This design comes from an exercise in tuning for small area on the open sky130 flow, not from production work.
In this exercise RTL edits were held to simulation tests only and were not proved equivalent to the original.
The series may have gaps, and a smaller design here may also do less where the tests do not look.
The clock cells of runs 4 to 7 come from the design's own scripts or RTL, not from TritonCTS.
No driver is modelled on the clock port, so clock power and skew are understated where the tree is cut down; a real chip needs a root buffer or a tree.

==> flow/design.v <==
module servo_pwm(
    input   sclk,        
    input   rst,         
    input   key1,
    input   key2,
    output  PWM
);
parameter   period = 32'd20_000;                 
parameter   pulse_min = 32'd500;                 
parameter   pulse_middle = 32'd1_500;            
parameter   pulse_max = 32'd2_500;               
parameter   pulse_step = 32'd5;                  
reg     [31:0]    pulse_width;               
reg     [31:0]    cnt;                       
reg     pulse;                               
reg     pulse_r0;
reg     pulse_r1;
wire    pulse_pose;                          
always @(posedge sclk) begin
    if(rst == 1) begin
        pulse_r0 <= 0;
        pulse_r1 <= 0;
    end
    else begin
        pulse_r0 <= pulse;
        pulse_r1 <= pulse_r0;
    end
end
assign  pulse_pose = pulse_r0 & ~pulse_r1;
always @(posedge sclk) begin
    if(rst == 1) begin
        pulse_width <= pulse_middle;
    end
    else if(key1 == 1)   begin
        if(pulse_width >= pulse_max-1)    begin      
            pulse_width <= pulse_max-1;
        end
        else    begin
            if(pulse_pose == 1) begin
                pulse_width <= pulse_width + pulse_step;     
            end
            else    begin
                pulse_width <= pulse_width;
            end
        end
    end
    else if(key2 == 1)  begin
        if(pulse_width <= pulse_min-1)  begin
            pulse_width <= pulse_min-1;              
        end
        else    begin
            if(pulse_pose == 1) begin
                pulse_width <= pulse_width - pulse_step;     
            end
            else    begin
                pulse_width <= pulse_width;
            end
        end
    end
    else    begin
        pulse_width <= pulse_width;
    end
end
always @(posedge sclk) begin
    if(rst == 1) begin
        cnt <= 32'd0;
    end
    else if(cnt == period-1) begin
        cnt <= 32'd0;
    end
    else    begin
        cnt <= cnt + 1;
    end
end
always @(posedge sclk) begin
    if(rst == 1) begin
        pulse <= 0;
    end
    else if(cnt < pulse_width)  begin
        pulse <= 1;
    end
    else if(cnt >= pulse_width-1)   begin
        pulse <= 0;
    end
    else   begin
        pulse <= pulse;
    end
end
assign  PWM = pulse;
endmodule
==> flow/run.sh <==
#!/bin/bash
# synth_recipe.tcl (not shown) runs the flow's synth.tcl, then flattens the netlist and writes it again
# the make line also repeats each setting of config.mk as NAME=value (left out here)
make -C /OpenROAD-flow-scripts/flow DESIGN_CONFIG=/design/flow/config.mk WORK_HOME=/design/flow/orfs CLKGATE_MAP_FILE= SYNTH_SCRIPT=/design/flow/synth_recipe.tcl finish
==> flow/config.mk <==
export PLATFORM = sky130hd
export DESIGN_NAME = servo_pwm
export DESIGN_NICKNAME = servo_pwm
export VERILOG_FILES = /design/flow/design.v
export SDC_FILE = /design/flow/constraint.sdc
export NUM_CORES = 4
export LEC_CHECK = 0
export CAP_MARGIN = 20
export CORE_MARGIN = 2
export CORE_UTILIZATION = 40
export SLEW_MARGIN = 20
==> flow/constraint.sdc <==
create_clock -name core_clock -period 10.0 [get_ports {sclk}]
set_input_delay 2.0000 -clock core_clock [delete_from_list [all_inputs] [get_ports {sclk}]]
set_output_delay 2.0000 -clock core_clock [all_outputs]
set_load 0.01 [all_outputs]
Figure 1. The whole layout, all layers (run 1).
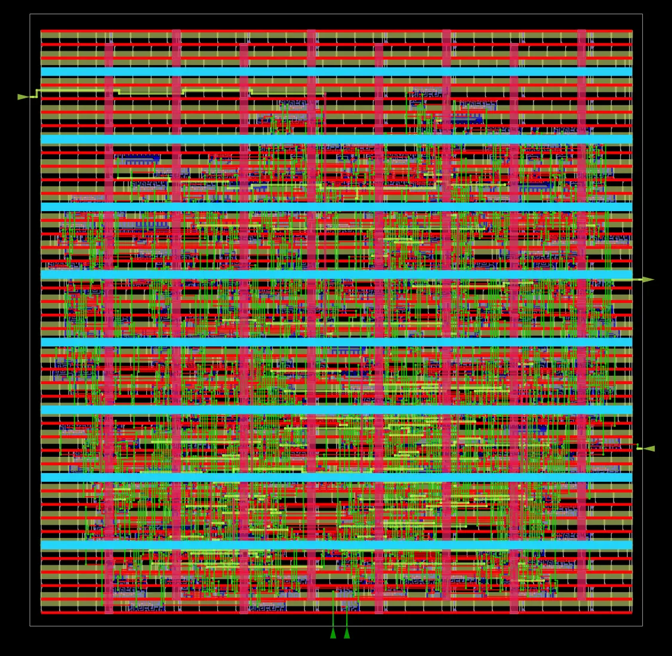
die footprint: 15200 sq um
number of placed I/O pins: 5
WL final: 16000 microns

Figure 2. Wires at chosen ports, followed through buffers (run 1).
Drawn at 6 px/micron.
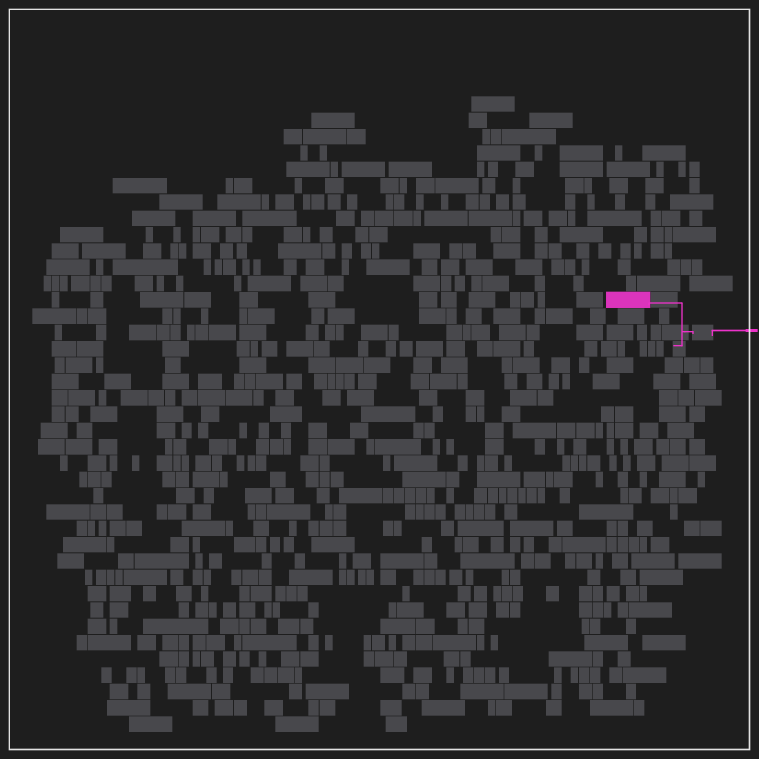
[PWM] magenta | bits: 1 | direction: output | end cells: 1 | wire: 23.2 microns

==> results.py, run 1 <==
metrics = {
    "place": {
        "gp_congestion": 0.923,
        "pre_cts_ws_ps": 5080,
        "io_buffers": 4,
        "placed_cells": 886,
    },
    "global_route": {
        "grt_pass1_vias": 5219,
        "grt_use_total_pct": 22.2,
        "grt_max_degree": 43,
        "grt_antenna_before_repair": 0,
        "grt_overflow": 0,
        "grt_pass1_wl_microns": 26500,
    },
    "clocking": {
        "clkSlewWorstSetupHoldPaths_ps": 50,
        "hold_buffers": 0,
        "cts_resized": 0,
        "cts_setup_buffers": 0,
        "h-tree-depth": 3,
        "clockRootBuffer": "clkbuf_16",
        "clkSinkCount": 67,
        "cts_tree": "yes",
        "cts_max_path_buffers": 2,
    },
    "routing": {
        "vias": 5498,
        "first_pass_iters": 5,
        "route.detailed.drc": 0,
        "vias_per_cell": 6.10,
        "ant_nets": 0,
        "drt_iter0_markers": 449,
    },
    "final_layout": {
        "n_antenna_cell": 0,
        "areaGrowthSynthToFinish_pct": 7.91,
        "n_fill_cell": 1425,
        "final-seq-area_sq_um": 1340,
        "drive_gt1_share_pct": 4.43,
        "layout.nets": 788,
        "multiInputGateArea_sq_um": 4030,
        "final_common_cell": "nor2_1",
        "design_area_sq_um": 6120,
        "layout_common_cells": "81 x nor2_1, 67 x ha_1, 67 x dfxtp_1",
        "top_regs": "cnt (32), pulse_width (32)",
    },
    "setup_path": {
        "worst_ep_required_time_ps": 10280,
        "r2r_end": "pulse",
        "cp_max_fo": 11,
        "ff2ff_setup_slack_ps": 5710,
        "criticalPathCategory": "flip-flop to flip-flop",
        "setup.worst_path.end_class": "flip-flop",
        "startpoint_type": "flip-flop",
        "worstPathArrival_ps": 4580,
        "worstReg2RegStart": "pulse_width[3]",
    },
    "job": {
        "max_cap_violations": 0,
    },
    "floorplanning": {
        "core-area_sq_um": 13900,
        "initial_utilization_pct": 40.9,
        "die_h_microns": 123,
    },
    "logic_synthesis": {
        "yosysSeqAreaShare_pct": 23.6,
        "synth_edf_count": 0,
        "synth_seq_cells": 67,
        "synth_nets": 803,
        "syn_area_per_cell_sq_um": 7.75,
        "syn_inst": 732,
        "yosysUniqueCellTypes": 64,
        "async_flop_share_pct": 0,
        "netlist_area_sq_um": 5680,
        "synthFlopType": "dfxtp_1",
        "yosys_warnings": 1,
    },
    "sta": {
        "max_freq_ghz": 0.233,
        "maxSlewViolCount": 0,
        "setup_viol": 0,
        "min_period_ps": 4290,
        "whs_ps": 490,
        "skew_ps": 8.78,
        "slew_headroom_pct": 43.0,
        "setup_ws_ps": 5710,
    },
    "worst_hold_path": {
        "min_from": "cnt[0]",
        "hp-class": "flip-flop to flip-flop",
        "min_delay_path_depth": 1,
    },
    "status": {
        "status": "finished clean",
    },
}
Figure 3. Layout detail (run 1).
Window x 47 to 77, y 22 to 52 microns. Cells in grey, sequential cells in the stronger grey; small squares are vias.
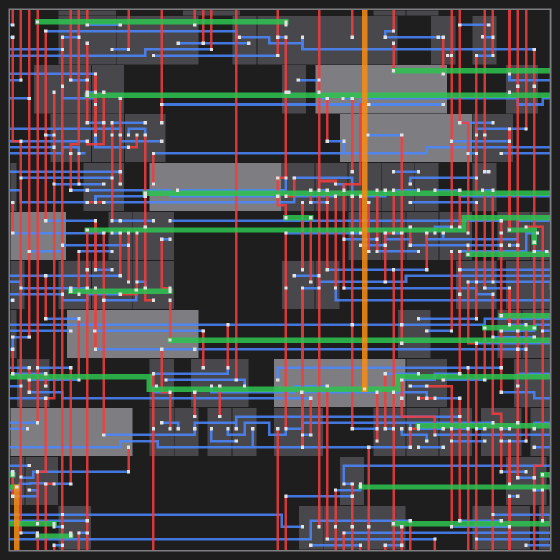
[met3] green
[met4] orange
[met1] blue
[met2] red
cells with their middle in the window: 66
netlist names of flops here include: pulse_width (6)
most frequent: nor2_1 (9), inv_1 (7)
sequential cells in the window: 6

Figure 4. Track usage over the die (run 1).
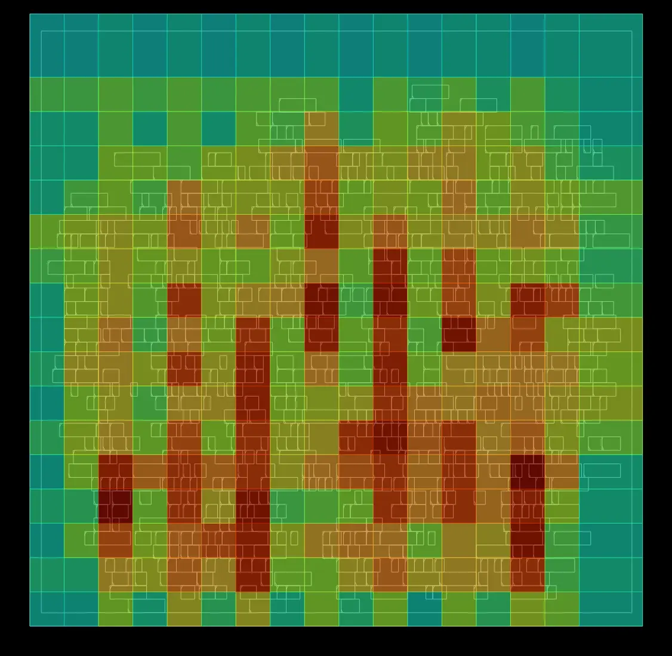
Wirelength per Cell: 17.8 microns
fin util: 44.1%
GRT met2 Usage: 36.4%

run 1: layout make-up:
cell class / instances / area share (%)
Clock inverter: 5 / 1.27
Clock buffer: 11 / 3.80
Tap cell: 180 / 3.68
Multi-Input combinational cell: 592 / 65.8
Sequential cell: 67 / 21.9
Timing Repair Buffer: 9 / 1.27
Inverter: 38 / 2.33
run 1: cell usage after synthesis, types with 4 or more instances:
master / count / area [sq um]
xor2_1: 20 / 175
a21o_1: 12 / 90.1
clkbuf_1: 17 / 63.8
and4_1: 8 / 70.1
o21ai_1: 13 / 65.1
a31oi_1: 4 / 25.0
inv_1: 37 / 139
nor2b_1: 6 / 37.5
nor4_1: 22 / 138
o211ai_1: 7 / 52.6
and3_1: 10 / 62.6
ha_1: 67 / 838
or4_1: 6 / 45.0
nand2b_1: 5 / 31.3
dfxtp_1: 67 / 1340
a211oi_1: 14 / 105
nand3_1: 37 / 185
buf_2: 13 / 65.1
a21oi_1: 56 / 280
and2_1: 4 / 25.0
nand2_1: 37 / 139
nor2_1: 81 / 304
nand4_1: 33 / 206
o21ai_0: 17 / 85.1
o21a_1: 5 / 37.5
a211o_1: 4 / 35.0
or3_1: 13 / 81.3
nor3_1: 27 / 135
xnor2_1: 35 / 307
run 1: routing by layer:
layer	up-vias	global-route usage, %	part of all wire [%]
met5	-	0	0
met4	0	7.67	2.0
met3	30	5.30	6.2
met2	153	36.4	47
met1	2630	28.6	45
li1	2685	-	-
run 1: cells by family (layout without fill, tap and decap cells):
kind of cell | count (synthesis) | after routing | share of synthesized area, %
AOI/OAI and AO/OA | 167 | 167 | 19.2
DFF | 67 | 67 | 23.6
adders and majority gates | 67 | 67 | 14.8
buffers and inverters | 73 | 63 | 5.51
xor gates and xnor gates | 55 | 55 | 8.49
and+or+nand+nor | 303 | 303 | 28.4
run 1: worst max-delay path by stage:
stage	startpoint	to	slack, ps	cells past startpoint
after floorplan	key1	pulse_width[15]	6560	7
after global placement	key1	pulse_width[6]	5210	6
after detailed placement	key1	pulse_width[6]	5080	6
after CTS	key1	pulse_width[6]	5450	6
after global routing	pulse_width[3]	pulse	5360	12
final	pulse_width[3]	pulse	5710	12
run 1: critical path, cell delays in order (launching register included):
cell      delay (ps)
dfxtp_1          440
nor4_2           690
nand4_1          400
nor3_1           600
nand2_1          210
nor2_1           200
xnor2_1          160
ha_1             270
and4_1           200
a221oi_1         500
o211ai_1         170
nor3_1           230
a211o_1          160
==> inputs of run 2 (changes only) <==
==> flow/design.v (replaced) <==
module servo_pwm(
    input   sclk,
    input   rst,
    input   key1,
    input   key2,
    output  PWM
);
reg [2:0]  cp;
reg [8:0]  cl;
reg [2:0]  ch;
reg [8:0]  q;
reg        c;
reg        pulse;
reg        pulse_r0;
reg        pulse_r1;
wire pose  = pulse_r0 & ~pulse_r1;
wire p4    = cp[2];
wire lwrap = p4 & cl[8] & cl[7] & cl[6] & cl[5] & cl[4] & cl[1] & cl[0];  
wire q500  = q[8] & q[7] & q[6] & q[5] & q[4] & q[2];                    
wire q499  = q[8] & q[7] & q[6] & q[5] & q[4] & q[1] & q[0];             
wire hi    = q500 | (q499 & c);                                          
wire lo    = ~(q[8] | q[7] | q[4] | q[3] | q[2]);                         
wire up    = key1 & ~hi & pose;
wire dn    = key1 ? q500 : (key2 & ~lo & pose);
reg [9:0] bw;
reg [8:0] t;
integer i;
always @* begin
    bw[0] = c & ~p4;
    for (i = 0; i < 9; i = i + 1)
        bw[i+1] = (~cl[i] & q[i]) | (~cl[i] & bw[i]) | (q[i] & bw[i]);
    t[0] = up | dn;
    for (i = 1; i < 9; i = i + 1)
        t[i] = t[i-1] & (q[i-1] ^ dn);
end
wire lt = (ch == 3'd0) & bw[9];
always @(posedge sclk) begin
    if (rst) begin
        cp <= 3'b000;
        cl <= 9'd0;
        ch <= 3'd0;
        pulse <= 1'b0;
        pulse_r0 <= 1'b0;
        pulse_r1 <= 1'b0;
        q <= 9'd300;
        c <= 1'b0;
    end else begin
        cp <= {cp[1] & ~cp[0], cp[0], ~cp[1] & ~cp[2]};
        if (p4)
            cl <= lwrap ? 9'd0 : cl + 9'd1;
        if (lwrap)
            ch <= ch + 3'd1;
        pulse <= lt;
        pulse_r0 <= pulse;
        pulse_r1 <= pulse_r0;
        q <= q ^ t;
        if ((key1 & hi) | (~key1 & key2 & lo))
            c <= 1'b1;
    end
end
assign PWM = pulse;
endmodule
Figure 5. Wires at chosen ports, followed through buffers (run 2).
Drawn at 12 px/micron.
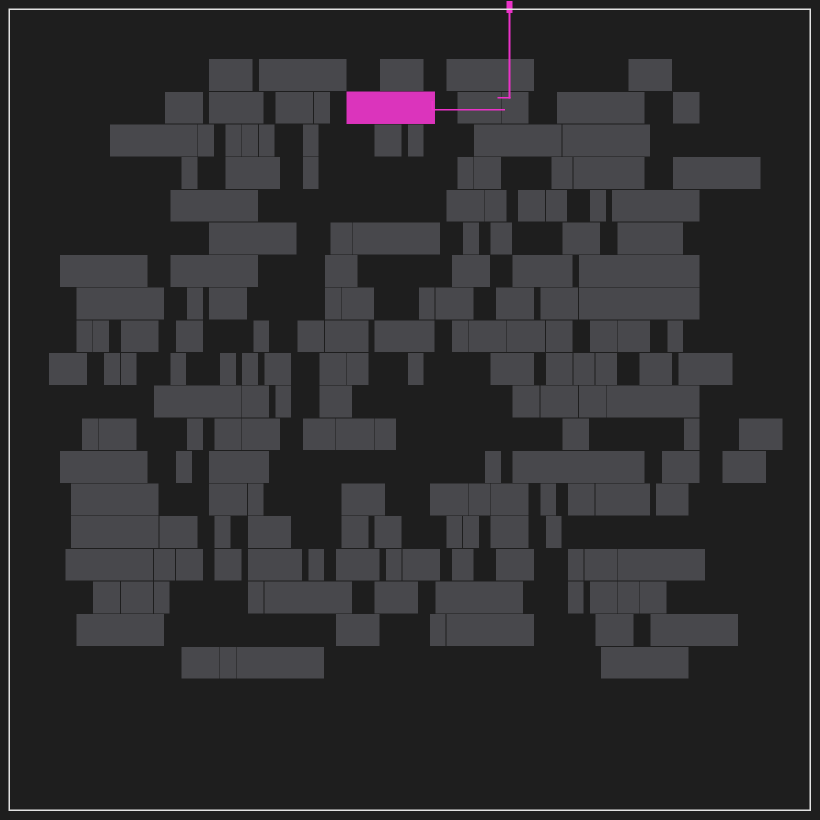
[PWM] magenta | bits: 1 | direction: output | end cells: 1 | wire: 14.6 microns

Figure 6. Track usage over the die (run 2).
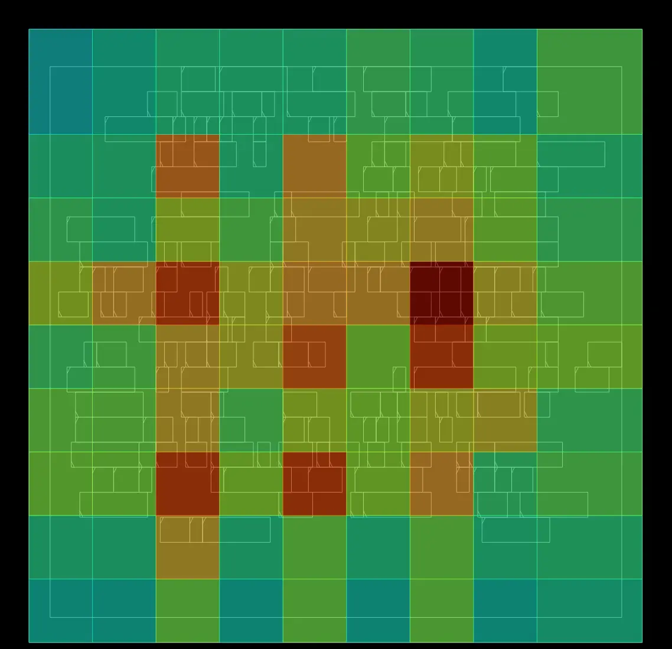
most crowded layer after global routing: met2
met1 GRT Util: 19.7%
Wirelength per Cell: 14.3 microns
met3 Track Usage GR: 4.05%
GRT met2 Usage: 26.9%

==> results.py, run 2 <==
metrics = {
    "logic_synthesis": {
        "yosysUniqueCellTypes": 45,
        "yosysSeqAreaShare_pct": 35.7,
        "synthFlopType": "dfxtp_1",
        "synthTopCellsByArea": "dfxtp_1 36%, xnor2_1 7.3%, nor2_1 5.5%",
        "yosysMostFrequentCell": "dfxtp_1",
        "async_flop_share_pct": 0,
        "yosys_warnings": 1,
        "synth_seq_cells": 28,
        "synth_edf_count": 0,
        "synth_nets": 183,
        "yosysTopAreaCellShare_pct": 35.7,
        "syn_inst": 176,
        "synth_largest_area_cell": "dfxtp_1",
        "netlist_area_sq_um": 1570,
        "ys_top_cells_by_count": "28 x dfxtp_1, 23 x nor2_1, 13 x xnor2_1",
        "syn_area_per_cell_sq_um": 8.91,
    },
    "clocking": {
        "clkSlewWorstSetupHoldPaths_ps": 100,
        "h-tree-depth": 1,
        "cts_resized": 0,
        "cts_max_path_buffers": 2,
        "clockRootBuffer": "clkbuf_8",
        "cts_tree": "yes",
        "cts_setup_buffers": 0,
        "clk_latency_ps": 280,
        "cts_inserted_buffers": 3,
        "hold_buffers": 0,
        "clkSinkCount": 28,
    },
    "final_layout": {
        "areaGrowthSynthToFinish_pct": 7.74,
        "top_regs": "cl (9), q (9)",
        "n_fill_cell": 376,
        "final-seq-area_sq_um": 561,
        "layout_common_cells": "28 x dfxtp_1, 23 x nor2_1, 13 x xnor2_1",
        "drive_gt1_share_pct": 10.3,
        "layout.nets": 183,
        "design_area_sq_um": 1690,
        "multiInputGateArea_sq_um": 913,
        "final_common_cell": "dfxtp_1",
        "n_antenna_cell": 0,
    },
    "routing": {
        "wl_met2_microns": 1530,
        "vias": 1194,
        "m1WireLength_microns": 1460,
        "drt_iter0_markers": 152,
        "wl_met3_microns": 153,
        "finalWirelength_microns": 3180,
        "dr.max_layer_used": "met4",
        "vias_per_cell": 5.35,
        "first_pass_iters": 4,
        "route.detailed.drc": 0,
        "ant_nets": 0,
    },
    "sta": {
        "min_period_ps": 3750,
        "min_period_over_period_pct": 37.5,
        "max_freq_ghz": 0.266,
        "worst_pin_slew_ps": 834,
        "slew_headroom_pct": 44.3,
        "setup_tns_ps": 0,
        "setup_viol": 0,
        "finalHoldViolations": 0,
        "skew_ps": 3.64,
        "rsz0062_at_grt": "false",
        "whs_ps": 416,
        "setup_ws_ps": 6250,
        "maxSlewViolCount": 0,
    },
    "setup_path": {
        "worstPathArrival_ps": 3950,
        "criticalPathCategory": "primary input to flip-flop",
        "worst_ep_required_time_ps": 10200,
        "cp_max_fo": 8,
        "startpoint_type": "primary input",
        "setup.worst_path.end_class": "flip-flop",
    },
    "floorplanning": {
        "initial_utilization_pct": 42.2,
        "die_w_microns": 66.6,
        "rows": 22,
        "io_pins": 5,
        "die-area_sq_um": 4440,
        "die_h_microns": 66.6,
        "core-area_sq_um": 3720,
    },
    "global_route": {
        "grt_overflow": 0,
        "grt_pass1_vias": 1186,
        "grt_max_degree": 25,
        "grt_pass1_wl_microns": 5430,
        "grt_antenna_before_repair": 0,
        "grt_use_total_pct": 16.0,
    },
    "place": {
        "place_area_sq_um": 1620,
        "dp_hpwl_microns": 2330,
        "pre_cts_ws_ps": 5970,
        "io_buffers": 4,
        "gp_congestion": 0.924,
    },
    "job": {
        "max_cap_violations": 0,
    },
    "status": {
        "status": "finished clean",
    },
    "worst_hold_path": {
        "hp-class": "flip-flop to flip-flop",
    },
}
Figure 7. Gate-type map (run 2).
Drawn at 8 px/micron.
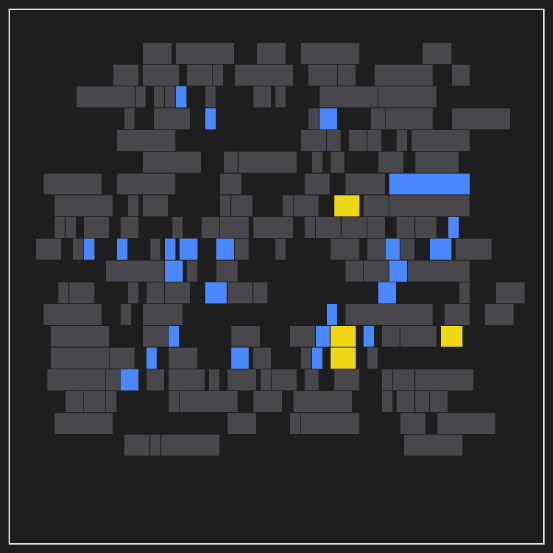
[NAND gates] blue | cells: 24 | most used: nand2_1
[AND-OR and OR-AND gates] yellow | cells: 4 | most used: a31o_2

Figure 8. Metal layers overlaid (run 2).
Drawn at 8 px/micron.
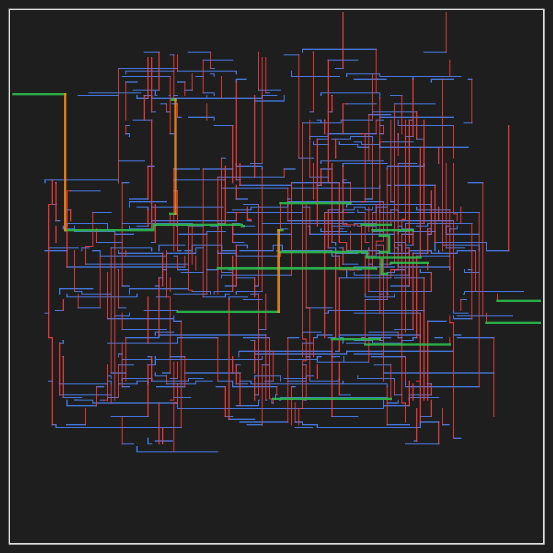
[met4] orange | wire length: 41.5 microns
[met2] red | wire length: 1530 microns
[met1] blue | wire length: 1460 microns
[met3] green | wire length: 154 microns

run 2: cell count changes after synthesis, sizes merged, moves of 22 or more:
cell,previous run,this run
ha,67,3
nor2,81,23
a21oi,56,4
dfxtp,67,28
nand3,37,2
nand4,33,5
o21ai,30,3
nand2,37,11
inv,37,12
nor3,27,4
nor4,26,3
xnor2,35,13
run 2: cell type report:
cell class                      instances  share of cell area [%]
Inverter                               12                    2.66
Timing Repair Buffer                    4                    2.37
Sequential cell                        28                    33.2
Multi-Input combinational cell        127                    54.0
Clock buffer                            3                    2.44
Clock inverter                          1                    1.78
Tap cell                               48                    3.55
run 2: final timing paths:
check                to  cells after the start   from  slack, ps
setup / recovery   q[6]                      6   key1       6250
hold / removal    cp[0]                      1  cp[1]        420
setup reg to reg   q[7]                      6   q[7]       7850
hold reg to reg   cp[0]                      1  cp[1]        420
run 2: cells by family (layout without fill, tap and decap cells):
family / Yosys count / count (layout) / share of synthesized area [%]
AND/OR/NAND/NOR: 70 / 70 / 25.1
buffers and inverters: 21 / 20 / 6.06
multiplexers: 4 / 4 / 2.55
XOR/XNOR: 18 / 18 / 10.0
flip-flops: 28 / 28 / 35.7
AO/OA/AOI/OAI: 28 / 28 / 15.6
adder cells (fa/ha/maj): 7 / 7 / 4.94
run 2: layer usage:
metal	global-route usage [%]	up-vias
met5	0	-
met4	5.87	0
met3	4.05	6
met2	26.9	30
met1	19.7	549
li1	-	609
run 2: worst max-delay path, stage by stage:
cell and delay (ps):
clkdlybuf4s50_1 550, nand4bb_4 310, a211oi_1 380, o32ai_2 180, or3_1 370, a21oi_1 150
run 2: stage by stage:
step | std cells | util, %
2_1_floorplan | 176 | -
3_3_place_gp | 219 | 43.6
3_5_place_dp | 219 | 43.6
4_1_cts | 223 | 45.5
5_1_grt | 223 | 45.5
6_report | 223 | 45.5
==> inputs of run 3 (changes only) <==
==> flow/flow/run.sh (new file) <==
#!/bin/bash
# Layout flow: ORFS, with an area-oriented synthesis (flow/mysynth.tcl, same
# front end, register inference and naming as the standard synthesis), plain
# buf_1 port buffers and a small clock tree.
set -euo pipefail
W=$PWD
export MY_ABC_SCRIPT=${MY_ABC_SCRIPT:-none}
[ -f "$W/flow/my.abc" ] && export MY_ABC_SCRIPT=$W/flow/my.abc
make -C "$FLOW_HOME" DESIGN_CONFIG="$FLOW_CONFIG" WORK_HOME="$W/orfs" CLKGATE_MAP_FILE= \
    SYNTH_SCRIPT="$W/flow/mysynth.tcl" \
    BUFFER_PORTS_ARGS="-buffer_cell sky130_fd_sc_hd__buf_1" \
    CTS_ARGS="-sink_clustering_enable -repair_clock_nets -dont_use_dummy_load -buf_list sky130_fd_sc_hd__clkbuf_8 -sink_clustering_size 40 -sink_clustering_max_diameter 200" \
    finish > "$W/make.log" 2>&1
R=$W/orfs/results/$FLOW_PLATFORM/servo_pwm/base
: # left out here: write the final layout as DEF
==> flow/flow/mysynth.tcl (new file) <==
proc synth {args} { yosys synth -nofsm -noshare {*}$args }
source $::env(SCRIPTS_DIR)/synth_preamble.tcl
read_checkpoint $::env(RESULTS_DIR)/1_1_yosys_canonicalize.rtlil
hierarchy -check -top $::env(DESIGN_NAME)
synth -flatten -run :fine
synth -top $::env(DESIGN_NAME) -run fine:
chformal -remove
delete t:\$print
renames -wire
opt -purge
dfflibmap {*}$lib_args {*}$lib_dont_use_args
opt
setundef -zero
set my_script $::env(MY_ABC_SCRIPT)
if {$my_script eq "none"} { abc {*}$lib_args {*}$lib_dont_use_args } else { abc -script $my_script {*}$lib_args {*}$lib_dont_use_args -constr $::env(OBJECTS_DIR)/abc.constr }
splitnets
opt_clean -purge
hilomap -singleton -hicell {*}$::env(TIEHI_CELL_AND_PORT) -locell {*}$::env(TIELO_CELL_AND_PORT)
insbuf -buf {*}$::env(MIN_BUF_CELL_AND_PORTS)
tee -o $::env(REPORTS_DIR)/synth_check.txt check
tee -o $::env(REPORTS_DIR)/synth_stat.txt stat {*}$lib_args
check -assert -mapped
# left out here: clear keep_hierarchy, flatten, clean up, hide names made inside functions, write 1_2_yosys.v
exec cp $::env(SDC_FILE) $::env(RESULTS_DIR)/1_synth.sdc
==> flow/standard.sh (new file) <==
#!/bin/bash
# synth_recipe.tcl (not shown) runs the flow's synth.tcl, then flattens the netlist and writes it again
# the make line also repeats each setting of config.mk as NAME=value (left out here)
make -C /OpenROAD-flow-scripts/flow DESIGN_CONFIG=/design/flow/config.mk WORK_HOME=/design/flow/orfs CLKGATE_MAP_FILE= SYNTH_SCRIPT=/design/flow/synth_recipe.tcl "${@:-finish}"
removed: flow/run.sh
Figure 9. Metal layers overlaid (run 3).
Drawn at 10 px/micron.
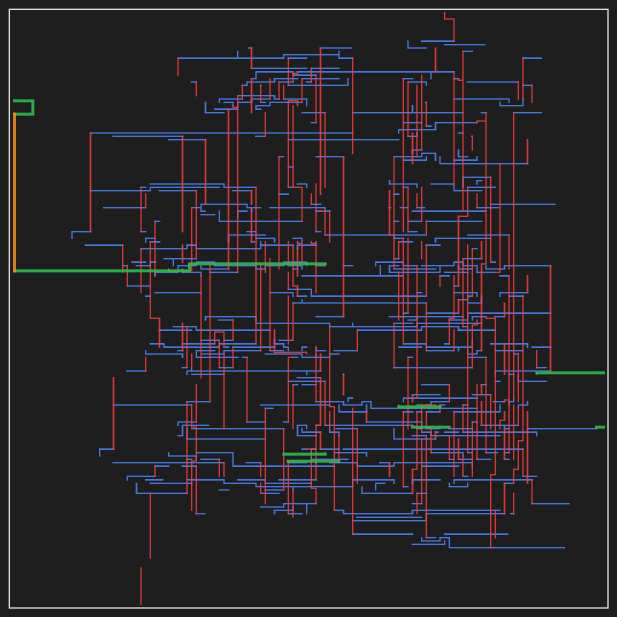
[met1] blue | wire length: 1200 microns
[met3] green | wire length: 61.1 microns
[met2] red | wire length: 1060 microns
[met4] orange | wire length: 15.6 microns

Figure 10. Track usage over the die (run 3).
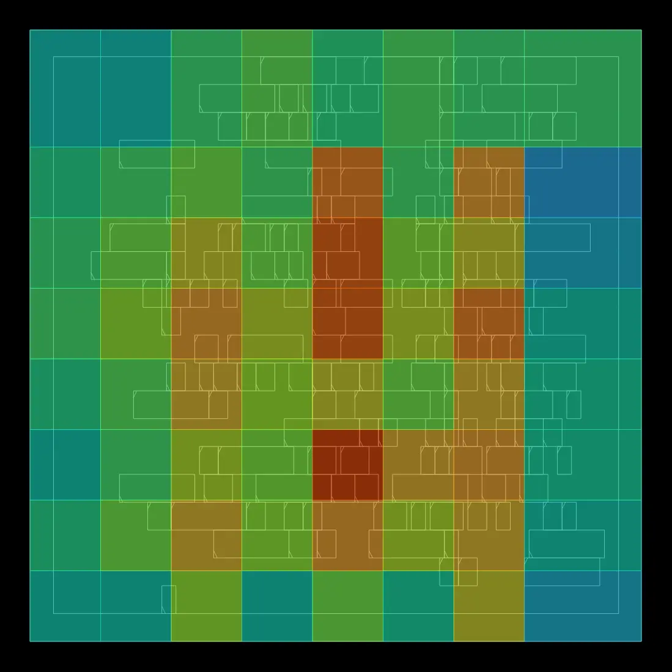
Total GRT Usage: 14.8%
met3 Track Usage GR: 2.60%
met1 GRT Util: 20.1%

==> results.py, run 3 <==
metrics = {
    "final_layout": {
        "drive_gt1_share_pct": 1.92,
        "instances_no_fill": 189,
        "final-seq-area_sq_um": 561,
        "top_regs": "cl (9), q (9)",
        "areaGrowthSynthToFinish_pct": 7.96,
        "n_antenna_cell": 0,
        "layout_common_cells": "28 x dfxtp_1, 18 x a21oi_1, 12 x clkinv_1",
        "n_fill_cell": 312,
        "layout.nets": 162,
        "multiInputGateArea_sq_um": 638,
        "final_common_cell": "dfxtp_1",
    },
    "setup_path": {
        "startpoint_type": "primary input",
        "criticalPathCategory": "primary input to flip-flop",
        "path_cells": "buf_1 -> o31ai_1 -> o21ai_1 -> or3_1 -> a2111oi_1 -> and3_1 -> nor3_1",
        "ff2ff_setup_slack_ps": 6780,
        "crit_slowest_cell": "a2111oi_1",
        "worst_ep_required_time_ps": 10120,
        "setup.worst_path.end_class": "flip-flop",
        "cp_max_fo": 10,
        "critPathMaxStageDelay_ps": 830,
        "r2r_end": "q[7]",
        "rr_worst_depth": 7,
        "worstReg2RegStart": "q[8]",
        "startpoint": "key1",
        "worstPathArrival_ps": 4180,
    },
    "global_route": {
        "grt_max_degree": 24,
        "grt_antenna_before_repair": 0,
        "grt_overflow": 0,
        "grt_pass1_wl_microns": 4020,
        "grt_pass1_vias": 915,
    },
    "sta": {
        "setup_ws_ps": 5930,
        "finalHoldViolations": 0,
        "maxSlewViolCount": 0,
        "setup_tns_ps": 0,
        "setup_viol": 0,
        "min_period_ps": 4070,
        "skew_ps": 3.69,
        "min_period_over_period_pct": 40.7,
        "max_freq_ghz": 0.246,
        "rsz0062_at_grt": "false",
        "worst_pin_slew_ps": 976,
        "slew_headroom_pct": 34.9,
    },
    "logic_synthesis": {
        "ys_top_cells_by_count": "28 x dfxtp_1, 18 x a21oi_1, 12 x clkinv_1",
        "synth_edf_count": 0,
        "yosysTopAreaCellShare_pct": 45.1,
        "syn_area_per_cell_sq_um": 8.34,
        "netlist_area_sq_um": 1240,
        "synthTopCellsByArea": "dfxtp_1 45%, a21oi_1 7.3%, xnor2_1 5.6%",
        "synthFlopType": "dfxtp_1",
        "yosysSeqAreaShare_pct": 45.1,
        "syn_inst": 149,
        "synth_largest_area_cell": "dfxtp_1",
        "async_flop_share_pct": 0,
        "synth_seq_cells": 28,
        "synth_nets": 153,
        "yosysMostFrequentCell": "dfxtp_1",
        "yosys_warnings": 1,
        "yosysUniqueCellTypes": 33,
    },
    "clocking": {
        "clk_latency_ps": 260,
        "cts_resized": 0,
        "hold_buffers": 0,
        "cts_inserted_buffers": 3,
        "cts_max_path_buffers": 2,
        "cts_setup_buffers": 0,
        "h-tree-depth": 1,
        "clockRootBuffer": "clkbuf_8",
        "cts_tree": "yes",
        "clkSinkCount": 28,
        "clkSlewWorstSetupHoldPaths_ps": 90,
    },
    "routing": {
        "finalWirelength_microns": 2340,
        "route.detailed.drc": 0,
        "wl_per_cell_microns": 12.4,
        "drt_iter0_markers": 42,
        "ant_nets": 0,
        "first_pass_iters": 4,
        "vias": 1048,
        "vias_per_cell": 5.54,
    },
    "status": {
        "status": "finished clean",
    },
    "place": {
        "placed_cells": 186,
        "gp_congestion": 0.867,
        "io_buffers": 4,
        "pre_cts_ws_ps": 5110,
        "dp_hpwl_microns": 1710,
    },
    "worst_hold_path": {
        "min_from": "cp[1]",
        "min_delay_path_depth": 1,
        "hold-path-endpoint": "cp[0]",
        "hp-class": "flip-flop to flip-flop",
    },
    "floorplanning": {
        "die-area_sq_um": 3570,
        "core-area_sq_um": 3000,
        "io_pins": 5,
        "initial_utilization_pct": 41.4,
    },
    "job": {
        "max_cap_violations": 0,
    },
}
Figure 11. The whole layout, all layers (run 3).
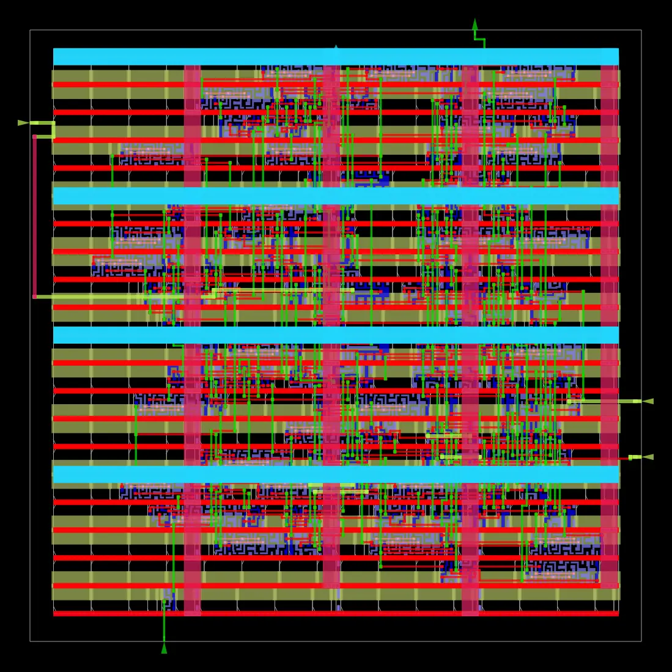
Cell Rows: 20
chip width: 59.7 microns
height of the die: 59.7 microns

Figure 12. Gate-type map (run 3).
Drawn at 8 px/micron.
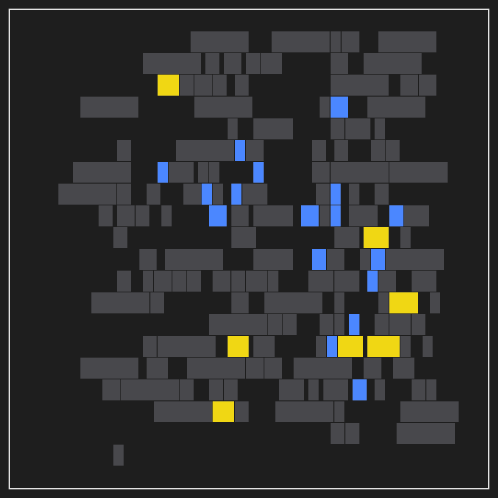
[AND-OR and OR-AND gates] yellow | cells: 7 | most used: o21a_1
[NAND gates] blue | cells: 17 | most used: nand2_1

run 3: cell types whose count changed after synthesis, sizes merged, moves of 5 or more:
cell	previous run	this run
clkinv	0	12
inv	12	0
a211oi	5	0
xnor2	13	8
a21oi	4	18
xor2	5	0
nor2	23	10
clkbuf	5	0
o21ai	3	11
run 3: worst max path at each step:
stage / to / slack, ps / depth (start not counted)
5_1_grt: q[7] / 5680 / 7
3_3_place_gp: q[7] / 5330 / 7
2_1_floorplan: q[7] / 5680 / 6
3_5_place_dp: q[7] / 5110 / 7
4_1_cts: q[7] / 5380 / 7
6_report: q[7] / 5930 / 7
run 3: per-layer routing:
metal | GRT usage, % | share of wire (%)
met1 | 20.1 | 51
met2 | 23.8 | 45
met3 | 2.60 | 2.6
met4 | 4.76 | 0.64
met5 | 0 | 0
run 3: worst max-delay path, delay by kind of cell:
| kind | cells | cell delay (ps) |
|---|---|---|
| and+or+nand+nor | 3 | 770 |
| buffers and inverters | 1 | 110 |
| AOI/OAI and AO/OA | 3 | 1310 |
run 3: through the flow:
step	hold slack (ps)	util [%]	area [sq um]
after global routing	456	44.7	1340
after CTS	423	44.6	1340
after detailed placement	405	43.3	1300
after global placement	396	43.3	1300
final	418	44.7	1340
after floorplan	386	-	1240
run 3: cell families (layout without fill, tap and decap cells):
| kind of cell | count (synthesis) | in the layout | share of synthesized area [%] |
|---|---|---|---|
| AOI/OAI and AO/OA | 51 | 51 | 25.3 |
| and+or+nand+nor | 50 | 50 | 20.3 |
| buffers and inverters | 12 | 19 | 3.63 |
| DFF | 28 | 28 | 45.1 |
| xor gates and xnor gates | 8 | 8 | 5.64 |
run 3: layout make-up:
type	instances	area share, %
repair buffers	4	1.12
well taps	33	3.08
inverters	12	3.36
flip-flops and latches	28	41.8
multi-input cells	109	47.6
clock buffers	3	3.08
==> inputs of run 4 (changes only) <==
--- a/flow/flow/run.sh
+++ b/flow/flow/run.sh
@@ -11,3 +11,3 @@
     BUFFER_PORTS_ARGS="-buffer_cell sky130_fd_sc_hd__buf_1" \
-    CTS_ARGS="-sink_clustering_enable -repair_clock_nets -dont_use_dummy_load -buf_list sky130_fd_sc_hd__clkbuf_8 -sink_clustering_size 40 -sink_clustering_max_diameter 200" \
+    PRE_CTS_TCL="$W/flow/cts_one_buffer.tcl" MY_CLK_PORT=sclk MY_CLK_BUF=sky130_fd_sc_hd__clkbuf_16 \
     finish > "$W/make.log" 2>&1
==> flow/flow/cts_one_buffer.tcl (new file) <==
# Clock distribution for a small design: one clock buffer, placed at the
# centre of its sinks, drives every register clock pin. Replaces TritonCTS
# for this step; cts.tcl then legalizes and repairs as usual.
rename clock_tree_synthesis orfs_clock_tree_synthesis
proc clock_tree_synthesis {args} {
  set block [ord::get_db_block]
  set bterm [$block findBTerm $::env(MY_CLK_PORT)]
  set clk_net [$bterm getNet]
  set master [[ord::get_db] findMaster $::env(MY_CLK_BUF)]
  set buf [odb::dbInst_create $block $master clkbuf_root]
  set new_net [odb::dbNet_create $block clknet_root]
  $clk_net setSigType CLOCK
  $new_net setSigType CLOCK
  set sx 0
  set sy 0
  set n 0
  foreach it [$clk_net getITerms] {
    set inst [$it getInst]
    set loc [$inst getLocation]
    set sx [expr {$sx + [lindex $loc 0]}]
    set sy [expr {$sy + [lindex $loc 1]}]
    incr n
    $it disconnect
    $it connect $new_net
  }
  [$buf findITerm A] connect $clk_net
  [$buf findITerm X] connect $new_net
  $buf setLocation [expr {$sx / $n}] [expr {$sy / $n}]
  $buf setPlacementStatus PLACED
  puts "one-buffer clock: $n sinks on [$master getName]"
  set_propagated_clock [all_clocks]
}
Figure 13. Metal layers overlaid (run 4).
Drawn at 10 px/micron.
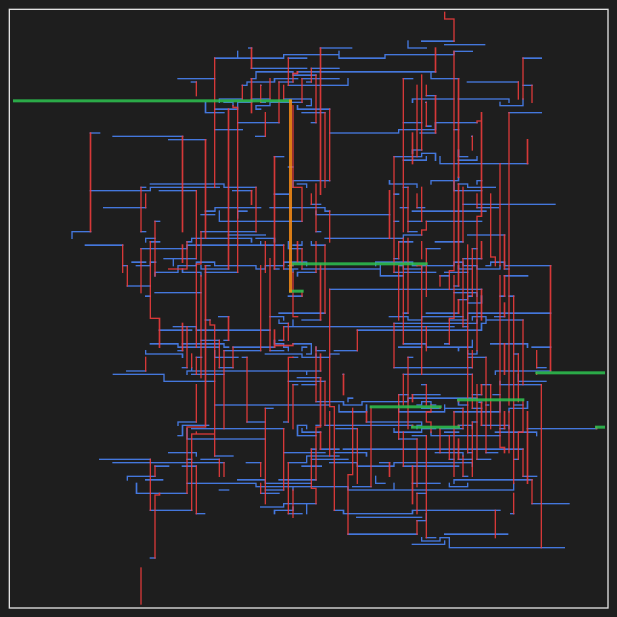
[met1] blue | wire length: 1170 microns
[met4] orange | wire length: 19.0 microns
[met2] red | wire length: 1050 microns
[met3] green | wire length: 67.4 microns

Figure 14. Wires at chosen ports, followed through buffers (run 4).
Drawn at 12 px/micron.
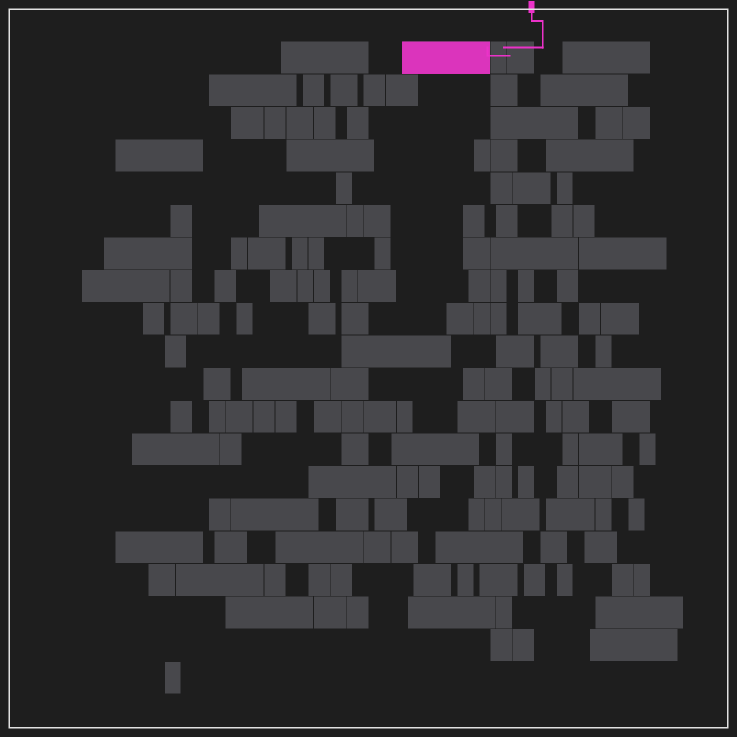
[PWM] magenta | bits: 1 | direction: output | end cells: 1 | wire: 9.60 microns

==> results.py, run 4 <==
metrics = {
    "status": {
        "status": "finished clean",
    },
    "logic_synthesis": {
        "syn_area_per_cell_sq_um": 8.34,
        "yosysUniqueCellTypes": 33,
        "synth_compound_gate_area_share_pct": 25.3,
        "syn_inst": 149,
        "netlist_area_sq_um": 1240,
        "synth_top_family_by_area": "compound AO/OA/AOI/OAI gates",
        "synth_seq_cells": 28,
        "yosys.area_share.simple_pct": 20.3,
        "async_flop_share_pct": 0,
        "synthAdderAreaFrac_pct": 0,
        "synthTopCellsByArea": "dfxtp_1 45%, a21oi_1 7.3%, xnor2_1 5.6%",
        "synth_xor_area_share_pct": 5.64,
        "yosysSeqAreaShare_pct": 45.1,
        "yosysTopAreaCellShare_pct": 45.1,
        "ys_top_cells_by_count": "28 x dfxtp_1, 18 x a21oi_1, 12 x clkinv_1",
        "synthFlopType": "dfxtp_1",
        "synth_edf_count": 0,
        "yosys_warnings": 1,
        "synth_largest_area_cell": "dfxtp_1",
        "yosysMostFrequentCell": "dfxtp_1",
        "synth.mux.area_fraction_pct": 0,
        "synth_nets": 153,
    },
    "global_route": {
        "grt_pass1_wl_microns": 4020,
        "grt_max_degree": 29,
        "grt_antenna_before_repair": 0,
        "grt_use_total_pct": 13.9,
        "grt_overflow": 0,
        "grt_pass1_vias": 907,
    },
    "final_layout": {
        "n_fill_cell": 310,
        "layout_common_cells": "28 x dfxtp_1, 18 x a21oi_1, 12 x clkinv_1",
        "drive_gt1_share_pct": 0.649,
        "design_area_sq_um": 1330,
        "layout.nets": 160,
        "top_regs": "cl (9), q (9)",
        "n_antenna_cell": 0,
        "areaGrowthSynthToFinish_pct": 6.65,
        "final_common_cell": "dfxtp_1",
    },
    "setup_path": {
        "worst_ep_required_time_ps": 10020,
        "criticalPathCategory": "primary input to flip-flop",
        "worstPathArrival_ps": 4180,
        "cp_max_fo": 10,
        "startpoint_type": "primary input",
        "setup.worst_path.end_class": "flip-flop",
    },
    "clocking": {
        "clkSlewWorstSetupHoldPaths_ps": 100,
        "cts_setup_buffers": 0,
        "cts_resized": 0,
        "hold_buffers": 0,
        "clk_latency_ps": 160,
    },
    "routing": {
        "vias": 1036,
        "drt_iter0_markers": 48,
        "vias_per_cell": 5.54,
        "wl_per_cell_microns": 12.4,
        "finalWirelength_microns": 2310,
        "route.detailed.drc": 0,
        "first_pass_iters": 4,
        "ant_nets": 0,
    },
    "sta": {
        "setup_ws_ps": 5840,
        "rsz0062_at_grt": "false",
        "setup_viol": 0,
        "worst_pin_slew_ps": 967,
        "min_period_over_period_pct": 41.6,
        "setup_tns_ps": 0,
        "max_freq_ghz": 0.240,
        "min_period_ps": 4160,
        "finalHoldViolations": 0,
        "whs_ps": 422,
        "skew_ps": 2.08,
        "slew_headroom_pct": 35.5,
        "maxSlewViolCount": 0,
    },
    "place": {
        "place_area_sq_um": 1300,
        "gp_congestion": 0.867,
        "io_buffers": 4,
        "pre_cts_ws_ps": 5110,
        "dp_hpwl_microns": 1710,
    },
    "floorplanning": {
        "die_w_microns": 59.7,
        "rows": 20,
        "initial_utilization_pct": 41.4,
        "io_pins": 5,
        "die-area_sq_um": 3570,
        "core-area_sq_um": 3000,
        "die_h_microns": 59.7,
    },
    "worst_hold_path": {
        "hp-class": "flip-flop to flip-flop",
    },
    "job": {
        "max_cap_violations": 0,
    },
}
Figure 15. Layout detail (run 4).
Window x 15 to 45, y 3 to 33 microns. Cells in grey, sequential cells in the stronger grey; small squares are vias.
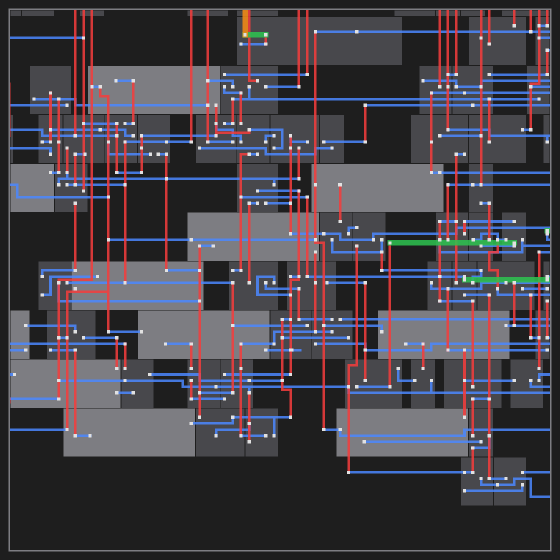
[met3] green
[met2] red
[met1] blue
[met4] orange
cells with their middle in the window: 55
most frequent: dfxtp_1 (9), a21oi_1 (7), xnor2_1 (5)
sequential cells in the window: 9
netlist names of flops here include: cl (4), q (3), cp (2)

Figure 16. Gate-type map (run 4).
Drawn at 8 px/micron.
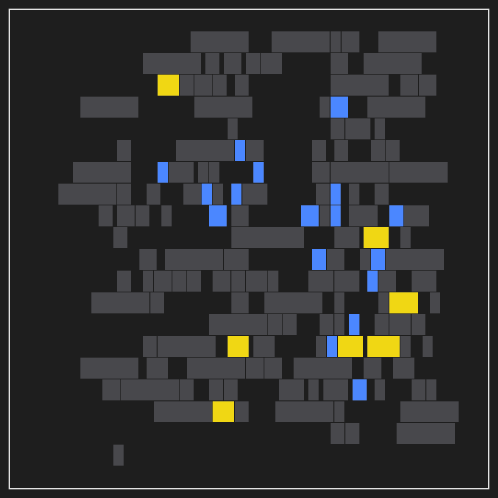
[AND-OR and OR-AND gates] yellow | cells: 7 | most used: o21a_1
[NAND gates] blue | cells: 17 | most used: nand2_1

[run 4: cell families (layout without fill, tap and decap cells)]
family                 Yosys count  in the layout
AO/OA/AOI/OAI                   51             51
buffers and inverters           12             17
XOR/XNOR                         8              8
flip-flops                      28             28
AND/OR/NAND/NOR                 50             50
[run 4: cell type report]
| type | count | area, sq um | area share, % |
|---|---|---|---|
| inverters | 12 | 45.0 | 3.40 |
| repair buffers | 4 | 15.0 | 1.13 |
| well taps | 33 | 41.3 | 3.12 |
| multi-input cells | 109 | 638 | 48.2 |
| flip-flops and latches | 28 | 561 | 42.3 |
| plain buffers | 1 | 25.0 | 1.89 |
[run 4: routing by layer]
metal  GRT usage (%)  vias to the layer above  wire [microns]
li1                -                      550               -
met1            19.8                      472            1170
met2            24.1                       12            1050
met3           0.866                        2              67
met4           0.952                        0              19
met5               0                        -               0
[run 4: final timing paths]
path	start	to	slack (ps)	cells past startpoint
max	key1	q[7]	5840	7
min reg2reg	cp[1]	cp[0]	420	1
min	cp[1]	cp[0]	420	1
max reg2reg	q[8]	q[7]	6790	7
[run 4: critical path, cell delays in order]
cell and delay, ps:
buf_1 110, o31ai_1 130, o21ai_1 350, or3_1 450, a2111oi_1 820, and3_1 270, nor3_1 50
[run 4: per-stage QoR]
stage	std cells	utilization [%]
after global routing	187	44.1
after detailed placement	186	43.3
after floorplan	149	-
after CTS	187	44.1
after global placement	186	43.3
final	187	44.1
==> inputs of run 5 (changes only) <==
--- a/flow/design.v
+++ b/flow/design.v
@@ -10,3 +10,3 @@
 reg [2:0]  ch;
-reg [8:0]  q;
+reg [8:0]  q_n;
 reg        c;
@@ -14,4 +14,5 @@
 reg        pulse_r0;
-reg        pulse_r1;
-wire pose  = pulse_r0 & ~pulse_r1;
+reg        pose_r;
+wire [8:0] q = ~q_n;
+wire pose  = pose_r;
 wire p4    = cp[2];
@@ -24,4 +25,4 @@
 wire dn    = key1 ? q500 : (key2 & ~lo & pose);
-reg [9:0] bw;
-reg [8:0] t;
+reg [9:0] bw;    
+reg [8:0] t;     
 integer i;
@@ -36,25 +37,16 @@
 wire lt = (ch == 3'd0) & bw[9];
+wire [2:0] cp_n = rst ? 3'b000 : {cp[1] & ~cp[0], cp[0], ~cp[1] & ~cp[2]};
+wire [8:0] cl_n = (rst | lwrap) ? 9'd0 : p4 ? cl + 9'd1 : cl;
+wire [2:0] ch_n = rst ? 3'd0 : lwrap ? ch + 3'd1 : ch;
+wire [8:0] q_nx = rst ? 9'd300 : q ^ t;
+wire       c_nx = ~rst & (c | (key1 & hi) | (~key1 & key2 & lo));
 always @(posedge sclk) begin
-    if (rst) begin
-        cp <= 3'b000;
-        cl <= 9'd0;
-        ch <= 3'd0;
-        pulse <= 1'b0;
-        pulse_r0 <= 1'b0;
-        pulse_r1 <= 1'b0;
-        q <= 9'd300;
-        c <= 1'b0;
-    end else begin
-        cp <= {cp[1] & ~cp[0], cp[0], ~cp[1] & ~cp[2]};
-        if (p4)
-            cl <= lwrap ? 9'd0 : cl + 9'd1;
-        if (lwrap)
-            ch <= ch + 3'd1;
-        pulse <= lt;
-        pulse_r0 <= pulse;
-        pulse_r1 <= pulse_r0;
-        q <= q ^ t;
-        if ((key1 & hi) | (~key1 & key2 & lo))
-            c <= 1'b1;
-    end
+    cp <= cp_n;
+    cl <= cl_n;
+    ch <= ch_n;
+    q_n <= ~q_nx;
+    c <= c_nx;
+    pulse <= ~rst & lt;
+    pulse_r0 <= pulse;
+    pose_r <= ~rst & pulse & ~pulse_r0;
 end
--- a/flow/flow/run.sh
+++ b/flow/flow/run.sh
@@ -6,4 +6,3 @@
 W=$PWD
-export MY_ABC_SCRIPT=${MY_ABC_SCRIPT:-none}
-[ -f "$W/flow/my.abc" ] && export MY_ABC_SCRIPT=$W/flow/my.abc
+export MY_ABC_SEEDS="0 1 2 3 4 5 6 7 8 9"
 make -C "$FLOW_HOME" DESIGN_CONFIG="$FLOW_CONFIG" WORK_HOME="$W/orfs" CLKGATE_MAP_FILE= \
@@ -11,3 +10,3 @@
     BUFFER_PORTS_ARGS="-buffer_cell sky130_fd_sc_hd__buf_1" \
-    PRE_CTS_TCL="$W/flow/cts_one_buffer.tcl" MY_CLK_PORT=sclk MY_CLK_BUF=sky130_fd_sc_hd__clkbuf_16 \
+    PRE_CTS_TCL="$W/flow/cts_one_buffer.tcl" MY_CLK_PORT=sclk MY_CLK_BUF=sky130_fd_sc_hd__buf_12 \
     finish > "$W/make.log" 2>&1
--- a/flow/flow/mysynth.tcl
+++ b/flow/flow/mysynth.tcl
@@ -13,4 +13,38 @@
 setundef -zero
-set my_script $::env(MY_ABC_SCRIPT)
-if {$my_script eq "none"} { abc {*}$lib_args {*}$lib_dont_use_args } else { abc -script $my_script {*}$lib_args {*}$lib_dont_use_args -constr $::env(OBJECTS_DIR)/abc.constr }
+
+design -save pre_abc
+set best_area 1e30
+set best_tag ""
+set runs {}
+foreach s $::env(MY_ABC_SEEDS) {
+  lappend runs [list "deepsyn${s}_amap" "strash\n&get -n\n&deepsyn -T 20 -S $s\n&put\ndch -f\namap -m\ntopo\n"]
+  lappend runs [list "deepsyn${s}_nf" "strash\n&get -n\n&deepsyn -T 20 -S $s\n&dch -f\n&nf -a -R 100\n&put\ntopo\n"]
+}
+lappend runs [list "plain" ""]
+foreach run $runs {
+  lassign $run tag text
+  design -load pre_abc
+  if { $text eq "" } {
+    abc {*}$lib_args {*}$lib_dont_use_args
+  } else {
+    set f $::env(OBJECTS_DIR)/my_$tag.abc
+    set fh [open $f w]
+    puts -nonewline $fh $text
+    close $fh
+    abc -script $f {*}$lib_args {*}$lib_dont_use_args
+  }
+  opt_clean -purge
+  set st [tee -q -s result.string stat {*}$lib_args]
+  if { [regexp {Chip area for module[^:]*:\s+([0-9.]+)} $st -> area] } {
+    puts "ABC run $tag: area $area"
+    if { $area < $best_area } {
+      set best_area $area
+      set best_tag $tag
+      design -save best_abc
+    }
+  }
+}
+puts "Keeping ABC run $best_tag: area $best_area"
+design -load best_abc
+
 splitnets
--- a/flow/config.mk
+++ b/flow/config.mk
@@ -8,4 +8,4 @@
 export CAP_MARGIN = 20
-export CORE_MARGIN = 2
-export CORE_UTILIZATION = 40
+export CORE_AREA = 2.3 2.72 60.3 59.84
+export DIE_AREA = 0 0 62.6 62.56
 export SLEW_MARGIN = 20
Figure 17. Gate-type map (run 5).
Drawn at 8 px/micron.
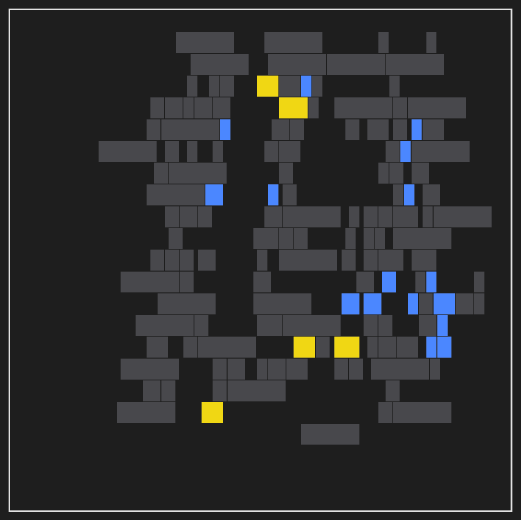
[NAND gates] blue | cells: 16 | most used: nand2_1
[AND-OR and OR-AND gates] yellow | cells: 5 | most used: o21a_1

Figure 18. Track usage over the die (run 5).
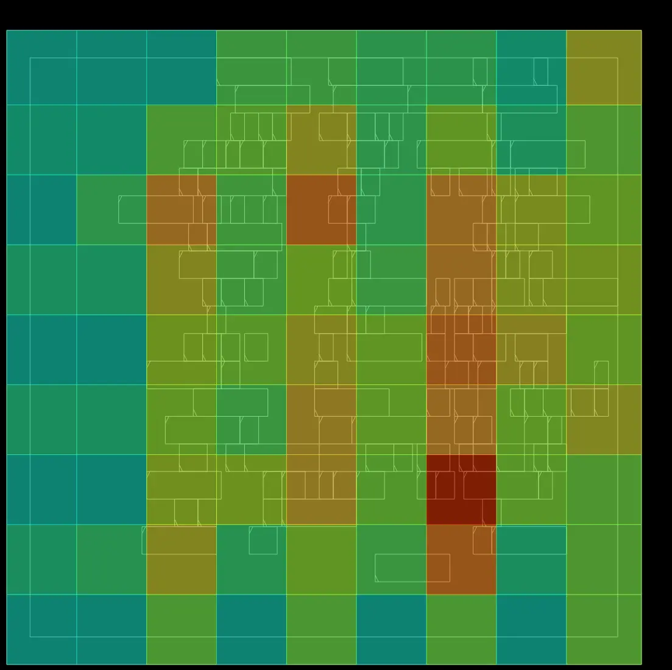
fin util: 37.6%
Total GRT Usage: 11.0%
GRT met2 Usage: 19.6%

==> results.py, run 5 <==
metrics = {
    "status": {
        "status": "finished clean",
    },
    "logic_synthesis": {
        "synthTopCellsByArea": "dfxtp_1 49%, a21oi_1 8.2%, o21ai_0 5.6%",
        "yosysSeqAreaShare_pct": 48.6,
        "yosysTopAreaCellShare_pct": 48.6,
        "synth_xor_area_share_pct": 2.28,
        "syn_inst": 138,
        "synth_nets": 142,
        "ys_top_cells_by_count": "28 x dfxtp_1, 19 x a21oi_1, 17 x nor2_1",
        "yosys_warnings": 1,
        "synth_largest_area_cell": "dfxtp_1",
        "syn_area_per_cell_sq_um": 8.36,
        "synth_top_family_by_area": "compound AO/OA/AOI/OAI gates",
        "synth_compound_gate_area_share_pct": 24.9,
        "async_flop_share_pct": 0,
        "yosysUniqueCellTypes": 28,
        "synth_seq_cells": 28,
        "synth.mux.area_fraction_pct": 0,
        "yosys.area_share.simple_pct": 23.2,
    },
    "clocking": {
        "clk_latency_ps": 140,
        "hold_buffers": 0,
        "cts_resized": 0,
        "clkSlewWorstSetupHoldPaths_ps": 110,
        "cts_setup_buffers": 0,
    },
    "sta": {
        "slew_headroom_pct": 41.1,
        "finalHoldViolations": 0,
        "rsz0062_at_grt": "false",
        "max_freq_ghz": 0.241,
        "min_period_ps": 4150,
        "setup_tns_ps": 0,
        "min_period_over_period_pct": 41.5,
        "worst_pin_slew_ps": 883,
        "maxSlewViolCount": 0,
        "setup_ws_ps": 5850,
        "whs_ps": 378,
    },
    "final_layout": {
        "layout_common_cells": "28 x dfxtp_1, 19 x a21oi_1, 17 x nor2_1",
        "instances_no_fill": 189,
        "final_common_cell": "dfxtp_1",
        "areaGrowthSynthToFinish_pct": 8.03,
        "top_regs": "cl (9), q_n (9)",
        "drive_gt1_share_pct": 0.699,
        "layout.nets": 149,
        "n_antenna_cell": 0,
    },
    "setup_path": {
        "cp_max_fo": 6,
        "worst_ep_required_time_ps": 10070,
        "setup.worst_path.end_class": "flip-flop",
        "ff2ff_setup_slack_ps": 7220,
        "startpoint": "key1",
        "startpoint_type": "primary input",
        "r2r_end": "q_n[8]",
        "rr_worst_depth": 12,
        "worstReg2RegStart": "q_n[5]",
        "worstPathArrival_ps": 4210,
    },
    "floorplanning": {
        "die-area_sq_um": 3920,
        "rows": 21,
        "die_h_microns": 62.6,
        "die_w_microns": 62.6,
        "io_pins": 5,
        "initial_utilization_pct": 34.8,
        "core-area_sq_um": 3310,
    },
    "place": {
        "placed_cells": 188,
        "dp_hpwl_microns": 1560,
        "pre_cts_ws_ps": 5780,
        "io_buffers": 4,
        "gp_congestion": 0.829,
    },
    "routing": {
        "wl_per_cell_microns": 11.3,
        "route.detailed.drc": 0,
        "first_pass_iters": 4,
        "vias_per_cell": 5.18,
        "vias": 979,
        "ant_nets": 0,
        "finalWirelength_microns": 2130,
        "drt_iter0_markers": 103,
    },
    "global_route": {
        "grt_max_degree": 29,
        "grt_overflow": 0,
        "grt_pass1_wl_microns": 3790,
        "grt_pass1_vias": 918,
        "grt_antenna_before_repair": 0,
    },
    "worst_hold_path": {
        "hp-class": "flip-flop to flip-flop",
    },
    "job": {
        "max_cap_violations": 0,
    },
}
Figure 19. Metal layers overlaid (run 5).
Drawn at 10 px/micron.
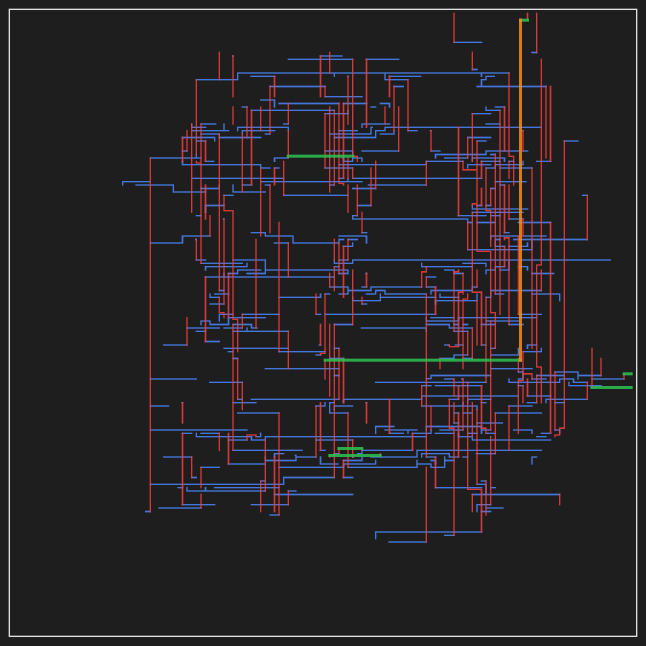
[met4] orange | wire length: 34.0 microns
[met2] red | wire length: 986 microns
[met1] blue | wire length: 1070 microns
[met3] green | wire length: 38.6 microns

Figure 20. Layout detail (run 5).
Window x 16 to 46, y 4 to 34 microns. Cells in grey, sequential cells in the stronger grey; small squares are vias.
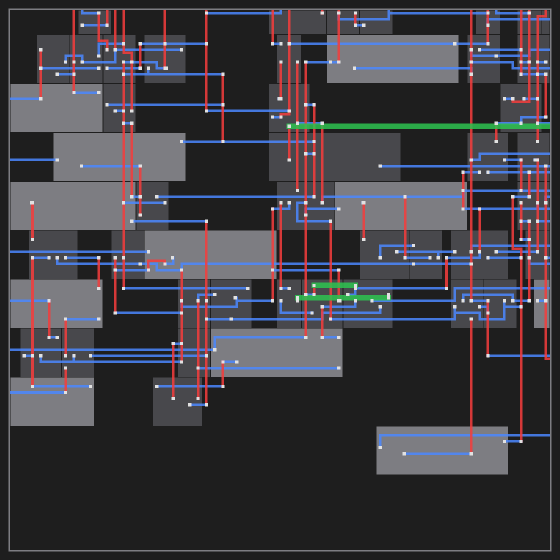
[met3] green
[met1] blue
[met2] red
cells with their middle in the window: 43
netlist names of flops here include: cl (4), cp (3), q_n (3)
most frequent: dfxtp_1 (10), a21oi_1 (9)
sequential cells in the window: 10

[run 5: changes by cell type in the layout (fill, tap and decap cells not counted), moves of 3 or more]
cell / previous run / this run
xnor2_1: 8 / 0
xor2_1: 0 / 3
clkinv_1: 12 / 3
nor2_1: 10 / 17
o21ai_0: 10 / 13
[run 5: through the flow]
step	area, sq um
final	1250
after global routing	1250
after CTS	1250
after detailed placement	1230
after global placement	1230
after floorplan	1150
[run 5: kinds of logic (layout without fill, tap and decap cells)]
group | after synthesis | after routing
compound gates | 49 | 49
xor+xnor | 3 | 3
buf+inv | 3 | 8
flops | 28 | 28
simple gates | 55 | 55
[run 5: worst max-delay path: stages]
cell and delay [ps]:
buf_1 100, nor2b_1 170, nand2_1 70, o21ai_0 590, nand4_1 260, o21ai_0 190
o21ai_0 150, nor2_1 200, nand2_1 120, nor2_1 160, o21bai_1 80, a21oi_1 140
[run 5: area by class of cell]
type | instances | area (sq um)
sequential | 28 | 561
fill | 358 | 2060
multi-input combinational | 107 | 582
tap | 46 | 57.6
inverter | 3 | 11.3
timing repair buffer | 4 | 15.0
buffer | 1 | 20.0
[run 5: worst min path at each step]
stage                     depth (start not counted)  startpoint       end  slack, ps
final                                             0       pulse  pulse_r0        380
after global routing                              0       pulse  pulse_r0        400
after CTS                                         0       pulse  pulse_r0        380
after detailed placement                          0       pulse  pulse_r0        360
after global placement                            0       pulse  pulse_r0        350
after floorplan                                   1    pulse_r0    pose_r        370
[run 5: metal layers]
layer	share of wire, %	up-vias	global-route usage (%)
li1	-	518	-
met1	50	449	14.7
met2	46	10	19.6
met3	1.8	2	0.541
met4	1.6	0	1.94
met5	0	-	0
==> inputs of run 6 (changes only) <==
--- a/flow/design.v
+++ b/flow/design.v
@@ -26,3 +26,2 @@
 reg [9:0] bw;    
-reg [8:0] t;     
 integer i;
@@ -32,5 +31,2 @@
         bw[i+1] = (~cl[i] & q[i]) | (~cl[i] & bw[i]) | (q[i] & bw[i]);
-    t[0] = up | dn;
-    for (i = 1; i < 9; i = i + 1)
-        t[i] = t[i-1] & (q[i-1] ^ dn);
 end
@@ -40,3 +36,3 @@
 wire [2:0] ch_n = rst ? 3'd0 : lwrap ? ch + 3'd1 : ch;
-wire [8:0] q_nx = rst ? 9'd300 : q ^ t;
+wire [8:0] q_nx = rst ? 9'd300 : up ? q + 9'd1 : dn ? q - 9'd1 : q;
 wire       c_nx = ~rst & (c | (key1 & hi) | (~key1 & key2 & lo));
--- a/flow/flow/run.sh
+++ b/flow/flow/run.sh
@@ -6,3 +6,3 @@
 W=$PWD
-export MY_ABC_SEEDS="0 1 2 3 4 5 6 7 8 9"
+export MY_ABC_RUNS="${MY_ABC_RUNS:-nf:0 nf:1 nf:2 nf:3 nf:4 nf:5 nf:6 nf:7 nf:8 nf:9 nf:10 nf:11 amap:0 amap:1 amap:2 amap:3}"
 make -C "$FLOW_HOME" DESIGN_CONFIG="$FLOW_CONFIG" WORK_HOME="$W/orfs" CLKGATE_MAP_FILE= \
--- a/flow/flow/mysynth.tcl
+++ b/flow/flow/mysynth.tcl
@@ -18,5 +18,10 @@
 set runs {}
-foreach s $::env(MY_ABC_SEEDS) {
-  lappend runs [list "deepsyn${s}_amap" "strash\n&get -n\n&deepsyn -T 20 -S $s\n&put\ndch -f\namap -m\ntopo\n"]
-  lappend runs [list "deepsyn${s}_nf" "strash\n&get -n\n&deepsyn -T 20 -S $s\n&dch -f\n&nf -a -R 100\n&put\ntopo\n"]
+# MY_ABC_RUNS lists the runs as kind:seed, kind amap or nf
+foreach r $::env(MY_ABC_RUNS) {
+  lassign [split $r :] kind s
+  if { $kind eq "amap" } {
+    lappend runs [list "deepsyn${s}_amap" "strash\n&get -n\n&deepsyn -T 20 -S $s\n&put\ndch -f\namap -m\ntopo\n"]
+  } else {
+    lappend runs [list "deepsyn${s}_nf" "strash\n&get -n\n&deepsyn -T 20 -S $s\n&dch -f\n&nf -a -R 100\n&put\ntopo\n"]
+  }
 }
Figure 21. Wires at chosen ports, followed through buffers (run 6).
Drawn at 12 px/micron.
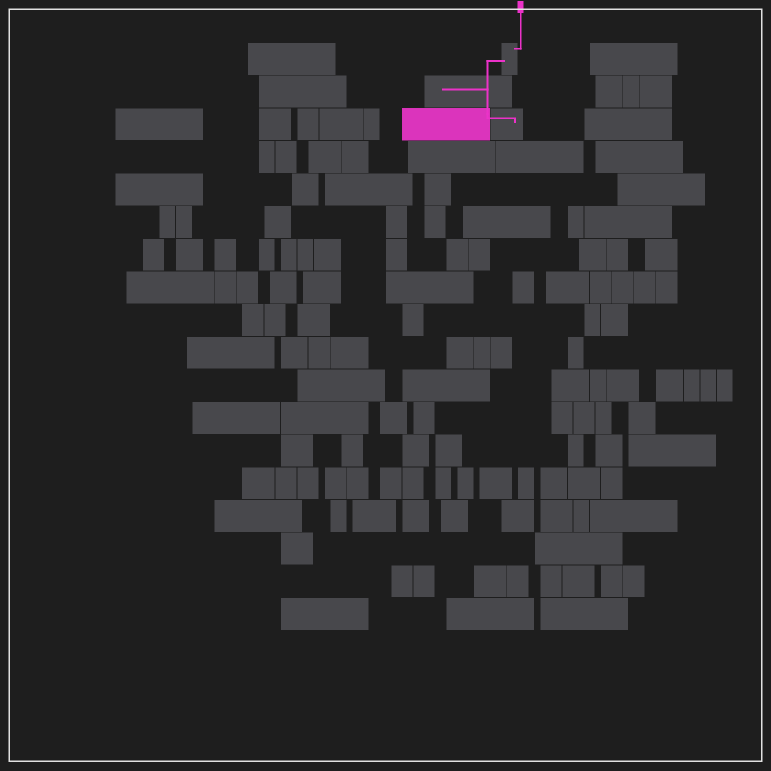
[PWM] magenta | bits: 1 | direction: output | end cells: 1 | wire: 15.9 microns

Figure 22. Metal layers overlaid (run 6).
Drawn at 10 px/micron.
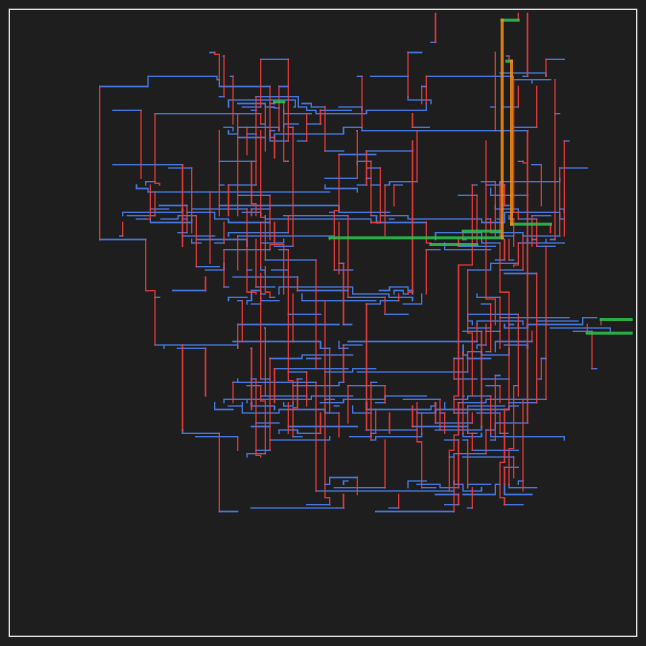
[met3] green | wire length: 39.6 microns
[met2] red | wire length: 971 microns
[met4] orange | wire length: 38.1 microns
[met1] blue | wire length: 1010 microns

==> results.py, run 6 <==
metrics = {
    "sta": {
        "worst_pin_slew_ps": 817,
        "maxSlewViolCount": 0,
        "max_freq_ghz": 0.273,
        "setup_viol": 0,
        "min_period_over_period_pct": 36.7,
        "finalHoldViolations": 0,
        "min_period_ps": 3670,
    },
    "logic_synthesis": {
        "yosysTopAreaCellShare_pct": 49.2,
        "synth_seq_cells": 28,
        "synthFlopType": "dfxtp_1",
        "synthTopCellsByArea": "dfxtp_1 49%, a21oi_1 8.8%, and3_1 4.9%",
        "synth_compound_gate_area_share_pct": 28.4,
        "synth_nets": 134,
        "synth.mux.area_fraction_pct": 0.879,
        "async_flop_share_pct": 0,
        "syn_inst": 130,
        "syn_area_per_cell_sq_um": 8.76,
        "synth_edf_count": 0,
        "synth_top_family_by_area": "compound AO/OA/AOI/OAI gates",
        "yosys_warnings": 1,
        "ys_top_cells_by_count": "28 x dfxtp_1, 20 x a21oi_1, 11 x o21ai_0",
        "synth_xor_area_share_pct": 0,
        "synthAdderAreaFrac_pct": 0,
        "yosys.area_share.simple_pct": 20.9,
    },
    "floorplanning": {
        "io_pins": 5,
        "die_w_microns": 62.6,
        "initial_utilization_pct": 34.4,
        "rows": 21,
    },
    "final_layout": {
        "layout.nets": 141,
        "instances_no_fill": 181,
        "drive_gt1_share_pct": 0.741,
        "layout_common_cells": "28 x dfxtp_1, 20 x a21oi_1, 11 x o21ai_0",
        "areaGrowthSynthToFinish_pct": 8.13,
        "n_fill_cell": 367,
        "final_common_cell": "dfxtp_1",
    },
    "worst_hold_path": {
        "hp-class": "flip-flop to flip-flop",
        "min_from": "pulse",
        "hold-path-endpoint": "pulse_r0",
    },
    "setup_path": {
        "cp_top_family": "simple AND/OR/NAND/NOR gates",
        "criticalPathCategory": "primary input to flip-flop",
        "worstPathArrival_ps": 3750,
        "r2r_end": "q_n[8]",
        "path_cells": "buf_1 -> nand2_1 -> a211o_1 -> or4_1 -> nor3_1 -> mux2i_1 -> a21oi_1 -> o21ai_0 -> a21oi_1",
        "rr_worst_depth": 10,
        "crit_slowest_cell": "or4_1",
        "cp_num_buf_inv": 1,
    },
    "clocking": {
        "clk_latency_ps": 140,
        "hold_buffers": 0,
    },
    "status": {
        "status": "finished clean",
    },
    "routing": {
        "first_pass_iters": 4,
        "finalWirelength_microns": 2060,
        "vias": 938,
        "drt_iter0_markers": 108,
    },
    "global_route": {
        "grt_pass1_wl_microns": 3710,
        "grt_antenna_before_repair": 0,
        "grt_pass1_vias": 867,
        "grt_overflow": 0,
    },
}
Figure 23. Gate-type map (run 6).
Drawn at 8 px/micron.
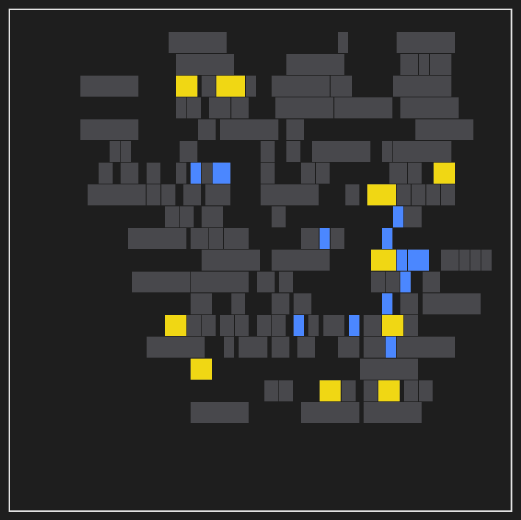
[NAND gates] blue | cells: 12 | most used: nand2_1
[AND-OR and OR-AND gates] yellow | cells: 10 | most used: o21a_1

Figure 24. Track usage over the die (run 6).
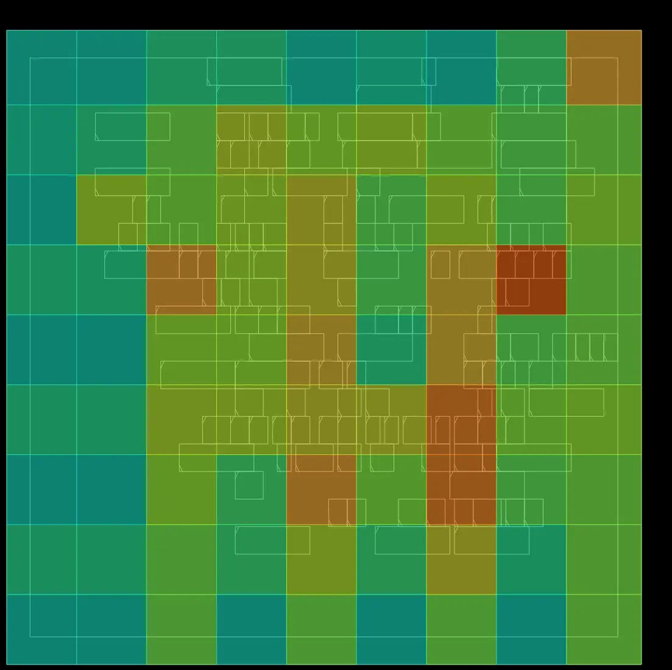
met1 GRT Util: 15.3%
met3 Track Usage GR: 0.541%
Wirelength per Cell: 11.4 microns

-- run 6: area by class of cell --
cell class	count	area (sq um)	share of cell area, %
sequential	28	561	45.5
multi-input combinational	100	571	46.3
timing repair buffer	4	15.0	1.22
inverter	2	7.51	0.610
tap	46	57.6	4.67
buffer	1	20.0	1.63
-- run 6: kinds of logic (layout without fill, tap and decap cells) --
logic type      count (synthesis)  count (layout)
flops                          28              28
mux                             1               1
compound gates                 53              53
simple gates                   46              46
buf+inv                         2               7
-- run 6: how the worst max path moves through the flow --
stage,startpoint,endpoint,depth (start not counted)
after floorplan,key1,q_n[8],8
after global placement,key1,q_n[8],9
after detailed placement,key1,q_n[8],9
after CTS,key1,q_n[8],9
after global routing,key1,q_n[8],9
final,key1,q_n[8],9
-- run 6: per-layer routing --
layer / global-route usage [%] / vias to the layer above / part of all wire (%)
met4: 1.67 / 0 / 1.8
met2: 18.4 / 12 / 47
met1: 15.3 / 421 / 49
met5: 0 / - / 0
li1: - / 501 / -
met3: 0.541 / 4 / 1.9
-- run 6: per-stage QoR --
stage	worst slack, ps	hold WS, ps	cell area, sq um
6_report	6330	367	1230
3_5_place_dp	6200	358	1210
2_1_floorplan	6510	372	1140
5_1_grt	6150	389	1230
3_3_place_gp	6270	349	1210
4_1_cts	6340	374	1230
==> inputs of run 7 (changes only) <==
--- a/flow/flow/run.sh
+++ b/flow/flow/run.sh
@@ -6,3 +6,3 @@
 W=$PWD
-export MY_ABC_RUNS="${MY_ABC_RUNS:-nf:0 nf:1 nf:2 nf:3 nf:4 nf:5 nf:6 nf:7 nf:8 nf:9 nf:10 nf:11 amap:0 amap:1 amap:2 amap:3}"
+export MY_ABC_RUNS="${MY_ABC_RUNS:-nf:0 nf:1 nf:2 nf:3 nf:4 nf:5 nf:6 nf:7 nf:25 nf:27 nf:29 nf2:1 nf2:4 nf2:25 nf2:27 amap:0 amap:1 amap:2}"
 make -C "$FLOW_HOME" DESIGN_CONFIG="$FLOW_CONFIG" WORK_HOME="$W/orfs" CLKGATE_MAP_FILE= \
--- a/flow/flow/mysynth.tcl
+++ b/flow/flow/mysynth.tcl
@@ -18,3 +18,3 @@
 set runs {}
-# MY_ABC_RUNS lists the runs as kind:seed, kind amap or nf
+# MY_ABC_RUNS lists the runs as kind:seed, kind amap, nf or nf2 (nf mapped twice)
 foreach r $::env(MY_ABC_RUNS) {
@@ -23,2 +23,4 @@
     lappend runs [list "deepsyn${s}_amap" "strash\n&get -n\n&deepsyn -T 20 -S $s\n&put\ndch -f\namap -m\ntopo\n"]
+  } elseif { $kind eq "nf2" } {
+    lappend runs [list "deepsyn${s}_nf2" "strash\n&get -n\n&deepsyn -T 20 -S $s\n&dch -f\n&nf -a -R 100\n&put\nstrash\n&get -n\n&dch -f\n&nf -a -R 100\n&put\ntopo\n"]
   } else {
Figure 25. Metal layers overlaid (run 7).
Drawn at 10 px/micron.
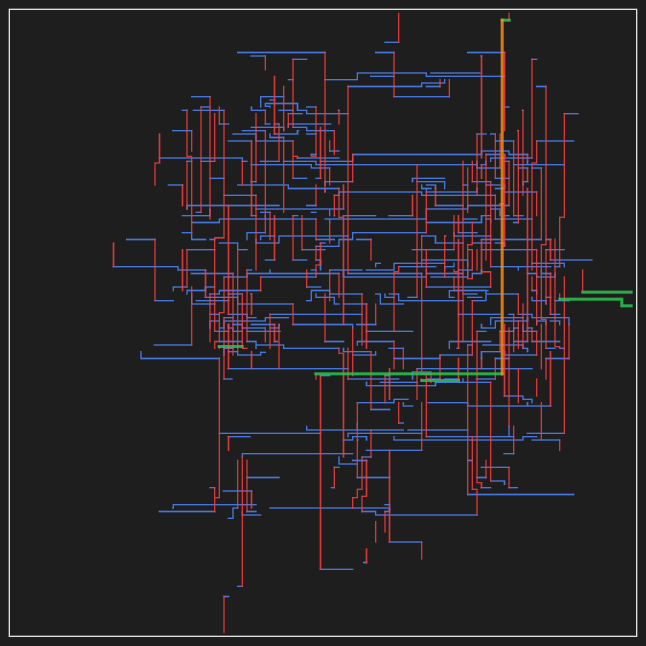
[met1] blue | wire length: 1040 microns
[met3] green | wire length: 37.9 microns
[met2] red | wire length: 1030 microns
[met4] orange | wire length: 35.4 microns

Figure 26. Layout detail (run 7).
Window x 16 to 46, y 4 to 34 microns. Cells in grey, sequential cells in the stronger grey; small squares are vias.
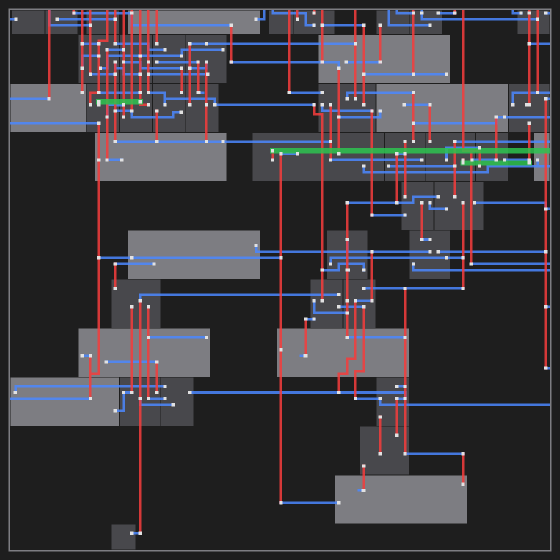
[met3] green
[met1] blue
[met2] red
cells with their middle in the window: 35
netlist names of flops here include: cl (4), cp (3), q_n (2)
sequential cells in the window: 9
most frequent: dfxtp_1 (9), a21oi_1 (7)

==> results.py, run 7 <==
metrics = {
    "setup_path": {
        "criticalPathCategory": "primary input to flip-flop",
        "endpoint": "q_n[8]",
        "ff2ff_setup_slack_ps": 7590,
        "startpoint_type": "primary input",
        "cp_top_family": "simple AND/OR/NAND/NOR gates",
        "startpoint": "key1",
        "cp_max_fo": 4,
        "worstReg2RegStart": "q_n[7]",
        "setup.worst_path.end_class": "flip-flop",
        "crit_slowest_cell": "or3_1",
        "cp.depth": 9,
        "worst_ep_required_time_ps": 10020,
        "rr_worst_depth": 11,
        "r2r_end": "q_n[8]",
        "worstPathArrival_ps": 3680,
        "critPathMaxStageDelay_ps": 330,
        "path_cells": "buf_1 -> nand2_1 -> a21oi_1 -> nand2_1 -> or3_1 -> nor3_1 -> o21ai_0 -> o21ai_0 -> o32ai_1",
        "cp_num_buf_inv": 1,
    },
    "floorplanning": {
        "io_pins": 5,
        "rows": 21,
        "core-area_sq_um": 3310,
        "initial_utilization_pct": 34.2,
    },
    "global_route": {
        "grt_use_met3_pct": 0.721,
        "grtUsageMet1_pct": 13.5,
        "grt_antenna_before_repair": 0,
        "grt_use_total_pct": 10.7,
        "grt_max_degree": 29,
        "grt_overflow": 0,
        "top_usage_layer": "met2",
        "grt_pass1_vias": 854,
        "grt_util_met2_pct": 20.3,
        "grt_pass1_wl_microns": 3570,
    },
    "place": {
        "io_buffers": 4,
        "place_area_sq_um": 1210,
        "dp_hpwl_microns": 1600,
        "gp_congestion": 0.800,
        "pre_cts_ws_ps": 6180,
    },
    "final_layout": {
        "final-seq-area_sq_um": 561,
        "drive_gt1_share_pct": 0.735,
        "areaGrowthSynthToFinish_pct": 8.17,
        "top_regs": "cl (9), q_n (9)",
        "design_area_sq_um": 1230,
        "multiInputGateArea_sq_um": 562,
        "layout_common_cells": "28 x dfxtp_1, 18 x a21oi_1, 15 x o21ai_0",
        "n_antenna_cell": 0,
        "layout.nets": 142,
        "n_fill_cell": 364,
        "final_common_cell": "dfxtp_1",
    },
    "logic_synthesis": {
        "yosysUniqueCellTypes": 29,
        "synthFlopType": "dfxtp_1",
        "synth_seq_cells": 28,
        "synth_xor_area_share_pct": 0,
        "synth_top_family_by_area": "compound AO/OA/AOI/OAI gates",
        "synth_compound_gate_area_share_pct": 28.8,
        "syn_area_per_cell_sq_um": 8.65,
        "yosysSeqAreaShare_pct": 49.4,
        "synthTopCellsByArea": "dfxtp_1 49%, a21oi_1 7.9%, o21ai_0 6.6%",
        "ys_top_cells_by_count": "28 x dfxtp_1, 18 x a21oi_1, 15 x o21ai_0",
        "synth_largest_area_cell": "dfxtp_1",
        "synthAdderAreaFrac_pct": 0,
        "yosys.area_share.simple_pct": 19.9,
        "syn_inst": 131,
        "synth.mux.area_fraction_pct": 0.883,
        "async_flop_share_pct": 0,
        "yosysTopAreaCellShare_pct": 49.4,
        "yosys_warnings": 1,
        "yosysMostFrequentCell": "dfxtp_1",
        "synth_nets": 135,
        "synth_edf_count": 0,
        "netlist_area_sq_um": 1130,
    },
    "routing": {
        "vias_per_cell": 5.48,
        "vias": 997,
        "route.detailed.drc": 0,
        "ant_nets": 0,
        "first_pass_iters": 4,
        "wl_per_cell_microns": 11.8,
        "drt_iter0_markers": 82,
    },
    "sta": {
        "finalHoldViolations": 0,
        "setup_viol": 0,
        "setup_ws_ps": 6340,
        "rsz0062_at_grt": "false",
        "max_freq_ghz": 0.273,
        "maxSlewViolCount": 0,
        "setup_tns_ps": 0,
        "skew_ps": 2.88,
        "worst_pin_slew_ps": 691,
        "min_period_ps": 3660,
        "slew_headroom_pct": 53.9,
        "min_period_over_period_pct": 36.6,
    },
    "clocking": {
        "cts_resized": 0,
        "cts_setup_buffers": 0,
        "clk_latency_ps": 140,
        "clkSlewWorstSetupHoldPaths_ps": 100,
        "hold_buffers": 0,
    },
    "worst_hold_path": {
        "min_delay_path_depth": 0,
        "hp-class": "flip-flop to flip-flop",
    },
    "job": {
        "max_cap_violations": 0,
    },
    "status": {
        "status": "finished clean",
    },
}
Figure 27. Gate-type map (run 7).
Drawn at 8 px/micron.
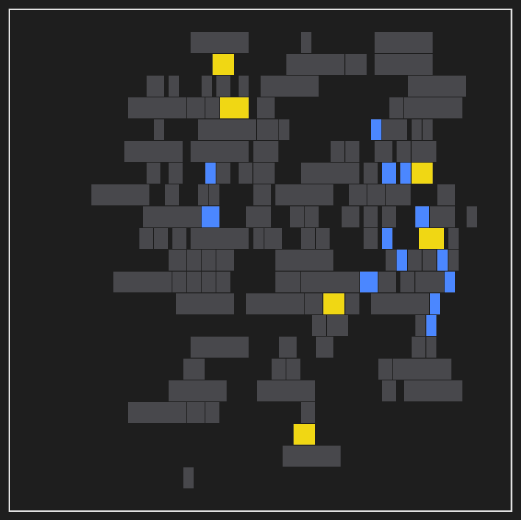
[NAND gates] blue | cells: 13 | most used: nand2_1
[AND-OR and OR-AND gates] yellow | cells: 6 | most used: o21a_1

Figure 28. The whole layout, all layers (run 7).
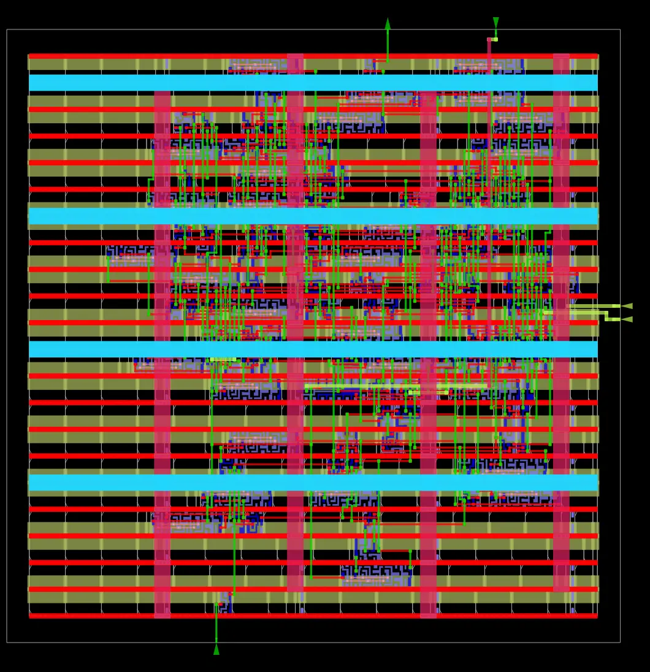
height of the die: 62.6 microns
die footprint: 3920 sq um
fin util: 37.0%
WL final: 2140 microns
chip width: 62.6 microns

[run 7: cell count changes in the layout (fill, tap and decap cells not counted), sizes merged, moves of 2 or more]
cell    before  now
nor2         8   11
o21a         5    3
nand3        0    2
o21ai       11   15
o21bai       2    0
and3         9    7
a21oi       20   18
[run 7: final cells by class]
type | count | share of cell area [%]
multi-input combinational | 100 | 45.8
sequential | 28 | 45.7
tap | 46 | 4.69
buffer | 1 | 1.63
timing repair buffer | 4 | 1.22
inverter | 3 | 0.918
[run 7: how the worst min path moves through the flow]
stage | startpoint | to
4_1_cts | pulse | pulse_r0
3_5_place_dp | pulse | pulse_r0
3_3_place_gp | pulse | pulse_r0
5_1_grt | pulse | pulse_r0
2_1_floorplan | pulse_r0 | pose_r
6_report | pulse | pulse_r0
[run 7: cells by family after synthesis]
group / after synthesis
compound gates: 54
flops: 28
buf+inv: 3
mux: 1
simple gates: 45
[run 7: metrics by stage]
step | hold slack [ps] | instances
after floorplan | 372 | 131
after CTS | 374 | 182
after detailed placement | 357 | 181
after global placement | 349 | 181
after global routing | 386 | 182
final | 373 | 182
[run 7: metal layers]
metal  share of wire (%)  up-vias
li1                    -      512
met1                  49      475
met2                  48        8
met3                 1.7        2
met4                 1.6        0
met5                   0        -
[run 7: worst reg2reg max path: stages (launching register included)]
cell and delay [ps]:
dfxtp_1 390, nor2_1 160, nor4b_1 380, nand2_1 90, nor2_1 140, a31o_1 160, and3_1 270, nand3_1 100
nand2_1 90, o21ai_0 130, o21ai_0 260, o32ai_1 130

## Gallery

The whole layout, all layers.
image #1
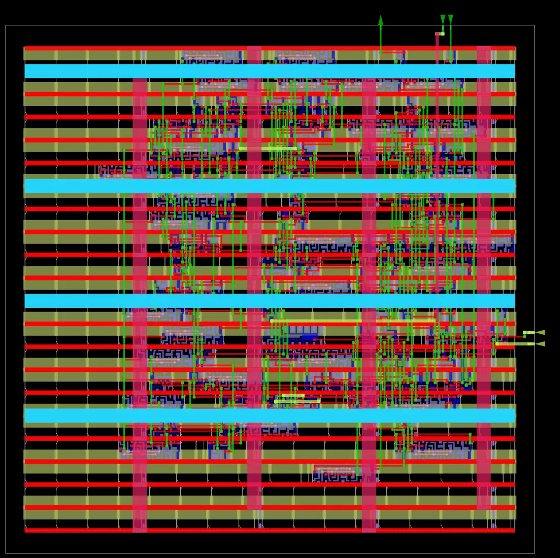
image #2
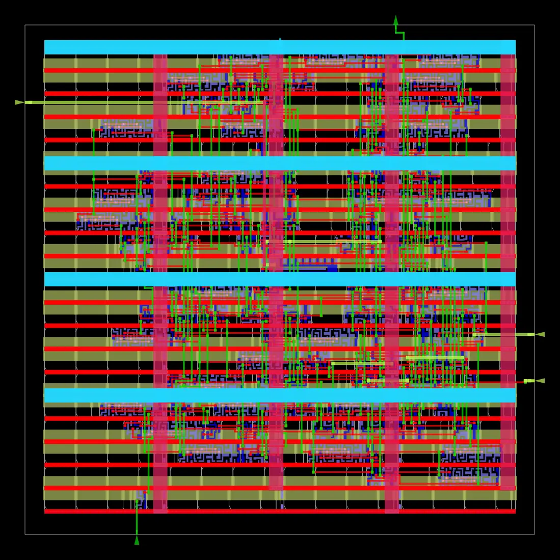
For run 5, see image #1.
For run 4, see image #2.
Of these, highest utilization: image #2

## separate check: timing with driven ports
The flow's constraints put no driver on any port. The routed layouts listed below were extracted and timed again, unchanged, in two steps. Step 1 (the two cells are an assumption about what drives the block):
set clk [get_ports {sclk}]
set_driving_cell -lib_cell sky130_fd_sc_hd__clkbuf_16 $clk
set_driving_cell -lib_cell sky130_fd_sc_hd__buf_2 [delete_from_list [all_inputs] $clk]
Step 2 moves the port delays by t, midway between the first and last clock arrival at a register: inputs arrive t later, outputs are due t later. That takes back most of the time a late clock gives input paths. a / b / c = ideal / step 1 / step 2; a / b = the first two.
run	shift t [ns]	setup WS [ns]	worst setup path at the end
run 1	0.383	5.708 / 5.708 / 5.443	input to register
run 2	0.300	6.245 / 6.248 / 5.947	input to register
run 3	0.287	5.932 / 5.934 / 5.647	input to register
run 4	0.192	5.840 / 5.847 / 5.656	input to register
run 5	0.171	5.853 / 5.865 / 5.694	input to register
run 6	0.167	6.332 / 6.341 / 6.174	input to register
run 7	0.170	6.341 / 6.348 / 6.177	input to register
After both steps every run listed still meets setup and hold. For run 2, which loses most, drivers alone change the setup slack by +0.003 ns; drivers and shift together by -0.298 ns.
